From an optimization exercise on the open Yosys and OpenROAD flow, aimed at small area, a short achievable clock period and few clock cycles per item; shortcuts taken in it are not production practice. Function was checked by simulation only, so behaviour that the tests miss may differ from the original. The series may have gaps, and a smaller design here may also do less where the tests do not look.

==> design/flow/design.v <==
module median
(
    arr, med
);
    input [71:0] arr;
    output [7:0] med;
    wire [7:0] row1 [2:0];
    wire [7:0] row2 [2:0];
    wire [7:0] row3 [2:0];
    assign row1[0] = arr[7:0];
    assign row1[1] = arr[15:8];
    assign row1[2] = arr[23:16];
    assign row2[0] = arr[31:24];
    assign row2[1] = arr[39:32];
    assign row2[2] = arr[47:40];
    assign row3[0] = arr[55:48];
    assign row3[1] = arr[63:56];
    assign row3[2] = arr[71:64];
    wire [7:0] f_subs [8:0];
    wire f_sels [8:0];
    wire [7:0] f_high [2:0];
    wire [7:0] f_med  [2:0];
    wire [7:0] f_low  [2:0];
    assign f_sels[0] = row1[0] > row1[1];
	assign f_subs[0] = (f_sels[0]) ? row1[0] : row1[1];
    assign f_subs[1] = (~f_sels[0]) ? row1[0] : row1[1];
    assign f_sels[1] = f_subs[1] > row1[2]; 
	assign f_subs[2] = (f_sels[1]) ? f_subs[1] : row1[2];
    assign f_low[0] = (~f_sels[1]) ? f_subs[1] : row1[2]; 
    assign f_sels[2] = f_subs[0] > f_subs[2]; 
	assign f_high[0] = (f_sels[2]) ? f_subs[0] : f_subs[2];
    assign f_med[0]  = (~f_sels[2]) ? f_subs[0] : f_subs[2];
    assign f_sels[3] = row2[0] > row2[1];
	assign f_subs[3] = (f_sels[3]) ? row2[0] : row2[1];
    assign f_subs[4] = (~f_sels[3]) ? row2[0] : row2[1];
    assign f_sels[4] = f_subs[4] > row2[2]; 
	assign f_subs[5] = (f_sels[4]) ? f_subs[4] : row2[2];
    assign f_low[1] = (~f_sels[4]) ? f_subs[4] : row2[2]; 
    assign f_sels[5] = f_subs[3] > f_subs[5]; 
	assign f_high[1] = (f_sels[5]) ? f_subs[3] : f_subs[5];
    assign f_med[1]  = (~f_sels[5]) ? f_subs[3] : f_subs[5];
    assign f_sels[6] = row3[0] > row3[1];
	assign f_subs[6] = (f_sels[6]) ? row3[0] : row3[1];
    assign f_subs[7] = (~f_sels[6]) ? row3[0] : row3[1];
    assign f_sels[7] = f_subs[7] > row3[2]; 
	assign f_subs[8] = (f_sels[7]) ? f_subs[7] : row3[2];
    assign f_low[2] = (~f_sels[7]) ? f_subs[7] : row3[2]; 
    assign f_sels[8] = f_subs[6] > f_subs[8]; 
	assign f_high[2] = (f_sels[8]) ? f_subs[6] : f_subs[8];
    assign f_med[2]  = (~f_sels[8]) ? f_subs[6] : f_subs[8];
    wire [7:0] s_subs [4:0];
    wire s_sels [6:0];
    wire [7:0] s_high;
    wire [7:0] s_med;
    wire [7:0] s_low;
    assign s_sels[0] = f_high[0] > f_high[1];
    assign s_subs[0] = s_sels[0] ? f_high[1] : f_high[0];
    assign s_sels[1] = s_subs[0] > f_high[2];
    assign s_high = s_sels[1] ? f_high[2] : s_subs[0];
    assign s_sels[2] = f_med[0] > f_med[1];
    assign s_subs[1] = (s_sels[2]) ? f_med[0] : f_med[1];
    assign s_subs[2] = (~s_sels[2]) ? f_med[0] : f_med[1];
    assign s_sels[3] = s_subs[2] > f_med[2];
    assign s_subs[3] = s_sels[3] ? s_subs[2] : f_med[2];
    assign s_sels[4] = s_subs[1] > s_subs[3];
    assign s_med = s_sels[4] ? s_subs[3] : s_subs[1];
    assign s_sels[5] = f_low[0] > f_low[1];
    assign s_subs[4] = s_sels[5] ? f_low[0] : f_low[1];
    assign s_sels[6] = s_subs[4] > f_low[2];
    assign s_low = s_sels[6] ? s_subs[4] : f_low[2];
    wire [7:0] t_subs [2:0];
    wire t_sels [2:0];
    assign t_sels[0] = s_high > s_med;
    assign t_subs[0] = (t_sels[0]) ? s_high : s_med;
    assign t_subs[1] = (~t_sels[0]) ? s_high : s_med;
    assign t_sels[1] = t_subs[1] > s_low;
    assign t_subs[2] = t_sels[1] ? t_subs[1] : s_low;
    assign t_sels[2] = t_subs[0] > t_subs[2];
    assign med = t_sels[2] ? t_subs[2] : t_subs[0];
endmodule
module median_pipe
(
    input         clk,
    input         rst,
    input         in_valid,
    input  [71:0] in_win,
    output        out_valid,
    output [7:0]  out_med
);
    reg        v1, v2;
    reg [71:0] win_q;
    reg [7:0]  med_q;
    wire [7:0] med_w;
    median u_median (.arr(win_q), .med(med_w));
    always @(posedge clk) begin
        if (rst) begin
            v1 <= 1'b0;
            v2 <= 1'b0;
        end else begin
            v1 <= in_valid;
            v2 <= v1;
        end
    end
    always @(posedge clk) begin
        win_q <= in_win;
        med_q <= med_w;
    end
    assign out_valid = v2;
    assign out_med   = med_q;
endmodule
==> design/flow/run.sh <==
#!/bin/bash
# synth_recipe.tcl (not shown) runs the flow's synth.tcl, then flattens the netlist and writes it again
# the make line also repeats each setting of config.mk as NAME=value (left out here)
make -C /OpenROAD-flow-scripts/flow DESIGN_CONFIG=/design/flow/config.mk WORK_HOME=/design/flow/orfs CLKGATE_MAP_FILE= SYNTH_SCRIPT=/design/flow/synth_recipe.tcl finish
==> design/flow/config.mk <==
export PLATFORM = sky130hd
export DESIGN_NAME = median_pipe
export DESIGN_NICKNAME = median_pipe
export VERILOG_FILES = /design/flow/design.v
export SDC_FILE = /design/flow/constraint.sdc
export NUM_CORES = 4
export LEC_CHECK = 0
export CAP_MARGIN = 20
export CORE_MARGIN = 2
export CORE_UTILIZATION = 40
export PLACE_DENSITY = 0.6
export SLEW_MARGIN = 20
==> design/flow/constraint.sdc <==
create_clock -name core_clock -period 15.5 [get_ports {clk}]
set_input_delay 3.1000 -clock core_clock [delete_from_list [all_inputs] [get_ports {clk}]]
set_output_delay 3.1000 -clock core_clock [all_outputs]
set_load 0.01 [all_outputs]
Fig. 1: run 1, signal metal coverage by tile
30 x 30 tiles, from dark purple (low) to yellow (high), scaled to the fullest tile. Values are wire area over tile area, all layers added.
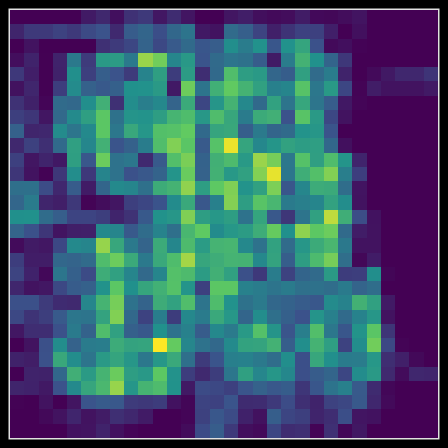
densest ninth of the die: centre
emptiest ninth of the die: north-east
fullest tile: 0.51
nearly empty tiles: 18%
mean over tiles: 0.15
number of vias in the routed layout: 7932
mean routed wirelength per cell: 15.3 um
All-Layer GR Usage: 20.2%
routed wire length: 22.9 mm

Fig. 2: run 1, worst path highlighted
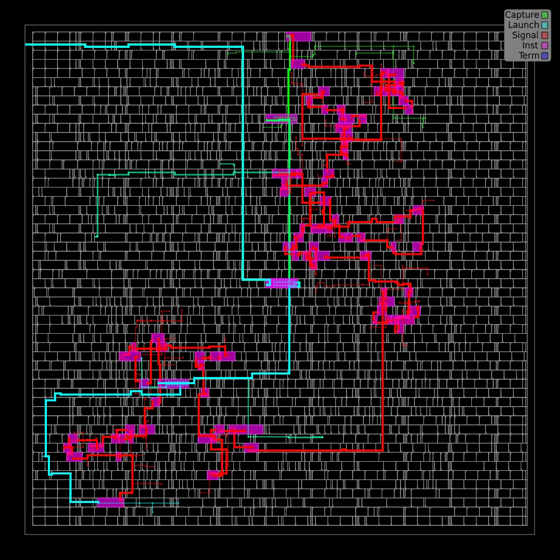
final instance count without filler cells: 1495
min Tclk post-route: 14.42 ns
setup TNS: 0 ns
share of the core filled with cells: 49.1%
PnR worst setup slack: 1.08 ns

Fig. 3: run 1, a small window of the routed layout
Scale bar: 10 um. Region (23, 99) to (53, 129) um. Cells in grey, sequential cells in the stronger grey; small squares are vias.
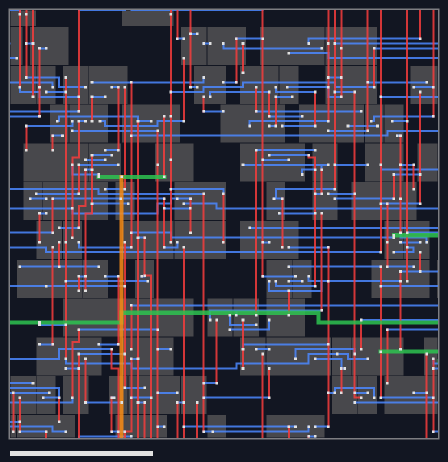
legend:
  red:
    layer: metal 2
  blue:
    layer: metal 1
  green:
    layer: metal 3
  orange:
    layer: metal 4
sequential cells in the window: 0
cells with their middle in the window: 70
most frequent: inv_1 (13), ha_1 (11), mux2i_1 (10)

==> flow_results.org, run 1 <==
** Outcome
- Status :: timing/DRC/antenna clean

** Layout
- Sequential cell area :: 1640 um^2
- Max reg flops :: 72
- Across the whole layout, multi-input logic makes up a little over three fifths of the cell area.
- At the end of the flow, the number of nets in the layout was 1433.
- Most common cell after layout, fill and taps aside :: ha_1
- The largest registers in the layout are win_q: 72 flops, med_q: 8 flops.
- Leading cell types in the layout, fill and taps excluded :: ha_1 (147), inv_1 (120), a21oi_1 (91), clkdlybuf4s50_1 (83)
- Signed area change from the synthesized netlist to the final layout :: 21.6%
- The fraction of final cell area spent on non-clock buffers in this run is 11.2%.
- Largest reg by FF count :: win_q
- Of all the cell area in the finished design, the clock network holds 2.76%.
- Non-clk invs :: 121
- Area of the multi-input gates :: 6680 um^2
- Number of fill cells :: 2131
- Signal buffers :: 129
- Dominant kind of cell by area :: multi-input gates
- Clk_buf instances :: 9
- Sequential share of cell area :: 15.5%
- Sequential cell count :: between 80 and 90
- Share of cells above drive strength 1 :: 14.0%
- Post-route cell area :: 10600 um^2
- The number of antenna diodes in the final layout is 0.
- Count of multi-input gates :: 868

** Logic synthesis
- Multiplexer share of the synthesized area :: 13.0%
- Net count of the mapped netlist :: around 1300
- Top cells by area in the synthesized netlist :: ha_1 (21%), dfxtp_1 (19%), mux2i_1 (8.1%)
- Xor/xnor cell area share of the yosys netlist :: 0.402%
- In the synthesized netlist the dominant register cell turns out to be dfxtp_1.
- Combined area of all synthesized cells :: ~8700 um^2
- Cell count after synthesis :: 1101
- Adder-Cell Fraction of Synth Area :: 21.1%
- Cell type with the highest aggregate area in the netlist :: ha_1
- During synthesis, Yosys emitted a total of 2 warnings.
- The most common cell in the synthesized netlist is ha_1.
- Async set-or-reset flop fraction in the synthesized netlist :: 0%
- Sequential cells were found to cover 18.8% of the synthesized design area.
- Area share of the largest cell type after synthesis :: between 20% and 30%
- By area, the combinational part of the netlist is dominated by compound AO/OA/AOI/OAI gates.
- The average instance in the mapped netlist occupies 7.92 um^2.
- List of most frequent post-synthesis cells :: ha_1 (147), inv_1 (120), a21oi_1 (99)
- In this run, synthesis inferred 0 flip-flops with an integrated enable.
- Synth cell types :: 82
- The synthesized netlist devotes 23.4% of its cell area to compound gates.
- In this run, synthesis produced a sequential element count of 82.
- Summing the areas of all and, or, nand and nor instances in the mapped netlist gives between 10% and 20% of the synthesized area.

** Global route
- The initial antenna violation count was 0.
- For this run, global-route usage on met2 was measured as between 30% and 40%.
- Global routing consumed, on the met1 layer, 27.0% of the routing resources.
- Maximum number of pins on one net before global-route repair :: 28
- Wire length of the first global-routing pass :: 36.7 mm
- Number of global-route vias before repair :: roughly 7400
- In the global route stage, met3 resource usage came out at between 3 and 4%.
- Most Used Layer, Global Route :: met2
- Total grt overflow :: 0

** Clocking
- Clock-pin slew on the worst setup and hold paths :: 0.07 ns
- The number of clock buffers added by TritonCTS is 9.
- Post-cts resize count :: 0
- In this run the deepest clock path goes through 2 buffers.
- Hold-fix buffers at CTS :: 0
- Root cell of the clock tree :: clkbuf_16
- In this run the post-CTS setup repair buffer count came out at 0.
- TritonCTS built the clock tree.
- Maximum level of the CTS H-tree :: 3
- Clock insertion delay at the later pin of the skew report :: between 0.3 and 0.4 ns
- The clock net in this run drives a total of 82 sinks.

** Detailed routing
- Total DRC errors in the routed layout :: 0
- Wire segments on met3 add up to around 730 um in the final route.
- Routed Antenna Nets :: 0
- In the routed layout, each cell is associated on average with a via count of 5.31.
- Initial DRT Pass Iterations :: 5
- First DRT Iteration DRCs :: 361
- For this block, wires on met1 add up to 11.2 mm.
- Highest metal layer with signal wires :: met4
- Routed wire length on met2 :: ~11 mm

** Critical path
- The critical path ends at med_q[6]$_DFF_P_.
- The most critical setup path has its startpoint at win_q[33]$_DFF_P_.
- The worst register-to-register path has a depth of 86.
- Type of the worst setup path :: reg2reg
- In this run the number of cells on the critical path is 86.
- R2r endpoint :: med_q[6]$_DFF_P_
- Buffers and inverters on the worst path :: 7
- R2r setup slk :: between 1 and 1.5 ns
- Among cell families on the critical path, the largest total delay comes from compound AO/OA/AOI/OAI gates.
- The startpoint identified for the worst register-to-register timing path is win_q[33]$_DFF_P_.
- In this design, the stage delay of the slowest critical-path cell is ~0.44 ns.
- Maximum fanout along the worst path :: 10
- Endpoint class of the critical path :: flip-flop
- The worst setup path is launched from a flip-flop.
- Data on the critical path is required at its endpoint by between 15 and 20 ns.
- For the worst setup path, the data arrival time is 14.66 ns.
- On the critical path, the stage with the largest delay is an instance of or3b_4.

** Placement
- Placed standard-cell area :: between 10000 and 15000 um^2
- The wire-length estimate of the detail-placed layout is 19.2 mm.
- OpenSTA, run right after detailed placement, puts the worst setup slack at 0.116 ns.
- GP Congestion :: 0.874
- In this run, placement finished with an instance count of between 1000 and 1500.
- Input and output buffers added on the ports amount to 83.

** Min path
- Hold wc startpoint :: v1$_SDFF_PP0_
- End point of the most critical hold path :: v2$_SDFF_PP0_
- Along the worst hold path, the cell count comes to 1.
- In this run the worst hold path is classified as reg2reg.

** Floorplanning
- Floorplan core area :: 21600 um^2
- The floorplan step set the die height to about 150 um.
- The flow inserted 280 tap cells.
- Total Die Area :: roughly 23000 um^2
- Effective utilization at floorplan :: 40.3%
- Measured along the x axis, the die boundary spans 152 um.
- Number of placement rows :: 54
- For this design the top-level I/O count stands at 84.

** Run
- Maximum capacitance violations :: 0

** STA
- The hold violation total from the final report came to 0.
- Measured slew at the worst slew-check pin :: ~1.0 ns
- Final period util :: about 93%
- Clock skew on the completed layout was measured at 0.0103 ns.
- Measured against its own limit, the worst slew margin works out to 33.5%.
- Hold is met by 0.442 ns.
- Setup violators final :: 0
- Timing would allow up to between 60 and 70 MHz.
- The max-slew violation total from the final report was 0.
Testbench counts for the RTL of run 1, summed over its fixed seeds: cycles 8,208, items 8,192.
Fig. 4: run 1, power grid
Pins as bars on the die edge. Tap cells in grey.
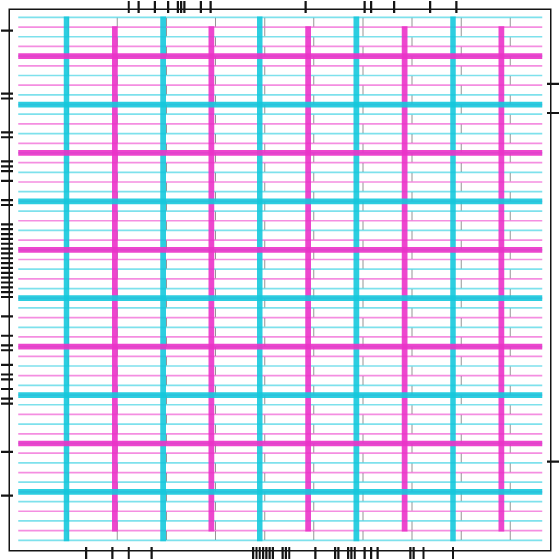

--- run 2 (changed files replaced; the others as in run 1) ---
removed: design/flow/run.sh
==> design/flow/design.v <==
module sort3
(
    input  [7:0] a, b, c,
    output [7:0] lo, mid, hi
);
    function automatic lt8(input [7:0] x, input [7:0] y);
        reg [7:0] l, n;
        reg l_hi, l_lo, n_hi;
        begin
            l = ~x & y;      
            n = ~x | y;      
            l_hi = l[7] | (n[7] & l[6]) | (n[7] & n[6] & l[5]) | (n[7] & n[6] & n[5] & l[4]);
            n_hi = &n[7:4];
            l_lo = l[3] | (n[3] & l[2]) | (n[3] & n[2] & l[1]) | (n[3] & n[2] & n[1] & l[0]);
            lt8 = l_hi | (n_hi & l_lo);
        end
    endfunction
    wire s_ab = lt8(b, a);
    wire s_ac = lt8(c, a);
    wire s_bc = lt8(c, b);
    wire a_lo = ~s_ab & ~s_ac, b_lo = s_ab & ~s_bc, c_lo = s_ac & s_bc;
    wire a_hi = s_ab & s_ac,   b_hi = ~s_ab & s_bc, c_hi = ~s_ac & ~s_bc;
    wire a_md = ~a_lo & ~a_hi, b_md = ~b_lo & ~b_hi, c_md = ~c_lo & ~c_hi;
    assign lo  = ({8{a_lo}} & a) | ({8{b_lo}} & b) | ({8{c_lo}} & c);
    assign mid = ({8{a_md}} & a) | ({8{b_md}} & b) | ({8{c_md}} & c);
    assign hi  = ({8{a_hi}} & a) | ({8{b_hi}} & b) | ({8{c_hi}} & c);
endmodule
module median_front
(
    input  [71:0] arr,
    output [7:0]  max_lo, med_mid, min_hi
);
    wire [7:0] l0, m0, h0, l1, m1, h1, l2, m2, h2;
    wire [7:0] u0, u1, u2, u3, u4, u5;
    sort3 r0 (arr[7:0],   arr[15:8],  arr[23:16], l0, m0, h0);
    sort3 r1 (arr[31:24], arr[39:32], arr[47:40], l1, m1, h1);
    sort3 r2 (arr[55:48], arr[63:56], arr[71:64], l2, m2, h2);
    sort3 sl (l0, l1, l2, u0, u1, max_lo);
    sort3 sm (m0, m1, m2, u2, med_mid, u3);
    sort3 sh (h0, h1, h2, min_hi, u4, u5);
endmodule
module median_back
(
    input  [7:0] a, b, c,
    output [7:0] med
);
    wire [7:0] u0, u1;
    sort3 t (a, b, c, u0, med, u1);
endmodule
module median
(
    arr, med
);
    input  [71:0] arr;
    output [7:0]  med;
    wire [7:0] a, b, c;
    median_front f (.arr(arr), .max_lo(a), .med_mid(b), .min_hi(c));
    median_back  k (.a(a), .b(b), .c(c), .med(med));
endmodule
module median_pipe
(
    input         clk,
    input         rst,
    input         in_valid,
    input  [71:0] in_win,
    output        out_valid,
    output [7:0]  out_med
);
    reg        v1, v2, v3;
    reg [71:0] win_q;
    reg [7:0]  a_q, b_q, c_q;
    reg [7:0]  med_q;
    wire [7:0] a_w, b_w, c_w, med_w;
    median_front u_front (.arr(win_q), .max_lo(a_w), .med_mid(b_w), .min_hi(c_w));
    median_back  u_back  (.a(a_q), .b(b_q), .c(c_q), .med(med_w));
    always @(posedge clk) begin
        if (rst) begin
            v1 <= 1'b0;
            v2 <= 1'b0;
            v3 <= 1'b0;
        end else begin
            v1 <= in_valid;
            v2 <= v1;
            v3 <= v2;
        end
    end
    always @(posedge clk) begin
        win_q <= in_win;
        a_q   <= a_w;
        b_q   <= b_w;
        c_q   <= c_w;
        med_q <= med_w;
    end
    assign out_valid = v3;
    assign out_med   = med_q;
endmodule
==> design/flow/flow/run.sh <==
#!/bin/bash
# Own flow: the standard synthesis, its combinational logic re-mapped by ABC
# (registers untouched), then the standard layout steps with a few cells kept
# out (pin access), plain buffers on the ports and a larger setup margin.
set -euo pipefail
WORK=$(pwd)
RES=$WORK/orfs/results/$FLOW_PLATFORM/median_pipe/base
YOSYS=/OpenROAD-flow-scripts/tools/install/yosys/bin/yosys
PDIR=$FLOW_HOME/platforms/$FLOW_PLATFORM
PDU=$(sed -n '/^export DONT_USE_CELLS/,/^$/p' $PDIR/config.mk | grep -o 'sky130_fd_sc_hd__[a-z0-9_]*' | tr '\n' ' ')
XDU=$(cat flow/dont_use.txt)
mapfile -t EXTRA < flow/extra_vars.txt

bash standard.sh "$RES/1_2_yosys.v" > synth.log 2>&1
cp "$RES/1_2_yosys.v" "$WORK/standard_synth.v"
REMAP_LIB=$PDIR/lib/sky130_fd_sc_hd__tt_025C_1v80.lib REMAP_IN=$WORK/standard_synth.v \
  REMAP_OUT=$WORK/remapped.v REMAP_ABC=$WORK/flow/abc.script REMAP_D=$(cat flow/abc_d.txt) \
  REMAP_DONT_USE="$PDU $XDU" $YOSYS -c flow/remap.tcl > remap.log 2>&1
cp "$WORK/remapped.v" "$RES/1_2_yosys.v"
touch "$RES/1_2_yosys.v"
bash standard.sh "DONT_USE_CELLS=$PDU $XDU" "${EXTRA[@]}" finish > layout.log 2>&1
==> design/flow/flow/abc.script <==
strash
dc2
balance
rewrite
refactor
balance
rewrite
rewrite -z
balance
refactor -z
rewrite -z
balance
balance
rewrite
refactor
balance
rewrite
rewrite -z
balance
refactor -z
rewrite -z
balance
&get -n
&dch -f
&nf {D}
&put
buffer -p
upsize {D}
dnsize {D}
==> design/flow/flow/abc_d.txt <==
3500
==> design/flow/flow/dont_use.txt <==

==> design/flow/flow/extra_vars.txt <==
SETUP_SLACK_MARGIN=11
BUFFER_PORTS_ARGS=-buffer_cell sky130_fd_sc_hd__buf_2
CELL_PAD_IN_SITES_DETAIL_PLACEMENT=1
CELL_PAD_IN_SITES_GLOBAL_PLACEMENT=1
==> design/flow/flow/remap.tcl <==
# Re-map the combinational logic of the standard synthesis netlist with ABC
# (area recovery under a delay target). Flip-flop instances, their names
# and cell types, are kept as they are.
yosys read_liberty -ignore_miss_func $::env(REMAP_LIB)
yosys read_verilog $::env(REMAP_IN)
yosys hierarchy -top $::env(FLOW_TOP)
foreach m [list sky130_fd_sc_hd__dfxtp_1] { yosys setattr -mod -set keep_hierarchy 1 $m }
yosys flatten
yosys opt_clean -purge
set du {}
foreach c $::env(REMAP_DONT_USE) { lappend du -dont_use $c }
yosys abc -liberty $::env(REMAP_LIB) -script $::env(REMAP_ABC) -D $::env(REMAP_D) {*}$du
yosys opt_clean -purge
yosys rename -hide w:*.*
yosys opt_clean -purge
yosys stat -liberty $::env(REMAP_LIB)
yosys select $::env(FLOW_TOP)
yosys write_verilog -noattr -nohex -nodec -selected $::env(REMAP_OUT)
==> design/flow/standard.sh <==
#!/bin/bash
# synth_recipe.tcl (not shown) runs the flow's synth.tcl, then flattens the netlist and writes it again
# the make line also repeats each setting of config.mk as NAME=value (left out here)
make -C /OpenROAD-flow-scripts/flow DESIGN_CONFIG=/design/flow/config.mk WORK_HOME=/design/flow/orfs CLKGATE_MAP_FILE= SYNTH_SCRIPT=/design/flow/synth_recipe.tcl "${@:-finish}"
==> design/flow/config.mk <==
export PLATFORM = sky130hd
export DESIGN_NAME = median_pipe
export DESIGN_NICKNAME = median_pipe
export VERILOG_FILES = /design/flow/design.v
export SDC_FILE = /design/flow/constraint.sdc
export NUM_CORES = 4
export LEC_CHECK = 0
export CAP_MARGIN = 20
export CORE_MARGIN = 2
export CORE_UTILIZATION = 30
export PLACE_DENSITY = 0.45
export SLEW_MARGIN = 20
Fig. 5: run 2, power grid
Pins as bars on the die edge. Tap cells in grey.
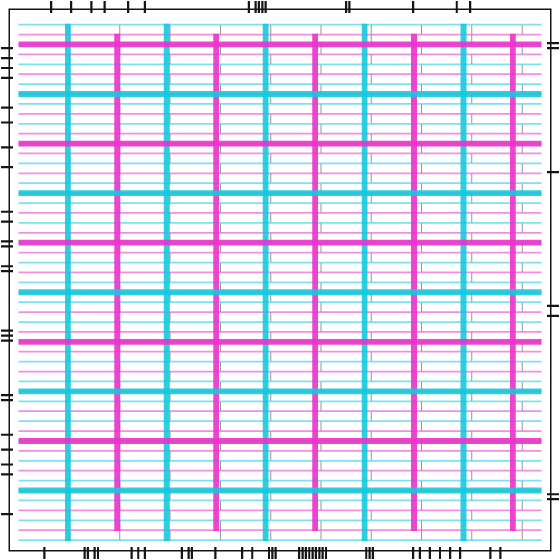
legend:
  magenta:
    net: VDD
  cyan:
    net: VSS
met1 rails: 53
tap cells: 270
rows: 52
signal pins: 84
met4 straps: 10
Die X-Extent: 148 um
die boundary height: 148 um
floorplan core area: 20300 um^2

Fig. 6: run 2, gate-type map
Scale bar: 50 um.
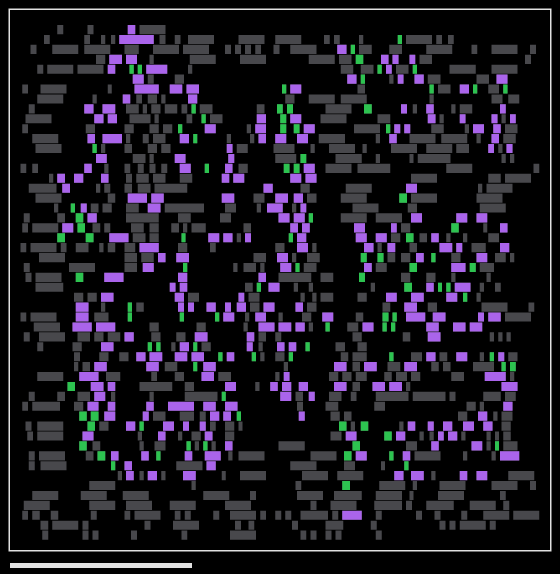
legend:
  green:
    family: nand cells
    cells: 96
    where: spread over the die
  purple:
    family: aoi and oai cells
    cells: 245
    where: spread over the die
most common cell after layout, fill and taps aside: dfxtp_1
final instance count without filler cells: 1129
proportion of cell area occupied by multi-input gates: 50.2%

==> flow_results.org, run 2 <==
** Critical path
- Data on the critical path is required at its endpoint by around 16 ns.
- The endpoint identified for the worst register-to-register timing path is c_q[4]$_DFF_P_.
- Maximum fanout along the worst path :: 14
- R2r worst-path depth :: 15
- Critical Path, Cell by Cell :: nor2b_2, o311ai_1, a22oi_1, o21ai_1, a21o_1, maj3_4, and2_4, a222oi_1, inv_1, a221oi_1, o221ai_1, a222oi_1, o22ai_2, and2_4, a221o_1
- Largest incremental delay on the critical path :: 0.51 ns
- The worst setup path is captured at a flip-flop.
- The worst register-to-register path begins at win_q[65]$_DFF_P_.
- Critical path startpoint category :: flip-flop
- Timing endpoint of the critical path :: c_q[4]$_DFF_P_
- Launching instance or port of the critical path :: win_q[65]$_DFF_P_
- Counting buffers and inverters, the worst setup path is 15 cells deep.
- Broken down by cell family, the worst path's largest delay share belongs to compound AO/OA/AOI/OAI gates.
- The critical path is of the reg2reg type.
- Arr. time, crit path :: 4.53 ns
- The number of buffers and inverters on the critical path is 1.
- R2r setup slk :: 11.20 ns
- CP max stage cell :: a222oi_1

** Detailed routing
- Once detail routing completed, the nets flagged for antenna violations numbered 0.
- Summed over all layers, the routed wires come to ~25 mm.
- Initial DRT Pass Iterations :: 9
- The detailed router placed 6830 vias in this run.
- In the routed layout, each cell is associated on average with a via count of 6.05.
- The detailed router used layers up to and including met4.
- Wire segments on met3 add up to between 1.5 and 2 mm in the final route.
- After detailed routing, the met2 layer carries 12.1 mm of wire.
- After detailed routing, the number of remaining DRC violations is 0.
- Met1 Wirelength :: 10.8 mm
- After detailed routing, the average wire length per cell comes to roughly 22 um.
- First DRT Iteration DRCs :: 639

** Layout
- The layout has 2470 filler cells.
- Area fraction of clock buffers and clock inverters :: between 3 and 4%
- Cells fill 38.2% of the core in the end.
- The multi-input combinational cells in the finished layout cover a total of 3900 um^2.
- Max reg flops :: just over 70
- Count of multi-input gates :: 526
- The number of antenna diodes in the final layout is 0.
- Signal buffers :: 132
- Non-clock inverters in the final layout number 79.
- Number of nets in the layout :: 930
- Clk_buf instances :: 10
- In the final layout, flip-flops and latches take up 27.7% of the cell area.
- Non-clock buffering takes up 10.2% of total cell area after layout.
- Leading cell types in the layout, fill and taps excluded :: dfxtp_1 (100), buf_2 (85), inv_1 (78), nand2_1 (58), buf_4 (45)
- Post-route cell area :: a little under 8000 um^2
- Sequential cell count :: 107
- Dominant kind of cell by area :: multi-input gates
- Of the cells placed in the final design, the portion with a size suffix greater than 1 is 24.0%.
- The register with the most flip-flops in the final layout is win_q.
- Sequential cell area :: between 2000 and 2500 um^2
- Compared with the post-synthesis result, the final layout area differs by 24.5%.

** Clocking
- Hold-fix buffers at CTS :: 0
- After clock tree synthesis, the setup repair step added 18 buffers.
- Root cell of the clock tree :: clkbuf_16
- Clock sinks :: 107
- TritonCTS built the clock tree.
- Max Buffers Root-to-Sink :: 2
- The H-tree was split into 3 levels.
- After clock tree synthesis, the clock-pin slew on the worst setup and hold paths is 0.07 ns.
- Counting the buffers created by CTS gives 9.
- Post-cts resize count :: 10
- At the later pin of the worst-skew pair, clock insertion delay measures 0.36 ns.

** Placement
- Detail Placement HPWL :: about 19 mm
- Placed standard-cell area :: a little under 7000 um^2
- Worst slack at placement :: roughly 11 ns
- Placed Instances :: 1070
- At the end of routability-driven placement, the weighted congestion stood at 0.889.
- I/O Buffers :: 83

** Logic synthesis
- Net count of the mapped netlist :: 799
- The cell count after synthesis came out at 724.
- The Yosys step of the flow raised 2 warnings.
- A synthesized cell averages 8.61 um^2.
- The synthesized netlist occupies a cell area of between 6000 and 7000 um^2.

** STA
- Min Tclk post-route :: 4.30 ns
- Measured slew at the worst slew-check pin :: 1.26 ns
- Setup violations remaining at the end of the flow were counted as 0.
- Setup repair after global routing could not meet its margin everywhere.
- Worst slew margin :: between 10% and 20%
- On the final layout, the worst hold slack is 0.445 ns.
- The max-slew violation total from the final report came to 0.
- Of the available clock period, the critical path in the final layout requires between 20 and 30%.
- The worst path meets setup with about 11 ns of slack.
- Clock Skews :: 0.00963 ns
- Setup TNS :: 0 ns
- The hold violation total from the final report is 0.
- Static timing analysis puts the maximum clock frequency at roughly 230 MHz.

** Global route
- Entering global routing, the biggest net connects 19 pins.
- Antenna violations before repair :: 0
- All-Layer GR Usage :: 22.3%
- Total grt overflow :: 0
- Wire length of the first global-routing pass :: 38.1 mm
- For met2 alone, demand over resource in global routing was a little under two fifths.
- The number of global-route vias before repair was 6659.
- The global routing stage identified its most utilized layer as met2.
- Met1 track utilization from global routing :: 28.7%
- Global routing used 4.11% of the available met3 tracks.

** Floorplanning
- N_taps :: between 200 and 300
- The die covers about 22000 um^2.
- Pin placement for this block handled 84 I/O pins.
- Once the floorplan was initialized, standard cells occupied ~30% of the core.
- Number of placement rows :: 52

** Min path
- Along the worst hold path, the cell count comes to 1.
- The startpoint identified for the worst hold timing path is v2$_SDFF_PP0_.
- The path with the worst hold slack has its endpoint at v3$_SDFF_PP0_.
- The worst hold path belongs to the class reg2reg.

** Run
- Maximum capacitance violations :: 0

** Outcome
- Status :: timing/DRC/antenna clean
Testbench counts for the RTL of run 2, summed over its fixed seeds: cycles 8,216, items 8,192.
Fig. 7: run 2, a small window of the routed layout
Scale bar: 10 um. Region (22, 96) to (52, 126) um. Cells in grey, sequential cells in the stronger grey; small squares are vias.
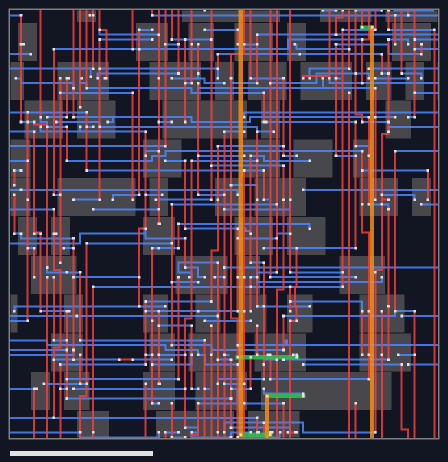
legend:
  green:
    layer: metal 3
  blue:
    layer: metal 1
  red:
    layer: metal 2
  orange:
    layer: metal 4
sequential cells in the window: 0
most frequent: nor3_1 (10), inv_1 (7), a221o_1 (7)
cells with their middle in the window: 58

Fig. 8: run 2, worst path highlighted
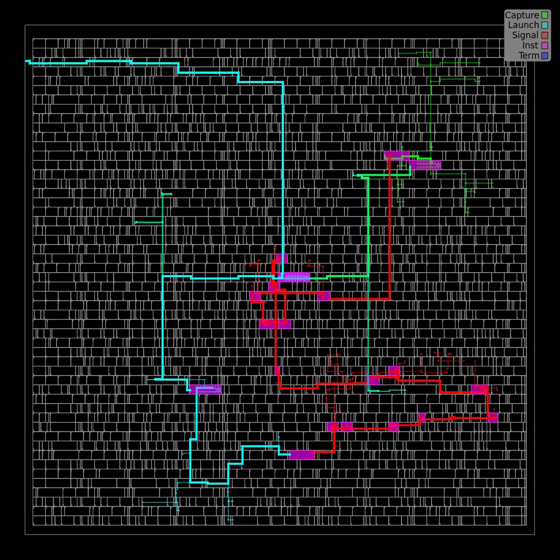

==> run 3: a larger rewrite; changed files in full <==
removed: design/flow/flow/abc.script
removed: design/flow/flow/abc_d.txt
==> design/flow/design.v <==
module lt8
(
    input  [7:0] x, y,
    output       lt
);
    wire [7:0] l = ~x & y;      
    wire [7:0] n = ~x | y;      
    wire l_hi = l[7] | (n[7] & l[6]) | (n[7] & n[6] & l[5]) | (n[7] & n[6] & n[5] & l[4]);
    wire n_hi = &n[7:4];
    wire l_lo = l[3] | (n[3] & l[2]) | (n[3] & n[2] & l[1]) | (n[3] & n[2] & n[1] & l[0]);
    assign lt = l_hi | (n_hi & l_lo);
endmodule
module cmp3
(
    input  [7:0] a, b, c,
    output [2:0] s
);
    lt8 u_ab (.x(b), .y(a), .lt(s[0]));
    lt8 u_ac (.x(c), .y(a), .lt(s[1]));
    lt8 u_bc (.x(c), .y(b), .lt(s[2]));
endmodule
module sel3
(
    input  [7:0] a, b, c,
    input  [2:0] s,
    output [7:0] lo, mid, hi
);
    wire s_ab = s[0], s_ac = s[1], s_bc = s[2];
    wire a_lo = ~s_ab & ~s_ac, b_lo = s_ab & ~s_bc, c_lo = s_ac & s_bc;
    wire a_hi = s_ab & s_ac,   b_hi = ~s_ab & s_bc, c_hi = ~s_ac & ~s_bc;
    wire a_md = ~a_lo & ~a_hi, b_md = ~b_lo & ~b_hi, c_md = ~c_lo & ~c_hi;
    assign lo  = ({8{a_lo}} & a) | ({8{b_lo}} & b) | ({8{c_lo}} & c);
    assign mid = ({8{a_md}} & a) | ({8{b_md}} & b) | ({8{c_md}} & c);
    assign hi  = ({8{a_hi}} & a) | ({8{b_hi}} & b) | ({8{c_hi}} & c);
endmodule
module sort3
(
    input  [7:0] a, b, c,
    output [7:0] lo, mid, hi
);
    wire [2:0] s;
    cmp3 u_c (.a(a), .b(b), .c(c), .s(s));
    sel3 u_s (.a(a), .b(b), .c(c), .s(s), .lo(lo), .mid(mid), .hi(hi));
endmodule
module median_cmp
(
    input  [71:0] arr,
    output [8:0]  s
);
    cmp3 r0 (.a(arr[7:0]),   .b(arr[15:8]),  .c(arr[23:16]), .s(s[2:0]));
    cmp3 r1 (.a(arr[31:24]), .b(arr[39:32]), .c(arr[47:40]), .s(s[5:3]));
    cmp3 r2 (.a(arr[55:48]), .b(arr[63:56]), .c(arr[71:64]), .s(s[8:6]));
endmodule
module median_front
(
    input  [71:0] arr,
    input  [8:0]  s,
    output [7:0]  max_lo, med_mid, min_hi
);
    wire [7:0] l0, m0, h0, l1, m1, h1, l2, m2, h2;
    wire [7:0] u0, u1, u2, u3, u4, u5;
    sel3  r0 (.a(arr[7:0]),   .b(arr[15:8]),  .c(arr[23:16]), .s(s[2:0]), .lo(l0), .mid(m0), .hi(h0));
    sel3  r1 (.a(arr[31:24]), .b(arr[39:32]), .c(arr[47:40]), .s(s[5:3]), .lo(l1), .mid(m1), .hi(h1));
    sel3  r2 (.a(arr[55:48]), .b(arr[63:56]), .c(arr[71:64]), .s(s[8:6]), .lo(l2), .mid(m2), .hi(h2));
    sort3 sl (.a(l0), .b(l1), .c(l2), .lo(u0),      .mid(u1),      .hi(max_lo));
    sort3 sm (.a(m0), .b(m1), .c(m2), .lo(u2),      .mid(med_mid), .hi(u3));
    sort3 sh (.a(h0), .b(h1), .c(h2), .lo(min_hi),  .mid(u4),      .hi(u5));
endmodule
module median_back
(
    input  [7:0] a, b, c,
    output [7:0] med
);
    wire [7:0] u0, u1;
    sort3 t (.a(a), .b(b), .c(c), .lo(u0), .mid(med), .hi(u1));
endmodule
module median
(
    arr, med
);
    input  [71:0] arr;
    output [7:0]  med;
    wire [8:0] s;
    wire [7:0] a, b, c;
    median_cmp   u_cmp   (.arr(arr), .s(s));
    median_front u_front (.arr(arr), .s(s), .max_lo(a), .med_mid(b), .min_hi(c));
    median_back  u_back  (.a(a), .b(b), .c(c), .med(med));
endmodule
module median_pipe
(
    input         clk,
    input         rst,
    input         in_valid,
    input  [71:0] in_win,
    output        out_valid,
    output [7:0]  out_med
);
    reg        v1, v2, v3;
    reg [71:0] win_q;
    reg [8:0]  cmp_q;
    reg [7:0]  a_q, b_q, c_q;
    reg [7:0]  med_q;
    wire [8:0] cmp_w;
    wire [7:0] a_w, b_w, c_w, med_w;
    median_cmp   u_cmp   (.arr(in_win), .s(cmp_w));
    median_front u_front (.arr(win_q), .s(cmp_q), .max_lo(a_w), .med_mid(b_w), .min_hi(c_w));
    median_back  u_back  (.a(a_q), .b(b_q), .c(c_q), .med(med_w));
    always @(posedge clk) begin
        if (rst) begin
            v1 <= 1'b0;
            v2 <= 1'b0;
            v3 <= 1'b0;
        end else begin
            v1 <= in_valid;
            v2 <= v1;
            v3 <= v2;
        end
    end
    always @(posedge clk) begin
        win_q <= in_win;
        cmp_q <= cmp_w;
        a_q   <= a_w;
        b_q   <= b_w;
        c_q   <= c_w;
        med_q <= med_w;
    end
    assign out_valid = v3;
    assign out_med   = med_q;
endmodule
==> design/flow/flow/run.sh <==
#!/bin/bash
# Own flow: the standard synthesis, its combinational logic re-mapped by ABC
# (registers untouched; the logic fed by the input ports for delay, the rest
# for area), then the standard layout steps with the cells in dont_use.txt kept
# out, plain buffers on the ports and a larger setup margin.
set -euo pipefail
WORK=$(pwd)
RES=$WORK/orfs/results/$FLOW_PLATFORM/median_pipe/base
YOSYS=/OpenROAD-flow-scripts/tools/install/yosys/bin/yosys
PDIR=$FLOW_HOME/platforms/$FLOW_PLATFORM
PDU=$(sed -n '/^export DONT_USE_CELLS/,/^$/p' $PDIR/config.mk | grep -o 'sky130_fd_sc_hd__[a-z0-9_]*' | tr '\n' ' ')
XDU=$(cat flow/dont_use.txt)
mapfile -t EXTRA < flow/extra_vars.txt

bash standard.sh "$RES/1_2_yosys.v" > synth.log 2>&1
cp "$RES/1_2_yosys.v" "$WORK/standard_synth.v"
REMAP_LIB=$PDIR/lib/sky130_fd_sc_hd__tt_025C_1v80.lib REMAP_IN=$WORK/standard_synth.v \
  REMAP_OUT=$WORK/remapped.v REMAP_ABC_AREA=$WORK/flow/abc_area.script \
  REMAP_ABC_FAST=$WORK/flow/abc_fast.script REMAP_FAST_FF="$(cat flow/fast_ff.txt)" \
  REMAP_FAST_D=$(cat flow/fast_d.txt) \
  REMAP_DONT_USE="$PDU $XDU" $YOSYS -c flow/remap.tcl > remap.log 2>&1
cp "$WORK/remapped.v" "$RES/1_2_yosys.v"
touch "$RES/1_2_yosys.v"
bash standard.sh "DONT_USE_CELLS=$PDU $XDU" "${EXTRA[@]}" finish > layout.log 2>&1
==> design/flow/flow/abc_area.script <==
strash
dc2
balance
rewrite
refactor
balance
rewrite
rewrite -z
balance
refactor -z
rewrite -z
balance
balance
rewrite
refactor
balance
rewrite
rewrite -z
balance
refactor -z
rewrite -z
balance
&get -n
&dch -f
&nf -R 1000
&put
&put
==> design/flow/flow/abc_fast.script <==
strash
dc2
balance
rewrite
refactor
balance
rewrite
rewrite -z
balance
refactor -z
rewrite -z
balance
balance
rewrite
refactor
balance
rewrite
rewrite -z
balance
refactor -z
rewrite -z
balance
&get -n
&dch -f
&nf {D}
&put
buffer -p
upsize {D}
dnsize {D}
==> design/flow/flow/extra_vars.txt <==
SETUP_SLACK_MARGIN=11.6
BUFFER_PORTS_ARGS=-buffer_cell sky130_fd_sc_hd__buf_2
CELL_PAD_IN_SITES_DETAIL_PLACEMENT=1
CELL_PAD_IN_SITES_GLOBAL_PLACEMENT=1
==> design/flow/flow/fast_d.txt <==
700
==> design/flow/flow/fast_ff.txt <==
cmp_q*
==> design/flow/flow/remap.tcl <==
# Re-map the combinational logic of the standard synthesis netlist with ABC.
# Flip-flop instances, their names and cell types, are kept as they are.
# The logic in front of the registers named in REMAP_FAST_FF (fed from the
# input ports, which arrive late) is mapped for delay (target REMAP_FAST_D
# ps), everything else for area.
yosys read_liberty -ignore_miss_func $::env(REMAP_LIB)
yosys read_verilog $::env(REMAP_IN)
yosys hierarchy -top $::env(FLOW_TOP)
foreach m [list sky130_fd_sc_hd__dfxtp_1] { yosys setattr -mod -set keep_hierarchy 1 $m }
yosys flatten
yosys opt_clean -purge
set du {}
foreach c $::env(REMAP_DONT_USE) { lappend du -dont_use $c }
if {$::env(REMAP_FAST_FF) ne ""} {
  yosys select -set ff {*}[lmap p $::env(REMAP_FAST_FF) { string cat c:$p }]
  yosys select -set cone @ff %ci* @ff %d
  yosys abc -liberty $::env(REMAP_LIB) -script $::env(REMAP_ABC_FAST) -D $::env(REMAP_FAST_D) {*}$du @cone
  yosys select -clear
}
yosys abc -liberty $::env(REMAP_LIB) -script $::env(REMAP_ABC_AREA) {*}$du
yosys opt_clean -purge
yosys rename -hide w:*.*
yosys opt_clean -purge
yosys stat -liberty $::env(REMAP_LIB)
yosys select $::env(FLOW_TOP)
yosys write_verilog -noattr -nohex -nodec -selected $::env(REMAP_OUT)
Fig. 9: run 3, worst path highlighted
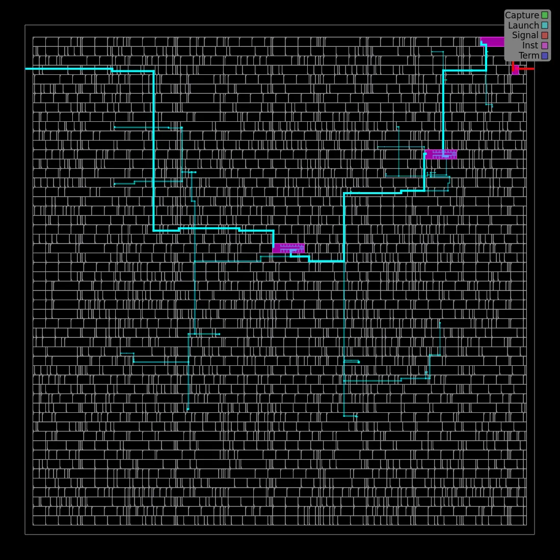
PnR worst setup slack: 11.55 ns
share of the core filled with cells: 38.7%
min Tclk post-route: 3.95 ns
final instance count without filler cells: 1117

Fig. 10: run 3, a small window of the routed layout
Scale bar: 10 um. Region (22, 96) to (52, 126) um. Cells in grey, sequential cells in the stronger grey; small squares are vias.
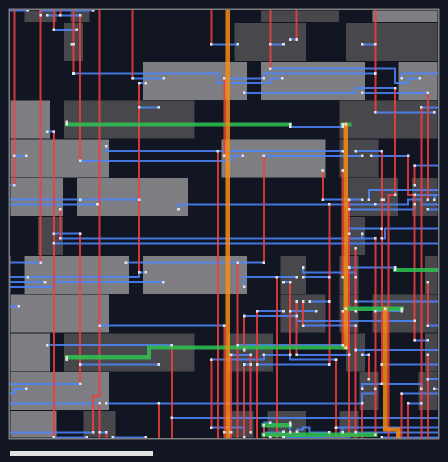
legend:
  blue:
    layer: metal 1
  red:
    layer: metal 2
  orange:
    layer: metal 4
  green:
    layer: metal 3
sequential cells in the window: 10
netlist names of flops here include: `win_q` (8), `cmp_q` (2)
most frequent: dfxtp_1 (8), nand2_1 (5), clkbuf_16 (4)
cells with their middle in the window: 35

Fig. 11: run 3, gate-type map
Scale bar: 50 um.
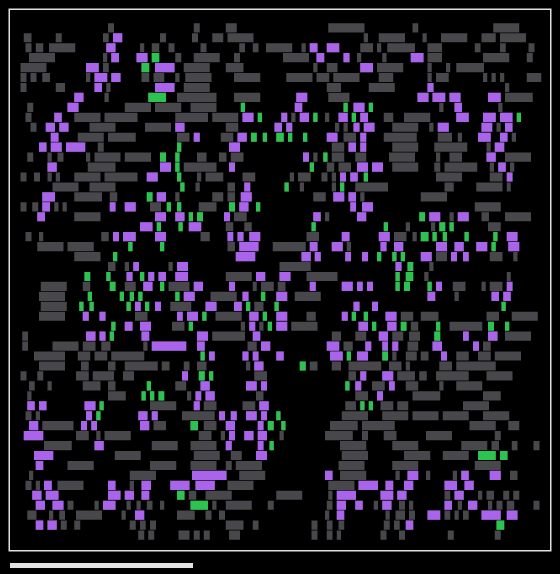
legend:
  purple:
    family: aoi and oai cells
    cells: 268
    where: spread over the die
  green:
    family: nand cells
    cells: 115
proportion of cell area occupied by multi-input gates: 48.1%

==> flow_results.org, run 3 <==
** Outcome
- Status :: timing/DRC/antenna clean

** STA
- Setup violators final :: 0
- The max-slew violation total from the final report is 0.
- Clock Skews :: 0.0105 ns
- Final period util :: 25.5%
- In this run the tightest slew margin relative to its limit is 40.1%.
- Hold violation count in the final report :: 0
- Across all hold checks on the routed design, the worst slack comes to roughly 0.45 ns.
- Adding up every negative setup slack in the final design gives 0 ns.
- Based on the critical path, the design can be clocked at up to 253 MHz.
- For the pin with the worst max-slew slack, the measured transition is 0.899 ns.
- RSZ-0062 raised after global routing :: true

** Detailed routing
- In this run, the number of DRC markers left after iteration 0 of detailed routing was 522.
- The first detailed-routing pass took 6 iterations.
- Highest metal layer with signal wires :: met4
- Dividing the detail-routed via count by the number of cells gives 5.91.
- Detailed routing inserted a total of 6597 vias.
- Routed Antenna Nets :: 0
- Routed met3 length :: 1.03 mm
- Mean routed wirelength per cell :: 22.2 um
- After detailed routing, the wire length on met1 is between 10 and 15 mm.
- For this run, design rule violations remaining after detail routing come to 0.
- Summed over all layers, the routed wires come to 24.7 mm.
- Routed wire length on met2 :: 12.1 mm

** Layout
- win_q holds more flip-flops than any other register.
- The clock buffers instantiated in the layout total 19.
- Area of the multi-input gates :: 3770 um^2
- In the layout the commonest cells are dfxtp_1 (102), nand2_1 (84), buf_2 (80), a21oi_1 (49), clkinv_1 (46).
- Share of cells above drive strength 1 :: 21.7%
- Non-clock buffer share of cell area :: between 6 and 7%
- # diodes :: 0
- The register with the most flip-flops in the layout has a little over 70 of them.
- Leaving out the clock tree, the finished layout contains a buffer count of 88.
- Sequential share of cell area :: 30.0%
- The largest registers in the layout are win_q: 72 flops, cmp_q: 9 flops.
- The final layout contains a sequential cell count of 116.
- Dominant kind of cell by area :: multi-input gates
- Most common cell after layout, fill and taps aside :: dfxtp_1
- Number of fill cells :: about 2400
- Number of nets in the layout :: 909
- Sequential cell area :: around 2300 um^2
- Post-route cell area :: 7830 um^2
- For this run, combinational gates with multiple inputs come to 525.
- Compared with the post-synthesis result, the final layout area differs by 26.4%.
- The non-clock inverters instantiated in the layout total 86.
- Area fraction of clock buffers and clock inverters :: between 7 and 8%

** Critical path
- Reg-to-Reg Start :: cmp_q[1]$_DFF_P_
- In this run the worst setup path begins at med_q[0]$_DFF_P_.
- WP depth :: 1
- Among all stages on the critical path, the largest delay is contributed by dfxtp_1.
- R2r setup slk :: 11.78 ns
- The worst setup path is captured at a primary output.
- Arr. time, crit path :: around 0.85 ns
- The worst register-to-register path ends at b_q[5]$_DFF_P_.
- Largest incremental delay on the critical path :: 0.31 ns
- The worst setup path is of the reg2out kind.
- The kind of cell with the highest combined delay along the critical path is flip-flops.
- STA classifies the critical path startpoint as a flip-flop.
- Critical Path, Cell by Cell :: buf_2
- Together, buffers and inverters on the worst path number 1.
- Timing endpoint of the critical path :: out_med[0]
- Data required time of the critical path :: around 12 ns
- Of all nets on the critical path, the largest fanout is 1.
- The number of cells on the worst reg-to-reg path is 13.

** Min path
- The path class of the tightest hold or removal check is reg2reg.
- Along the worst hold path, the cell count comes to 1.
- In this run the most critical hold path is launched from v1$_SDFF_PP0_.
- For hold timing, the worst endpoint is v2$_SDFF_PP0_.

** Logic synthesis
- Synthesis produced a netlist whose cell count is 727.
- Combined area of all synthesized cells :: 6190 um^2
- Averaged over all synthesized cells, the footprint is between 8 and 9 um^2.
- When the netlist entered floorplanning its net count stood at 802.
- For this run, the number of Yosys warnings is 1.

** Floorplanning
- The die is roughly 150 um wide.
- N_taps :: 270
- Number of placement rows :: 52
- 84 I/O pins were placed.
- The die covers 21800 um^2.
- After floorplanning, the core was sized to cover 20200 um^2.
- Effective utilization at floorplan :: 30.6%
- The die is 148 um tall.

** Global route
- Global routing finished with a remaining overflow of 0.
- Wire length of the first global-routing pass :: 38.1 mm
- Number of global-route vias before repair :: 6629
- All-Layer GR Usage :: 22.6%
- Antenna violations before repair :: 0
- Most Used Layer, Global Route :: met2
- Global-route track usage on met3 :: 3.86%
- Met1 track utilization from global routing :: around 29%
- For this run, global-route usage on met2 was measured as around two fifths.
- Entering global routing, the biggest net connects 21 pins.

** Clocking
- Max Buffers Root-to-Sink :: 2
- The clock reaches the later pin of the worst-skew pair after 0.43 ns.
- Clock-pin slew on the worst setup and hold paths :: 0.06 ns
- Number of clock buffers inserted by TritonCTS :: 17
- In this run, post-CTS hold repair placed 0 buffers.
- TritonCTS built the clock tree.
- Post-CTS repair changed the size of 28 cells.
- Root cell of the clock tree :: clkbuf_16
- CTS built an H-tree with a depth of 4.
- Post-CTS Setup Bufs :: 1
- Clock sinks :: 116

** Run
- The tool flagged a number of max-cap violations equal to 0.

** Placement
- Worst slack at placement :: 11.02 ns
- I/O Buffers :: between 80 and 90
- Summing all placed instances gives a cell area of 6950 um^2.
- Routability-driven placement finished with a final weighted congestion of 0.931.
- In this run, placement finished with an instance count of 1081.
- Detail Placement HPWL :: slightly below 20 mm
Testbench counts for the RTL of run 3, summed over its fixed seeds: cycles 8,216, items 8,192.
Fig. 12: run 3, signal metal coverage by tile
30 x 30 tiles, from dark purple (low) to yellow (high), scaled to the fullest tile. Values are wire area over tile area, all layers added.
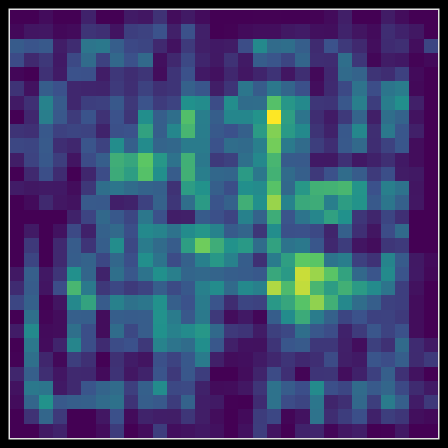

==> run 4: changes to the inputs <==
--- a/design/flow/flow/run.sh
+++ b/design/flow/flow/run.sh
@@ -2,4 +2,4 @@
 # Own flow: the standard synthesis, its combinational logic re-mapped by ABC
-# (registers untouched; the logic fed by the input ports for delay, the rest
-# for area), then the standard layout steps with the cells in dont_use.txt kept
+# (registers untouched; the logic in front of the registers in fast_ff.txt
+# for delay, the rest for area), then the standard layout steps with the cells in dont_use.txt kept
 # out, plain buffers on the ports and a larger setup margin.
@@ -19,3 +19,2 @@
   REMAP_ABC_FAST=$WORK/flow/abc_fast.script REMAP_FAST_FF="$(cat flow/fast_ff.txt)" \
-  REMAP_FAST_D=$(cat flow/fast_d.txt) \
   REMAP_DONT_USE="$PDU $XDU" $YOSYS -c flow/remap.tcl > remap.log 2>&1
--- a/design/flow/flow/abc_fast.script
+++ b/design/flow/flow/abc_fast.script
@@ -26,4 +26 @@
 &put
-buffer -p
-upsize {D}
-dnsize {D}
==> design/flow/flow/extra_vars.txt (replaced) <==
SETUP_SLACK_MARGIN=11.5
BUFFER_PORTS_ARGS=-buffer_cell sky130_fd_sc_hd__buf_2
CELL_PAD_IN_SITES_DETAIL_PLACEMENT=1
CELL_PAD_IN_SITES_GLOBAL_PLACEMENT=1
CTS_ARGS=-sink_clustering_enable -repair_clock_nets -sink_clustering_size 40 -sink_clustering_max_diameter 100 -buf_list sky130_fd_sc_hd__clkbuf_4 -root_buf sky130_fd_sc_hd__clkbuf_8 -sink_buffer_max_cap_derate 0.3 -dont_use_dummy_load
==> design/flow/flow/fast_ff.txt (replaced) <==
cmp_q*:700
[abc]_q*:2800
--- a/design/flow/flow/remap.tcl
+++ b/design/flow/flow/remap.tcl
@@ -2,5 +2,6 @@
 # Flip-flop instances, their names and cell types, are kept as they are.
-# The logic in front of the registers named in REMAP_FAST_FF (fed from the
-# input ports, which arrive late) is mapped for delay (target REMAP_FAST_D
-# ps), everything else for area.
+# REMAP_FAST_FF lists pattern:delay pairs: the logic in front of the
+# registers that match each pattern (back to the registers or ports that
+# feed it) is mapped for delay with that target in ps; whatever is left is
+# mapped for area.
 yosys read_liberty -ignore_miss_func $::env(REMAP_LIB)
@@ -13,6 +14,7 @@
 foreach c $::env(REMAP_DONT_USE) { lappend du -dont_use $c }
-if {$::env(REMAP_FAST_FF) ne ""} {
-  yosys select -set ff {*}[lmap p $::env(REMAP_FAST_FF) { string cat c:$p }]
-  yosys select -set cone @ff %ci* @ff %d
-  yosys abc -liberty $::env(REMAP_LIB) -script $::env(REMAP_ABC_FAST) -D $::env(REMAP_FAST_D) {*}$du @cone
+foreach spec $::env(REMAP_FAST_FF) {
+  lassign [split $spec :] pat d
+  yosys select -set ff c:$pat
+  yosys select -set cone @ff %ci*:-sky130_fd_sc_hd__dfxtp_1\[Q\] @ff %d
+  yosys abc -liberty $::env(REMAP_LIB) -script $::env(REMAP_ABC_FAST) -D $d {*}$du @cone
   yosys select -clear
removed: design/flow/flow/fast_d.txt
Fig. 13: run 4, signal metal coverage by tile
30 x 30 tiles, from dark purple (low) to yellow (high), scaled to the fullest tile. Values are wire area over tile area, all layers added.
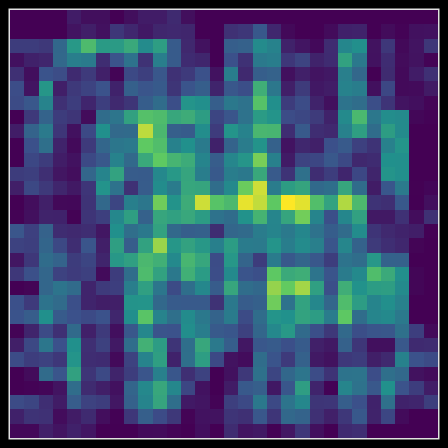
mean over tiles: 0.17
emptiest ninth of the die: north-east
densest ninth of the die: centre
nearly empty tiles: 11%
tiles over half the peak: 15%
fullest tile: 0.62
routed wire length: 23.5 mm
mean routed wirelength per cell: 21.4 um
number of vias in the routed layout: 6501
All-Layer GR Usage: 21.5%

Fig. 14: run 4, gate-type map
Scale bar: 50 um.
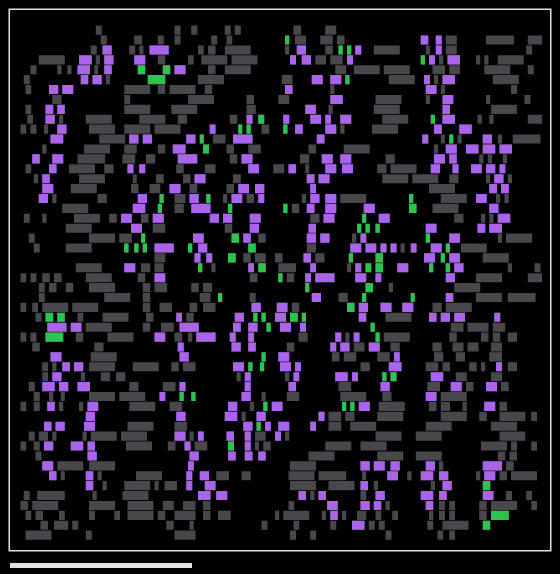
legend:
  green:
    family: nand cells
    cells: 78
  purple:
    family: aoi and oai cells
    cells: 281
    where: spread over the die
final instance count without filler cells: 1098
proportion of cell area occupied by multi-input gates: 51.0%

Fig. 15: run 4, worst path highlighted
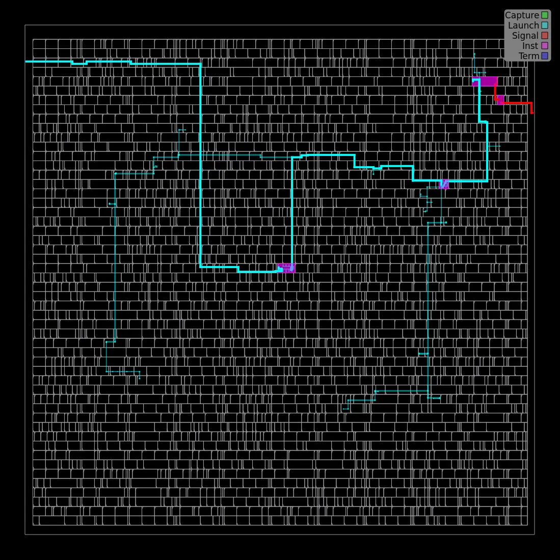
PnR worst setup slack: 11.55 ns
min Tclk post-route: 3.95 ns
share of the core filled with cells: 36.1%

==> flow_results.org, run 4 <==
** Layout
- Sequential cells make up 31.7% of the cell area.
- Area fraction of clock buffers and clock inverters :: roughly 1.8%
- 0 antenna diodes ended up in the layout.
- Most common cell after layout, fill and taps aside :: dfxtp_1
- The post-route netlist has 16.4% of its cells at a drive strength greater than 1.
- Count of multi-input gates :: approximately 530
- Post-route cell area :: 7350 um^2
- Among all cell classes, the greatest summed area belongs to multi-input gates.
- Relative to the synthesized area, the layout overhead comes to 17.7%.
- Non-clock buffer share of cell area :: ~6.9%
- Signal buffers :: 93
- Sequential cell count :: 116

** Detailed routing
- The detailed router put a total of 10.5 mm of wire on met1.
- For this run, the detailed router's first-pass iteration total came to 5.
- After the first detailed-routing iteration, the DRC count stood at 411.
- In this run the remaining antenna-violating nets after routing total 0.
- After detailed routing, the met2 layer carries roughly 11 mm of wire.
- Total DRC errors in the routed layout :: 0
- The highest metal layer carrying signal wires in the routed design is met4.

** Clocking
- Clock sinks :: 116
- Post-cts resize count :: 4
- Clock insertion delay at the later pin of the skew report :: between 0.4 and 0.5 ns
- In this run the clock root is driven by a clkbuf_8.
- Buffers inserted to repair hold after CTS numbered 0.
- TritonCTS built the clock tree.
- Max Buffers Root-to-Sink :: 2

** Logic synthesis
- Mean instance size in the synthesized netlist :: 8.70 um^2
- Summing every instance area after synthesis gives 6250 um^2.
- Warnings from Yosys :: 1

** STA
- At the pin with the least slew margin, the transition time is 1.00 ns.
- Setup violators final :: 0
- For the final database, setup skew stands at 0.0299 ns.
- The hold violation total from the final report came to 0.
- Worst slew margin :: around 33%
- Final period util :: about 26%
- The max-slew violation total from the final report is 0.
- RSZ-0062 raised after global routing :: true
- Setup TNS :: 0 ns
- Fmax :: 253 MHz
- On the final layout, the worst hold slack is 0.447 ns.

** Placement
- Once placement completed, the tool counted placed cells totaling 1073.
- Prior to clock tree synthesis, the placed netlist has a worst setup slack of 11.15 ns.
- The HPWL after detailed placement is 18.9 mm.
- Once placement finished, the instance area stood at 7060 um^2.
- Input and output buffers added on the ports amount to 83.
- GP Congestion :: 0.870

** Critical path
- Timing endpoint of the critical path :: out_med[3]
- Crit-path leading delay family :: flip-flops
- Along the worst path, the maximum fanout reaches 1.
- The critical path in this run is classified as reg2out.
- Launching instance or port of the critical path :: med_q[3]$_DFF_P_
- Critical Path, Cell by Cell :: buf_2
- Endpoint class of the critical path :: primary output
- Arr. time, crit path :: 0.85 ns
- Buffers and inverters on the worst path :: 1
- The worst register-to-register path begins at cmp_q[1]$_DFF_P_.
- WP depth :: 1
- R2r worst-path depth :: 10
- Critical path startpoint category :: flip-flop
- The largest single stage delay on the critical path is 0.32 ns.

** Floorplanning
- The floorplan step set the die width to 148 um.
- The die covers between 20000 and 25000 um^2.
- Once the floorplan was initialized, standard cells occupied 30.7% of the core.
- Die boundary height :: between 100 and 150 um
- N_taps :: 270
- Number of placement rows :: 52

** Global route
- Entering global routing, the biggest net connects 21 pins.
- Most Used Layer, Global Route :: met2
- The first global-routing pass estimated 37.0 mm of wire.
- Global routing finished with a remaining overflow of 0.
- Global routing consumed, on the met1 layer, 27.0% of the routing resources.
- Number of global-route vias before repair :: 6644
- For met3 alone, demand over resource in global routing was 3.96%.

** Min path
- Counting instances, the worst hold path has a depth of 1.

** Outcome
- Status :: timing/DRC/antenna clean
Fig. 16: run 4, a small window of the routed layout
Scale bar: 10 um. Region (22, 96) to (52, 126) um. Cells in grey, sequential cells in the stronger grey; small squares are vias.
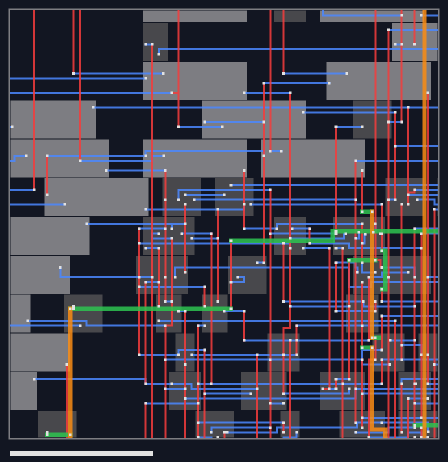

==> run 5: changes to the inputs <==
--- a/design/flow/flow/abc_fast.script
+++ b/design/flow/flow/abc_fast.script
@@ -24,3 +24,3 @@
 &dch -f
-&nf {D}
+&nf -R 100 {D}
 &put
==> design/flow/flow/extra_vars.txt (replaced) <==
SETUP_SLACK_MARGIN=11.5
BUFFER_PORTS_ARGS=-buffer_cell sky130_fd_sc_hd__buf_2
CTS_ARGS=-sink_clustering_enable -repair_clock_nets -sink_clustering_size 40 -sink_clustering_max_diameter 100 -buf_list sky130_fd_sc_hd__clkbuf_4 -root_buf sky130_fd_sc_hd__clkbuf_8 -sink_buffer_max_cap_derate 0.3 -dont_use_dummy_load
--- a/design/flow/config.mk
+++ b/design/flow/config.mk
@@ -9,4 +9,4 @@
 export CORE_MARGIN = 2
-export CORE_UTILIZATION = 30
-export PLACE_DENSITY = 0.45
+export CORE_UTILIZATION = 40
+export PLACE_DENSITY = 0.6
 export SLEW_MARGIN = 20
Fig. 17: run 5, a small window of the routed layout
Scale bar: 10 um. Region (17, 80) to (47, 110) um. Cells in grey, sequential cells in the stronger grey; small squares are vias.
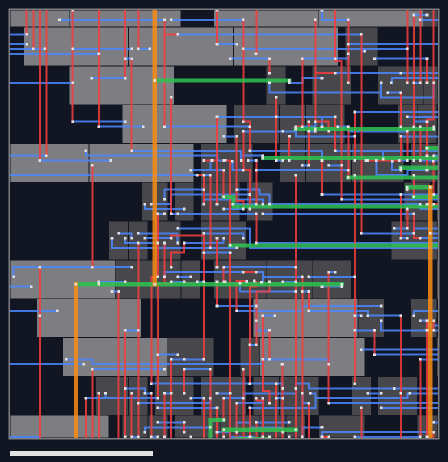
legend:
  blue:
    layer: metal 1
  red:
    layer: metal 2
  green:
    layer: metal 3
  orange:
    layer: metal 4
most frequent: dfxtp_1 (13), o21ai_0 (10), nand2_1 (7)
netlist names of flops here include: `win_q` (11), `b_q` (2)
sequential cells in the window: 13
cells with their middle in the window: 63

Fig. 18: run 5, power grid
Pins as bars on the die edge. Tap cells in grey.
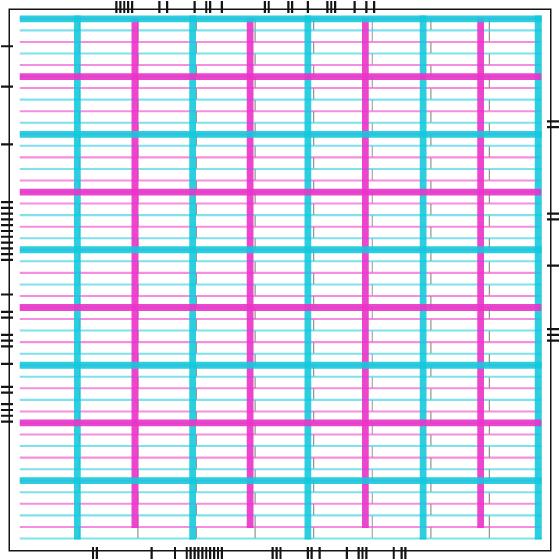
legend:
  cyan:
    net: VSS
  magenta:
    net: VDD
met4 straps: 9
signal pins: 84
tap cells: 188
rows: 45
Die X-Extent: 127 um
floorplan core area: 15000 um^2
die boundary height: 127 um

==> flow_results.org, run 5 <==
** Critical path
- R2r endpoint :: b_q[4]$_DFF_P_
- In this run the worst setup path terminates at out_valid.
- Crit-path leading delay family :: flip-flops
- Largest incremental delay on the critical path :: 0.31 ns
- Launching instance or port of the critical path :: v3$_SDFF_PP0_
- In this run the number of cells on the critical path is 1.
- R2r worst-path depth :: 12
- Critical path startpoint category :: flip-flop
- Data on the critical path is required at its endpoint by 12.40 ns.
- STA puts the critical path data arrival time at 0.85 ns.
- Critical Path, Cell by Cell :: buf_2

** Layout
- Counting plain and timing-repair buffers in the layout gives 87.
- Proportion of cell area occupied by multi-input gates :: 49.3%
- The library cell used most frequently in the layout, excluding fill and tap cells, is dfxtp_1.
- The number of antenna diodes in the final layout is 0.
- Non-clk invs :: 98
- Summing all multi-input logic gate instances after layout gives about 3500 um^2.
- Largest reg by FF count :: win_q
- The fraction of final cell area spent on non-clock buffers in this run is 6.32%.
- Sequential cells placed in the final layout were counted as 116.
- Measured on the final layout, the clock distribution area share stands at approximately 1.9%.
- Signed area change from the synthesized netlist to the final layout :: 16.0%
- Registers take 2330 um^2.
- For this run, combinational gates with multiple inputs come to 519.
- Once layout is done, the placed cells without fillers occupy 7040 um^2.
- In the final layout, flip-flops and latches take up 33.1% of the cell area.

** Placement
- I/O Buffers :: 83
- Placed Instances :: 1005

** Global route
- Global routing consumed, on the met2 layer, 38.0% of the routing resources.
- The initial antenna violation count was 0.
- All-Layer GR Usage :: 24.5%
- Most Used Layer, Global Route :: met2
- Maximum number of pins on one net before global-route repair :: 21
- Met1 track utilization from global routing :: 31.9%

** Floorplanning
- Row generation in the floorplan step produced 45 rows.
- During I/O placement, the number of pins put on the boundary was 84.

** STA
- Hold violation count in the final report :: 0
- Measured slew at the worst slew-check pin :: 1.01 ns
- Clock skew on the completed layout was measured at 0.0284 ns.
- Hold timing on the final database bottoms out at a slack of around 0.45 ns.
- Worst slew margin :: 32.6%
- Dividing the final minimum period by the clock period gives 25.5%.
- Count of pins over their slew limit :: 0
- Fmax :: 253 MHz
- Setup violators final :: 0

** Clocking
- Maximum level of the CTS H-tree :: 4
- After clock tree synthesis, the flow added hold-fix buffers numbering 0.
- Clock insertion delay at the later pin of the skew report :: 0.42 ns
- Post-cts resize count :: 8
- Clock sinks :: 116

** Min path
- Depth of the worst hold-timing path :: 1
- Hold wc startpoint :: v1$_SDFF_PP0_
- End point of the most critical hold path :: v2$_SDFF_PP0_
- HP Class :: reg2reg

** Logic synthesis
- Warnings from Yosys :: 1
- A synthesized cell averages 8.28 um^2.

** Detailed routing
- In the final routing, the length of wire on met1 measures 8.56 mm.
- Highest metal layer with signal wires :: met4
- The detail route stage leaves a number of antenna-violating nets equal to 0.
- Summing over every cut layer, the via total after detailed routing is roughly 6600.
- Routed wire length :: 19.6 mm
- First DRT Iteration DRCs :: 659
- Dividing the detail-routed wire length by the instance count gives 19.2 um.

** Outcome
- The flow ran to the end and the layout has no timing, DRC or antenna violations.
Fig. 19: run 5, worst path highlighted
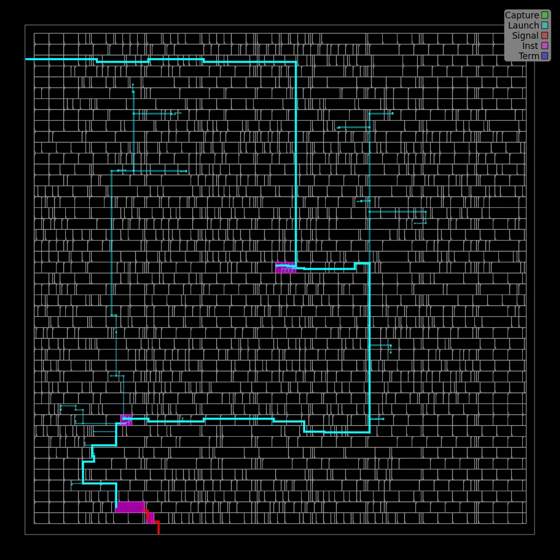
share of the core filled with cells: 46.9%
min Tclk post-route: 3.95 ns
PnR worst setup slack: 11.55 ns
final instance count without filler cells: 1025

Fig. 20: run 5, signal metal coverage by tile
25 x 25 tiles, from dark purple (low) to yellow (high), scaled to the fullest tile. Values are wire area over tile area, all layers added.
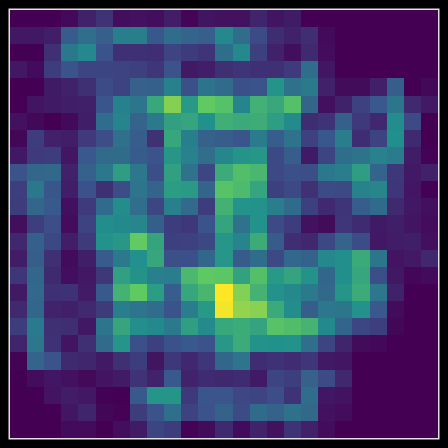

==> run 6: changes to the inputs <==
--- a/design/flow/flow/run.sh
+++ b/design/flow/flow/run.sh
@@ -3,3 +3,3 @@
 # (registers untouched; the logic in front of the registers in fast_ff.txt
-# for delay, the rest for area), then the standard layout steps with the cells in dont_use.txt kept
+# with the script named there, the rest for area), then the standard layout steps with the cells in dont_use.txt kept
 # out, plain buffers on the ports and a larger setup margin.
@@ -18,3 +18,3 @@
   REMAP_OUT=$WORK/remapped.v REMAP_ABC_AREA=$WORK/flow/abc_area.script \
-  REMAP_ABC_FAST=$WORK/flow/abc_fast.script REMAP_FAST_FF="$(cat flow/fast_ff.txt)" \
+  REMAP_FLOW_DIR=$WORK/flow REMAP_FAST_FF="$(cat flow/fast_ff.txt)" \
   REMAP_DONT_USE="$PDU $XDU" $YOSYS -c flow/remap.tcl > remap.log 2>&1
--- a/design/flow/flow/abc_area.script
+++ b/design/flow/flow/abc_area.script
@@ -24,3 +24,3 @@
 &dch -f
-&nf -R 1000
+&nf -R 1000 -E 50
 &put
==> design/flow/flow/abc_fast_area.script (new file) <==
strash
dc2
balance
rewrite
refactor
balance
rewrite
rewrite -z
balance
refactor -z
rewrite -z
balance
balance
rewrite
refactor
balance
rewrite
rewrite -z
balance
refactor -z
rewrite -z
balance
&get -n
&dch -f
&nf -R 100 -E 50 {D}
&put
==> design/flow/flow/fast_ff.txt (replaced) <==
cmp_q*:700:abc_fast.script
[abc]_q*:2800:abc_fast_area.script
--- a/design/flow/flow/remap.tcl
+++ b/design/flow/flow/remap.tcl
@@ -2,6 +2,6 @@
 # Flip-flop instances, their names and cell types, are kept as they are.
-# REMAP_FAST_FF lists pattern:delay pairs: the logic in front of the
-# registers that match each pattern (back to the registers or ports that
-# feed it) is mapped for delay with that target in ps; whatever is left is
-# mapped for area.
+# REMAP_FAST_FF lists pattern:delay:script triples: the logic in front of
+# the registers that match each pattern (back to the registers or ports
+# that feed it) is mapped with that ABC script (in REMAP_FLOW_DIR) and delay
+# target in ps; whatever is left is mapped for area.
 yosys read_liberty -ignore_miss_func $::env(REMAP_LIB)
@@ -15,6 +15,6 @@
 foreach spec $::env(REMAP_FAST_FF) {
-  lassign [split $spec :] pat d
+  lassign [split $spec :] pat d scr
   yosys select -set ff c:$pat
   yosys select -set cone @ff %ci*:-sky130_fd_sc_hd__dfxtp_1\[Q\] @ff %d
-  yosys abc -liberty $::env(REMAP_LIB) -script $::env(REMAP_ABC_FAST) -D $d {*}$du @cone
+  yosys abc -liberty $::env(REMAP_LIB) -script $::env(REMAP_FLOW_DIR)/$scr -D $d {*}$du @cone
   yosys select -clear
Fig. 21: run 6, signal metal coverage by tile
25 x 25 tiles, from dark purple (low) to yellow (high), scaled to the fullest tile. Values are wire area over tile area, all layers added.
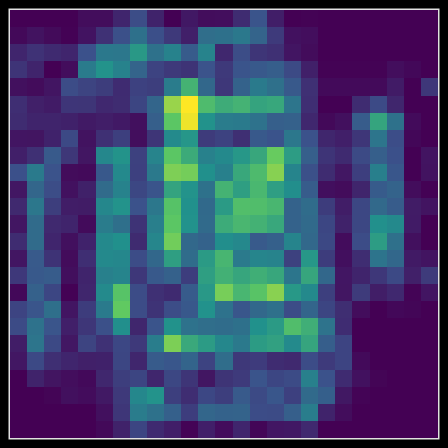
nearly empty tiles: 17%
emptiest ninth of the die: north-east
mean over tiles: 0.19
tiles over half the peak: 13%
densest ninth of the die: centre
number of vias in the routed layout: 6312
mean routed wirelength per cell: 18.2 um
All-Layer GR Usage: 22.8%
routed wire length: 18.0 mm

Fig. 22: run 6, a small window of the routed layout
Scale bar: 10 um. Region (16, 79) to (46, 109) um. Cells in grey, sequential cells in the stronger grey; small squares are vias.
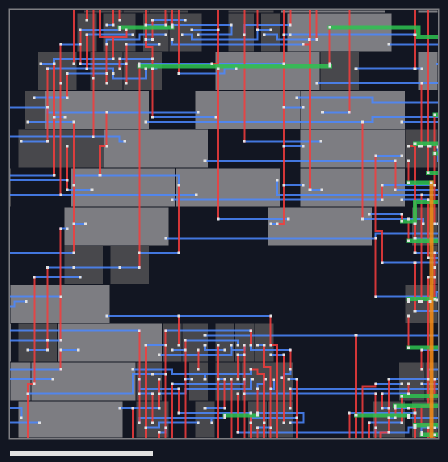
legend:
  green:
    layer: metal 3
  blue:
    layer: metal 1
  orange:
    layer: metal 4
  red:
    layer: metal 2
sequential cells in the window: 16
cells with their middle in the window: 49
most frequent: dfxtp_1 (16), nand2_1 (7)
netlist names of flops here include: `win_q` (16)

==> flow_results.org, run 6 <==
** Critical path
- Buffers and inverters on the worst path :: 2
- The worst register-to-register path has a depth of 11.
- R2r setup slk :: 11.71 ns
- Walking the worst path, the cells encountered are buf_2, clkinv_16, o22ai_2, a21oi_1, a221oi_2, a221oi_1, nor2_1, a221oi_1, a21oi_1.
- In this run the critical register-to-register path is captured at b_q[3]$_DFF_P_.
- The worst setup path is of the in2reg kind.
- Counting buffers and inverters, the worst setup path is 9 cells deep.
- Timing endpoint of the critical path :: cmp_q[3]$_DFF_P_
- Crit-path leading delay family :: compound AO/OA/AOI/OAI gates
- Endpoint class of the critical path :: flip-flop
- The largest individual stage delay along the critical path comes from the cell a221oi_1.
- Reg-to-Reg Start :: cmp_q[4]$_DFF_P_
- The worst setup path is launched from a primary input.
- Data required time of the critical path :: 15.78 ns
- In this design, the stage delay of the slowest critical-path cell is around 0.23 ns.
- In this run the worst setup path begins at in_win[25].
- Of all nets on the critical path, the largest fanout is 4.
- Arr. time, crit path :: 4.22 ns

** STA
- PnR worst setup slack :: approximately 12 ns
- Worst slew margin :: 26.3%
- Setup violations remaining at the end of the flow were counted as 0.
- The hold violation total from the final report came to 0.
- Setup repair after global routing could not meet its margin everywhere.
- Min Tclk post-route :: 3.94 ns
- Clock skew on the completed layout was measured at between 0.02 and 0.03 ns.
- Measured slew at the worst slew-check pin :: 1.11 ns
- Fmax :: 254 MHz
- Hold Slack :: between 0.4 and 0.5 ns
- Setup TNS :: 0 ns
- The worst path uses 25.4% of the clock period.
- The max-slew violation total from the final report is 0.

** Layout
- The design has approximately 120 sequential cells.
- 484 cells are multi-input combinational gates.
- Share of the core filled with cells :: 47.5%
- Number of nets in the layout :: about 880
- Area fraction of clock buffers and clock inverters :: 1.95%
- Largest reg by FF count :: win_q
- Counting the inverters off the clock network in the layout gives 95.
- Share of cells above drive strength 1 :: 17.1%
- After routing the design area is 6860 um^2.
- Leaving out fill and tap cells, the most frequent cells in the layout are dfxtp_1 (115), clkinv_1 (87), buf_2 (82), nand2_1 (64), a222oi_1 (52).
- Relative to the synthesized area, the layout overhead comes to 17.2%.
- Most common cell after layout, fill and taps aside :: dfxtp_1
- Non-clock buffer share of cell area :: 7.46%
- Clk_buf instances :: 17
- The repair_antennas step left the layout with diodes totalling 0.
- Area of the multi-input gates :: around 3200 um^2
- Dominant kind of cell by area :: multi-input gates
- Fill cells in the final layout number 1377.
- The register with the most flip-flops in the layout has 72 of them.
- After layout, the buffer instance count without clock buffers stands at 95.
- Registers represent a cell area share of around 34%.
- In the final layout, the registers with the most flip-flops are win_q: 72 flops, cmp_q: 9 flops.
- Sequential cell area :: between 2000 and 2500 um^2

** Floorplanning
- Floorplan core area :: 14400 um^2
- The design received a total of 184 well taps at floorplan.
- The initial utilization of the core area, before any placement, comes to 40.6%.
- Die X-Extent :: approximately 120 um
- Die boundary height :: roughly 120 um
- Number of placement rows :: 44
- The floorplan step defined a die boundary enclosing 15600 um^2.
- Number of top-level pins :: 84

** Logic synthesis
- For this run, the number of Yosys warnings is 1.
- Mean instance size in the synthesized netlist :: about 8.4 um^2
- The cell area that synthesis handed to floorplanning was 5850 um^2.
- Counting every instance in the synthesized netlist gives 695.
- Net count of the mapped netlist :: 770

** Min path
- For hold timing, the worst endpoint is v3$_SDFF_PP0_.
- Counting instances, the worst hold path has a depth of 1.
- In this run the most critical hold path is launched from v2$_SDFF_PP0_.
- HP Class :: reg2reg

** Global route
- Antenna violations before repair :: 0
- Wire length of the first global-routing pass :: between 20 and 30 mm
- In the global route stage, met1 resource usage came out at 29.4%.
- For met2 alone, demand over resource in global routing was 36.9%.
- Number of global-route vias before repair :: 5711
- Entering global routing, the biggest net connects 17 pins.
- Total grt overflow :: 0
- Global-route track usage on met3 :: ~6.3%
- In this run the most used layer during global routing was met2.

** Detailed routing
- The highest layer touched by signal routing is met4.
- The first detailed-routing pass ran for 9 iterations.
- Total DRC errors in the routed layout :: 0
- After the first detailed-routing iteration, the DRC count stood at 1018.
- Post-DR vias/cell :: 6.37
- Summed over all nets, wire length on met2 after detailed routing comes to 8.41 mm.
- The count of nets left with antenna violations once routing finished came out at 0.
- After detailed routing, the met3 layer carries approximately 1.5 mm of wire.
- Met1 Wirelength :: 7.75 mm

** Clocking
- Number of clock buffers inserted by TritonCTS :: 17
- Hold-fix buffers at CTS :: 0
- The root buffer cell chosen for the clock tree is clkbuf_8.
- Maximum level of the CTS H-tree :: 4
- TritonCTS built the clock tree.
- Clock tree synthesis found a total of 116 sinks.
- The clock passes through at most 2 buffers.
- Post-cts resize count :: 3
- Clock-pin slew on the worst setup and hold paths :: 0.08 ns
- Clock insertion delay at the later pin of the skew report :: 0.40 ns
- Post-CTS timing repair inserted 4 buffers for setup.

** Placement
- Placed standard-cell area :: 6560 um^2
- The congestion estimate from routability-driven global placement came to 0.970.
- Worst slack at placement :: 11.14 ns
- Placed Instances :: 962
- After legalization and detailed placement, the total HPWL measured 14.2 mm.
- I/O Buffers :: 83

** Outcome
- The run finished with no timing, DRC or antenna violations.

** Run
- Maximum capacitance violations :: 0
Fig. 23: run 6, gate-type map
Scale bar: 20 um.
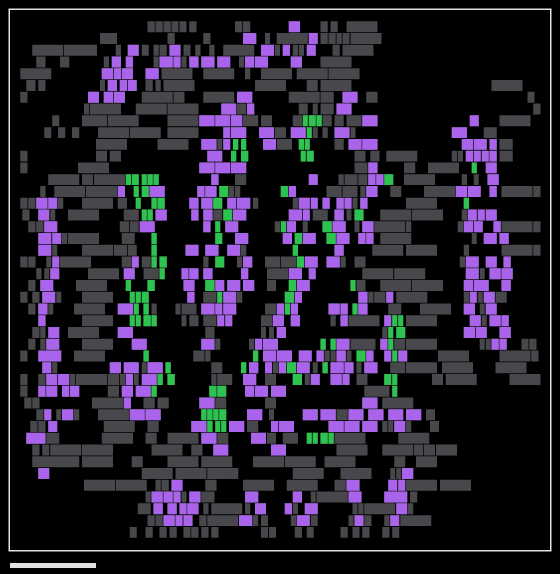
legend:
  purple:
    family: aoi and oai cells
    cells: 291
    where: spread over the die
  green:
    family: nand cells
    cells: 99
proportion of cell area occupied by multi-input gates: 47.3%
final instance count without filler cells: 991

==> port drivers added, routing unchanged <==
Ports are ideal in the flow. The routed layouts listed here were re-timed in OpenROAD. Step 1, drivers: a clkbuf_16 drives clk and a buf_2 each remaining input, both assumed. Step 2 times the ports against the registers' clock, not the clock port: input delays grow and output delays shrink by t, the midpoint of the rising clock arrivals with the driver on. Slacks: ideal / step 1 / step 2; pairs: ideal / step 1.
| run | t (ns) | setup slack, ns | worst register clock-pin slew, ns | worst data-port slew with drivers (ns) |
|---|---|---|---|---|
| run 1 | 0.395 | 1.080 / 1.080 / 1.080 | 0.07 / 0.07 | 0.04 |
| run 2 | 0.402 | 11.195 / 11.195 / 11.195 | 0.07 / 0.07 | 0.03 |
| run 3 | 0.470 | 11.548 / 11.503 / 11.169 | 0.06 / 0.06 | 0.04 |
| run 4 | 0.446 | 11.547 / 11.503 / 11.207 | 0.10 / 0.10 | 0.03 |
| run 5 | 0.446 | 11.546 / 11.506 / 11.161 | 0.10 / 0.10 | 0.03 |
| run 6 | 0.427 | 11.559 / 11.529 / 11.151 | 0.09 / 0.09 | 0.03 |
After both steps setup and hold are still met in every run listed. For run 6, which loses most, drivers alone change the setup slack by -0.030 ns; drivers and shift together by -0.408 ns.
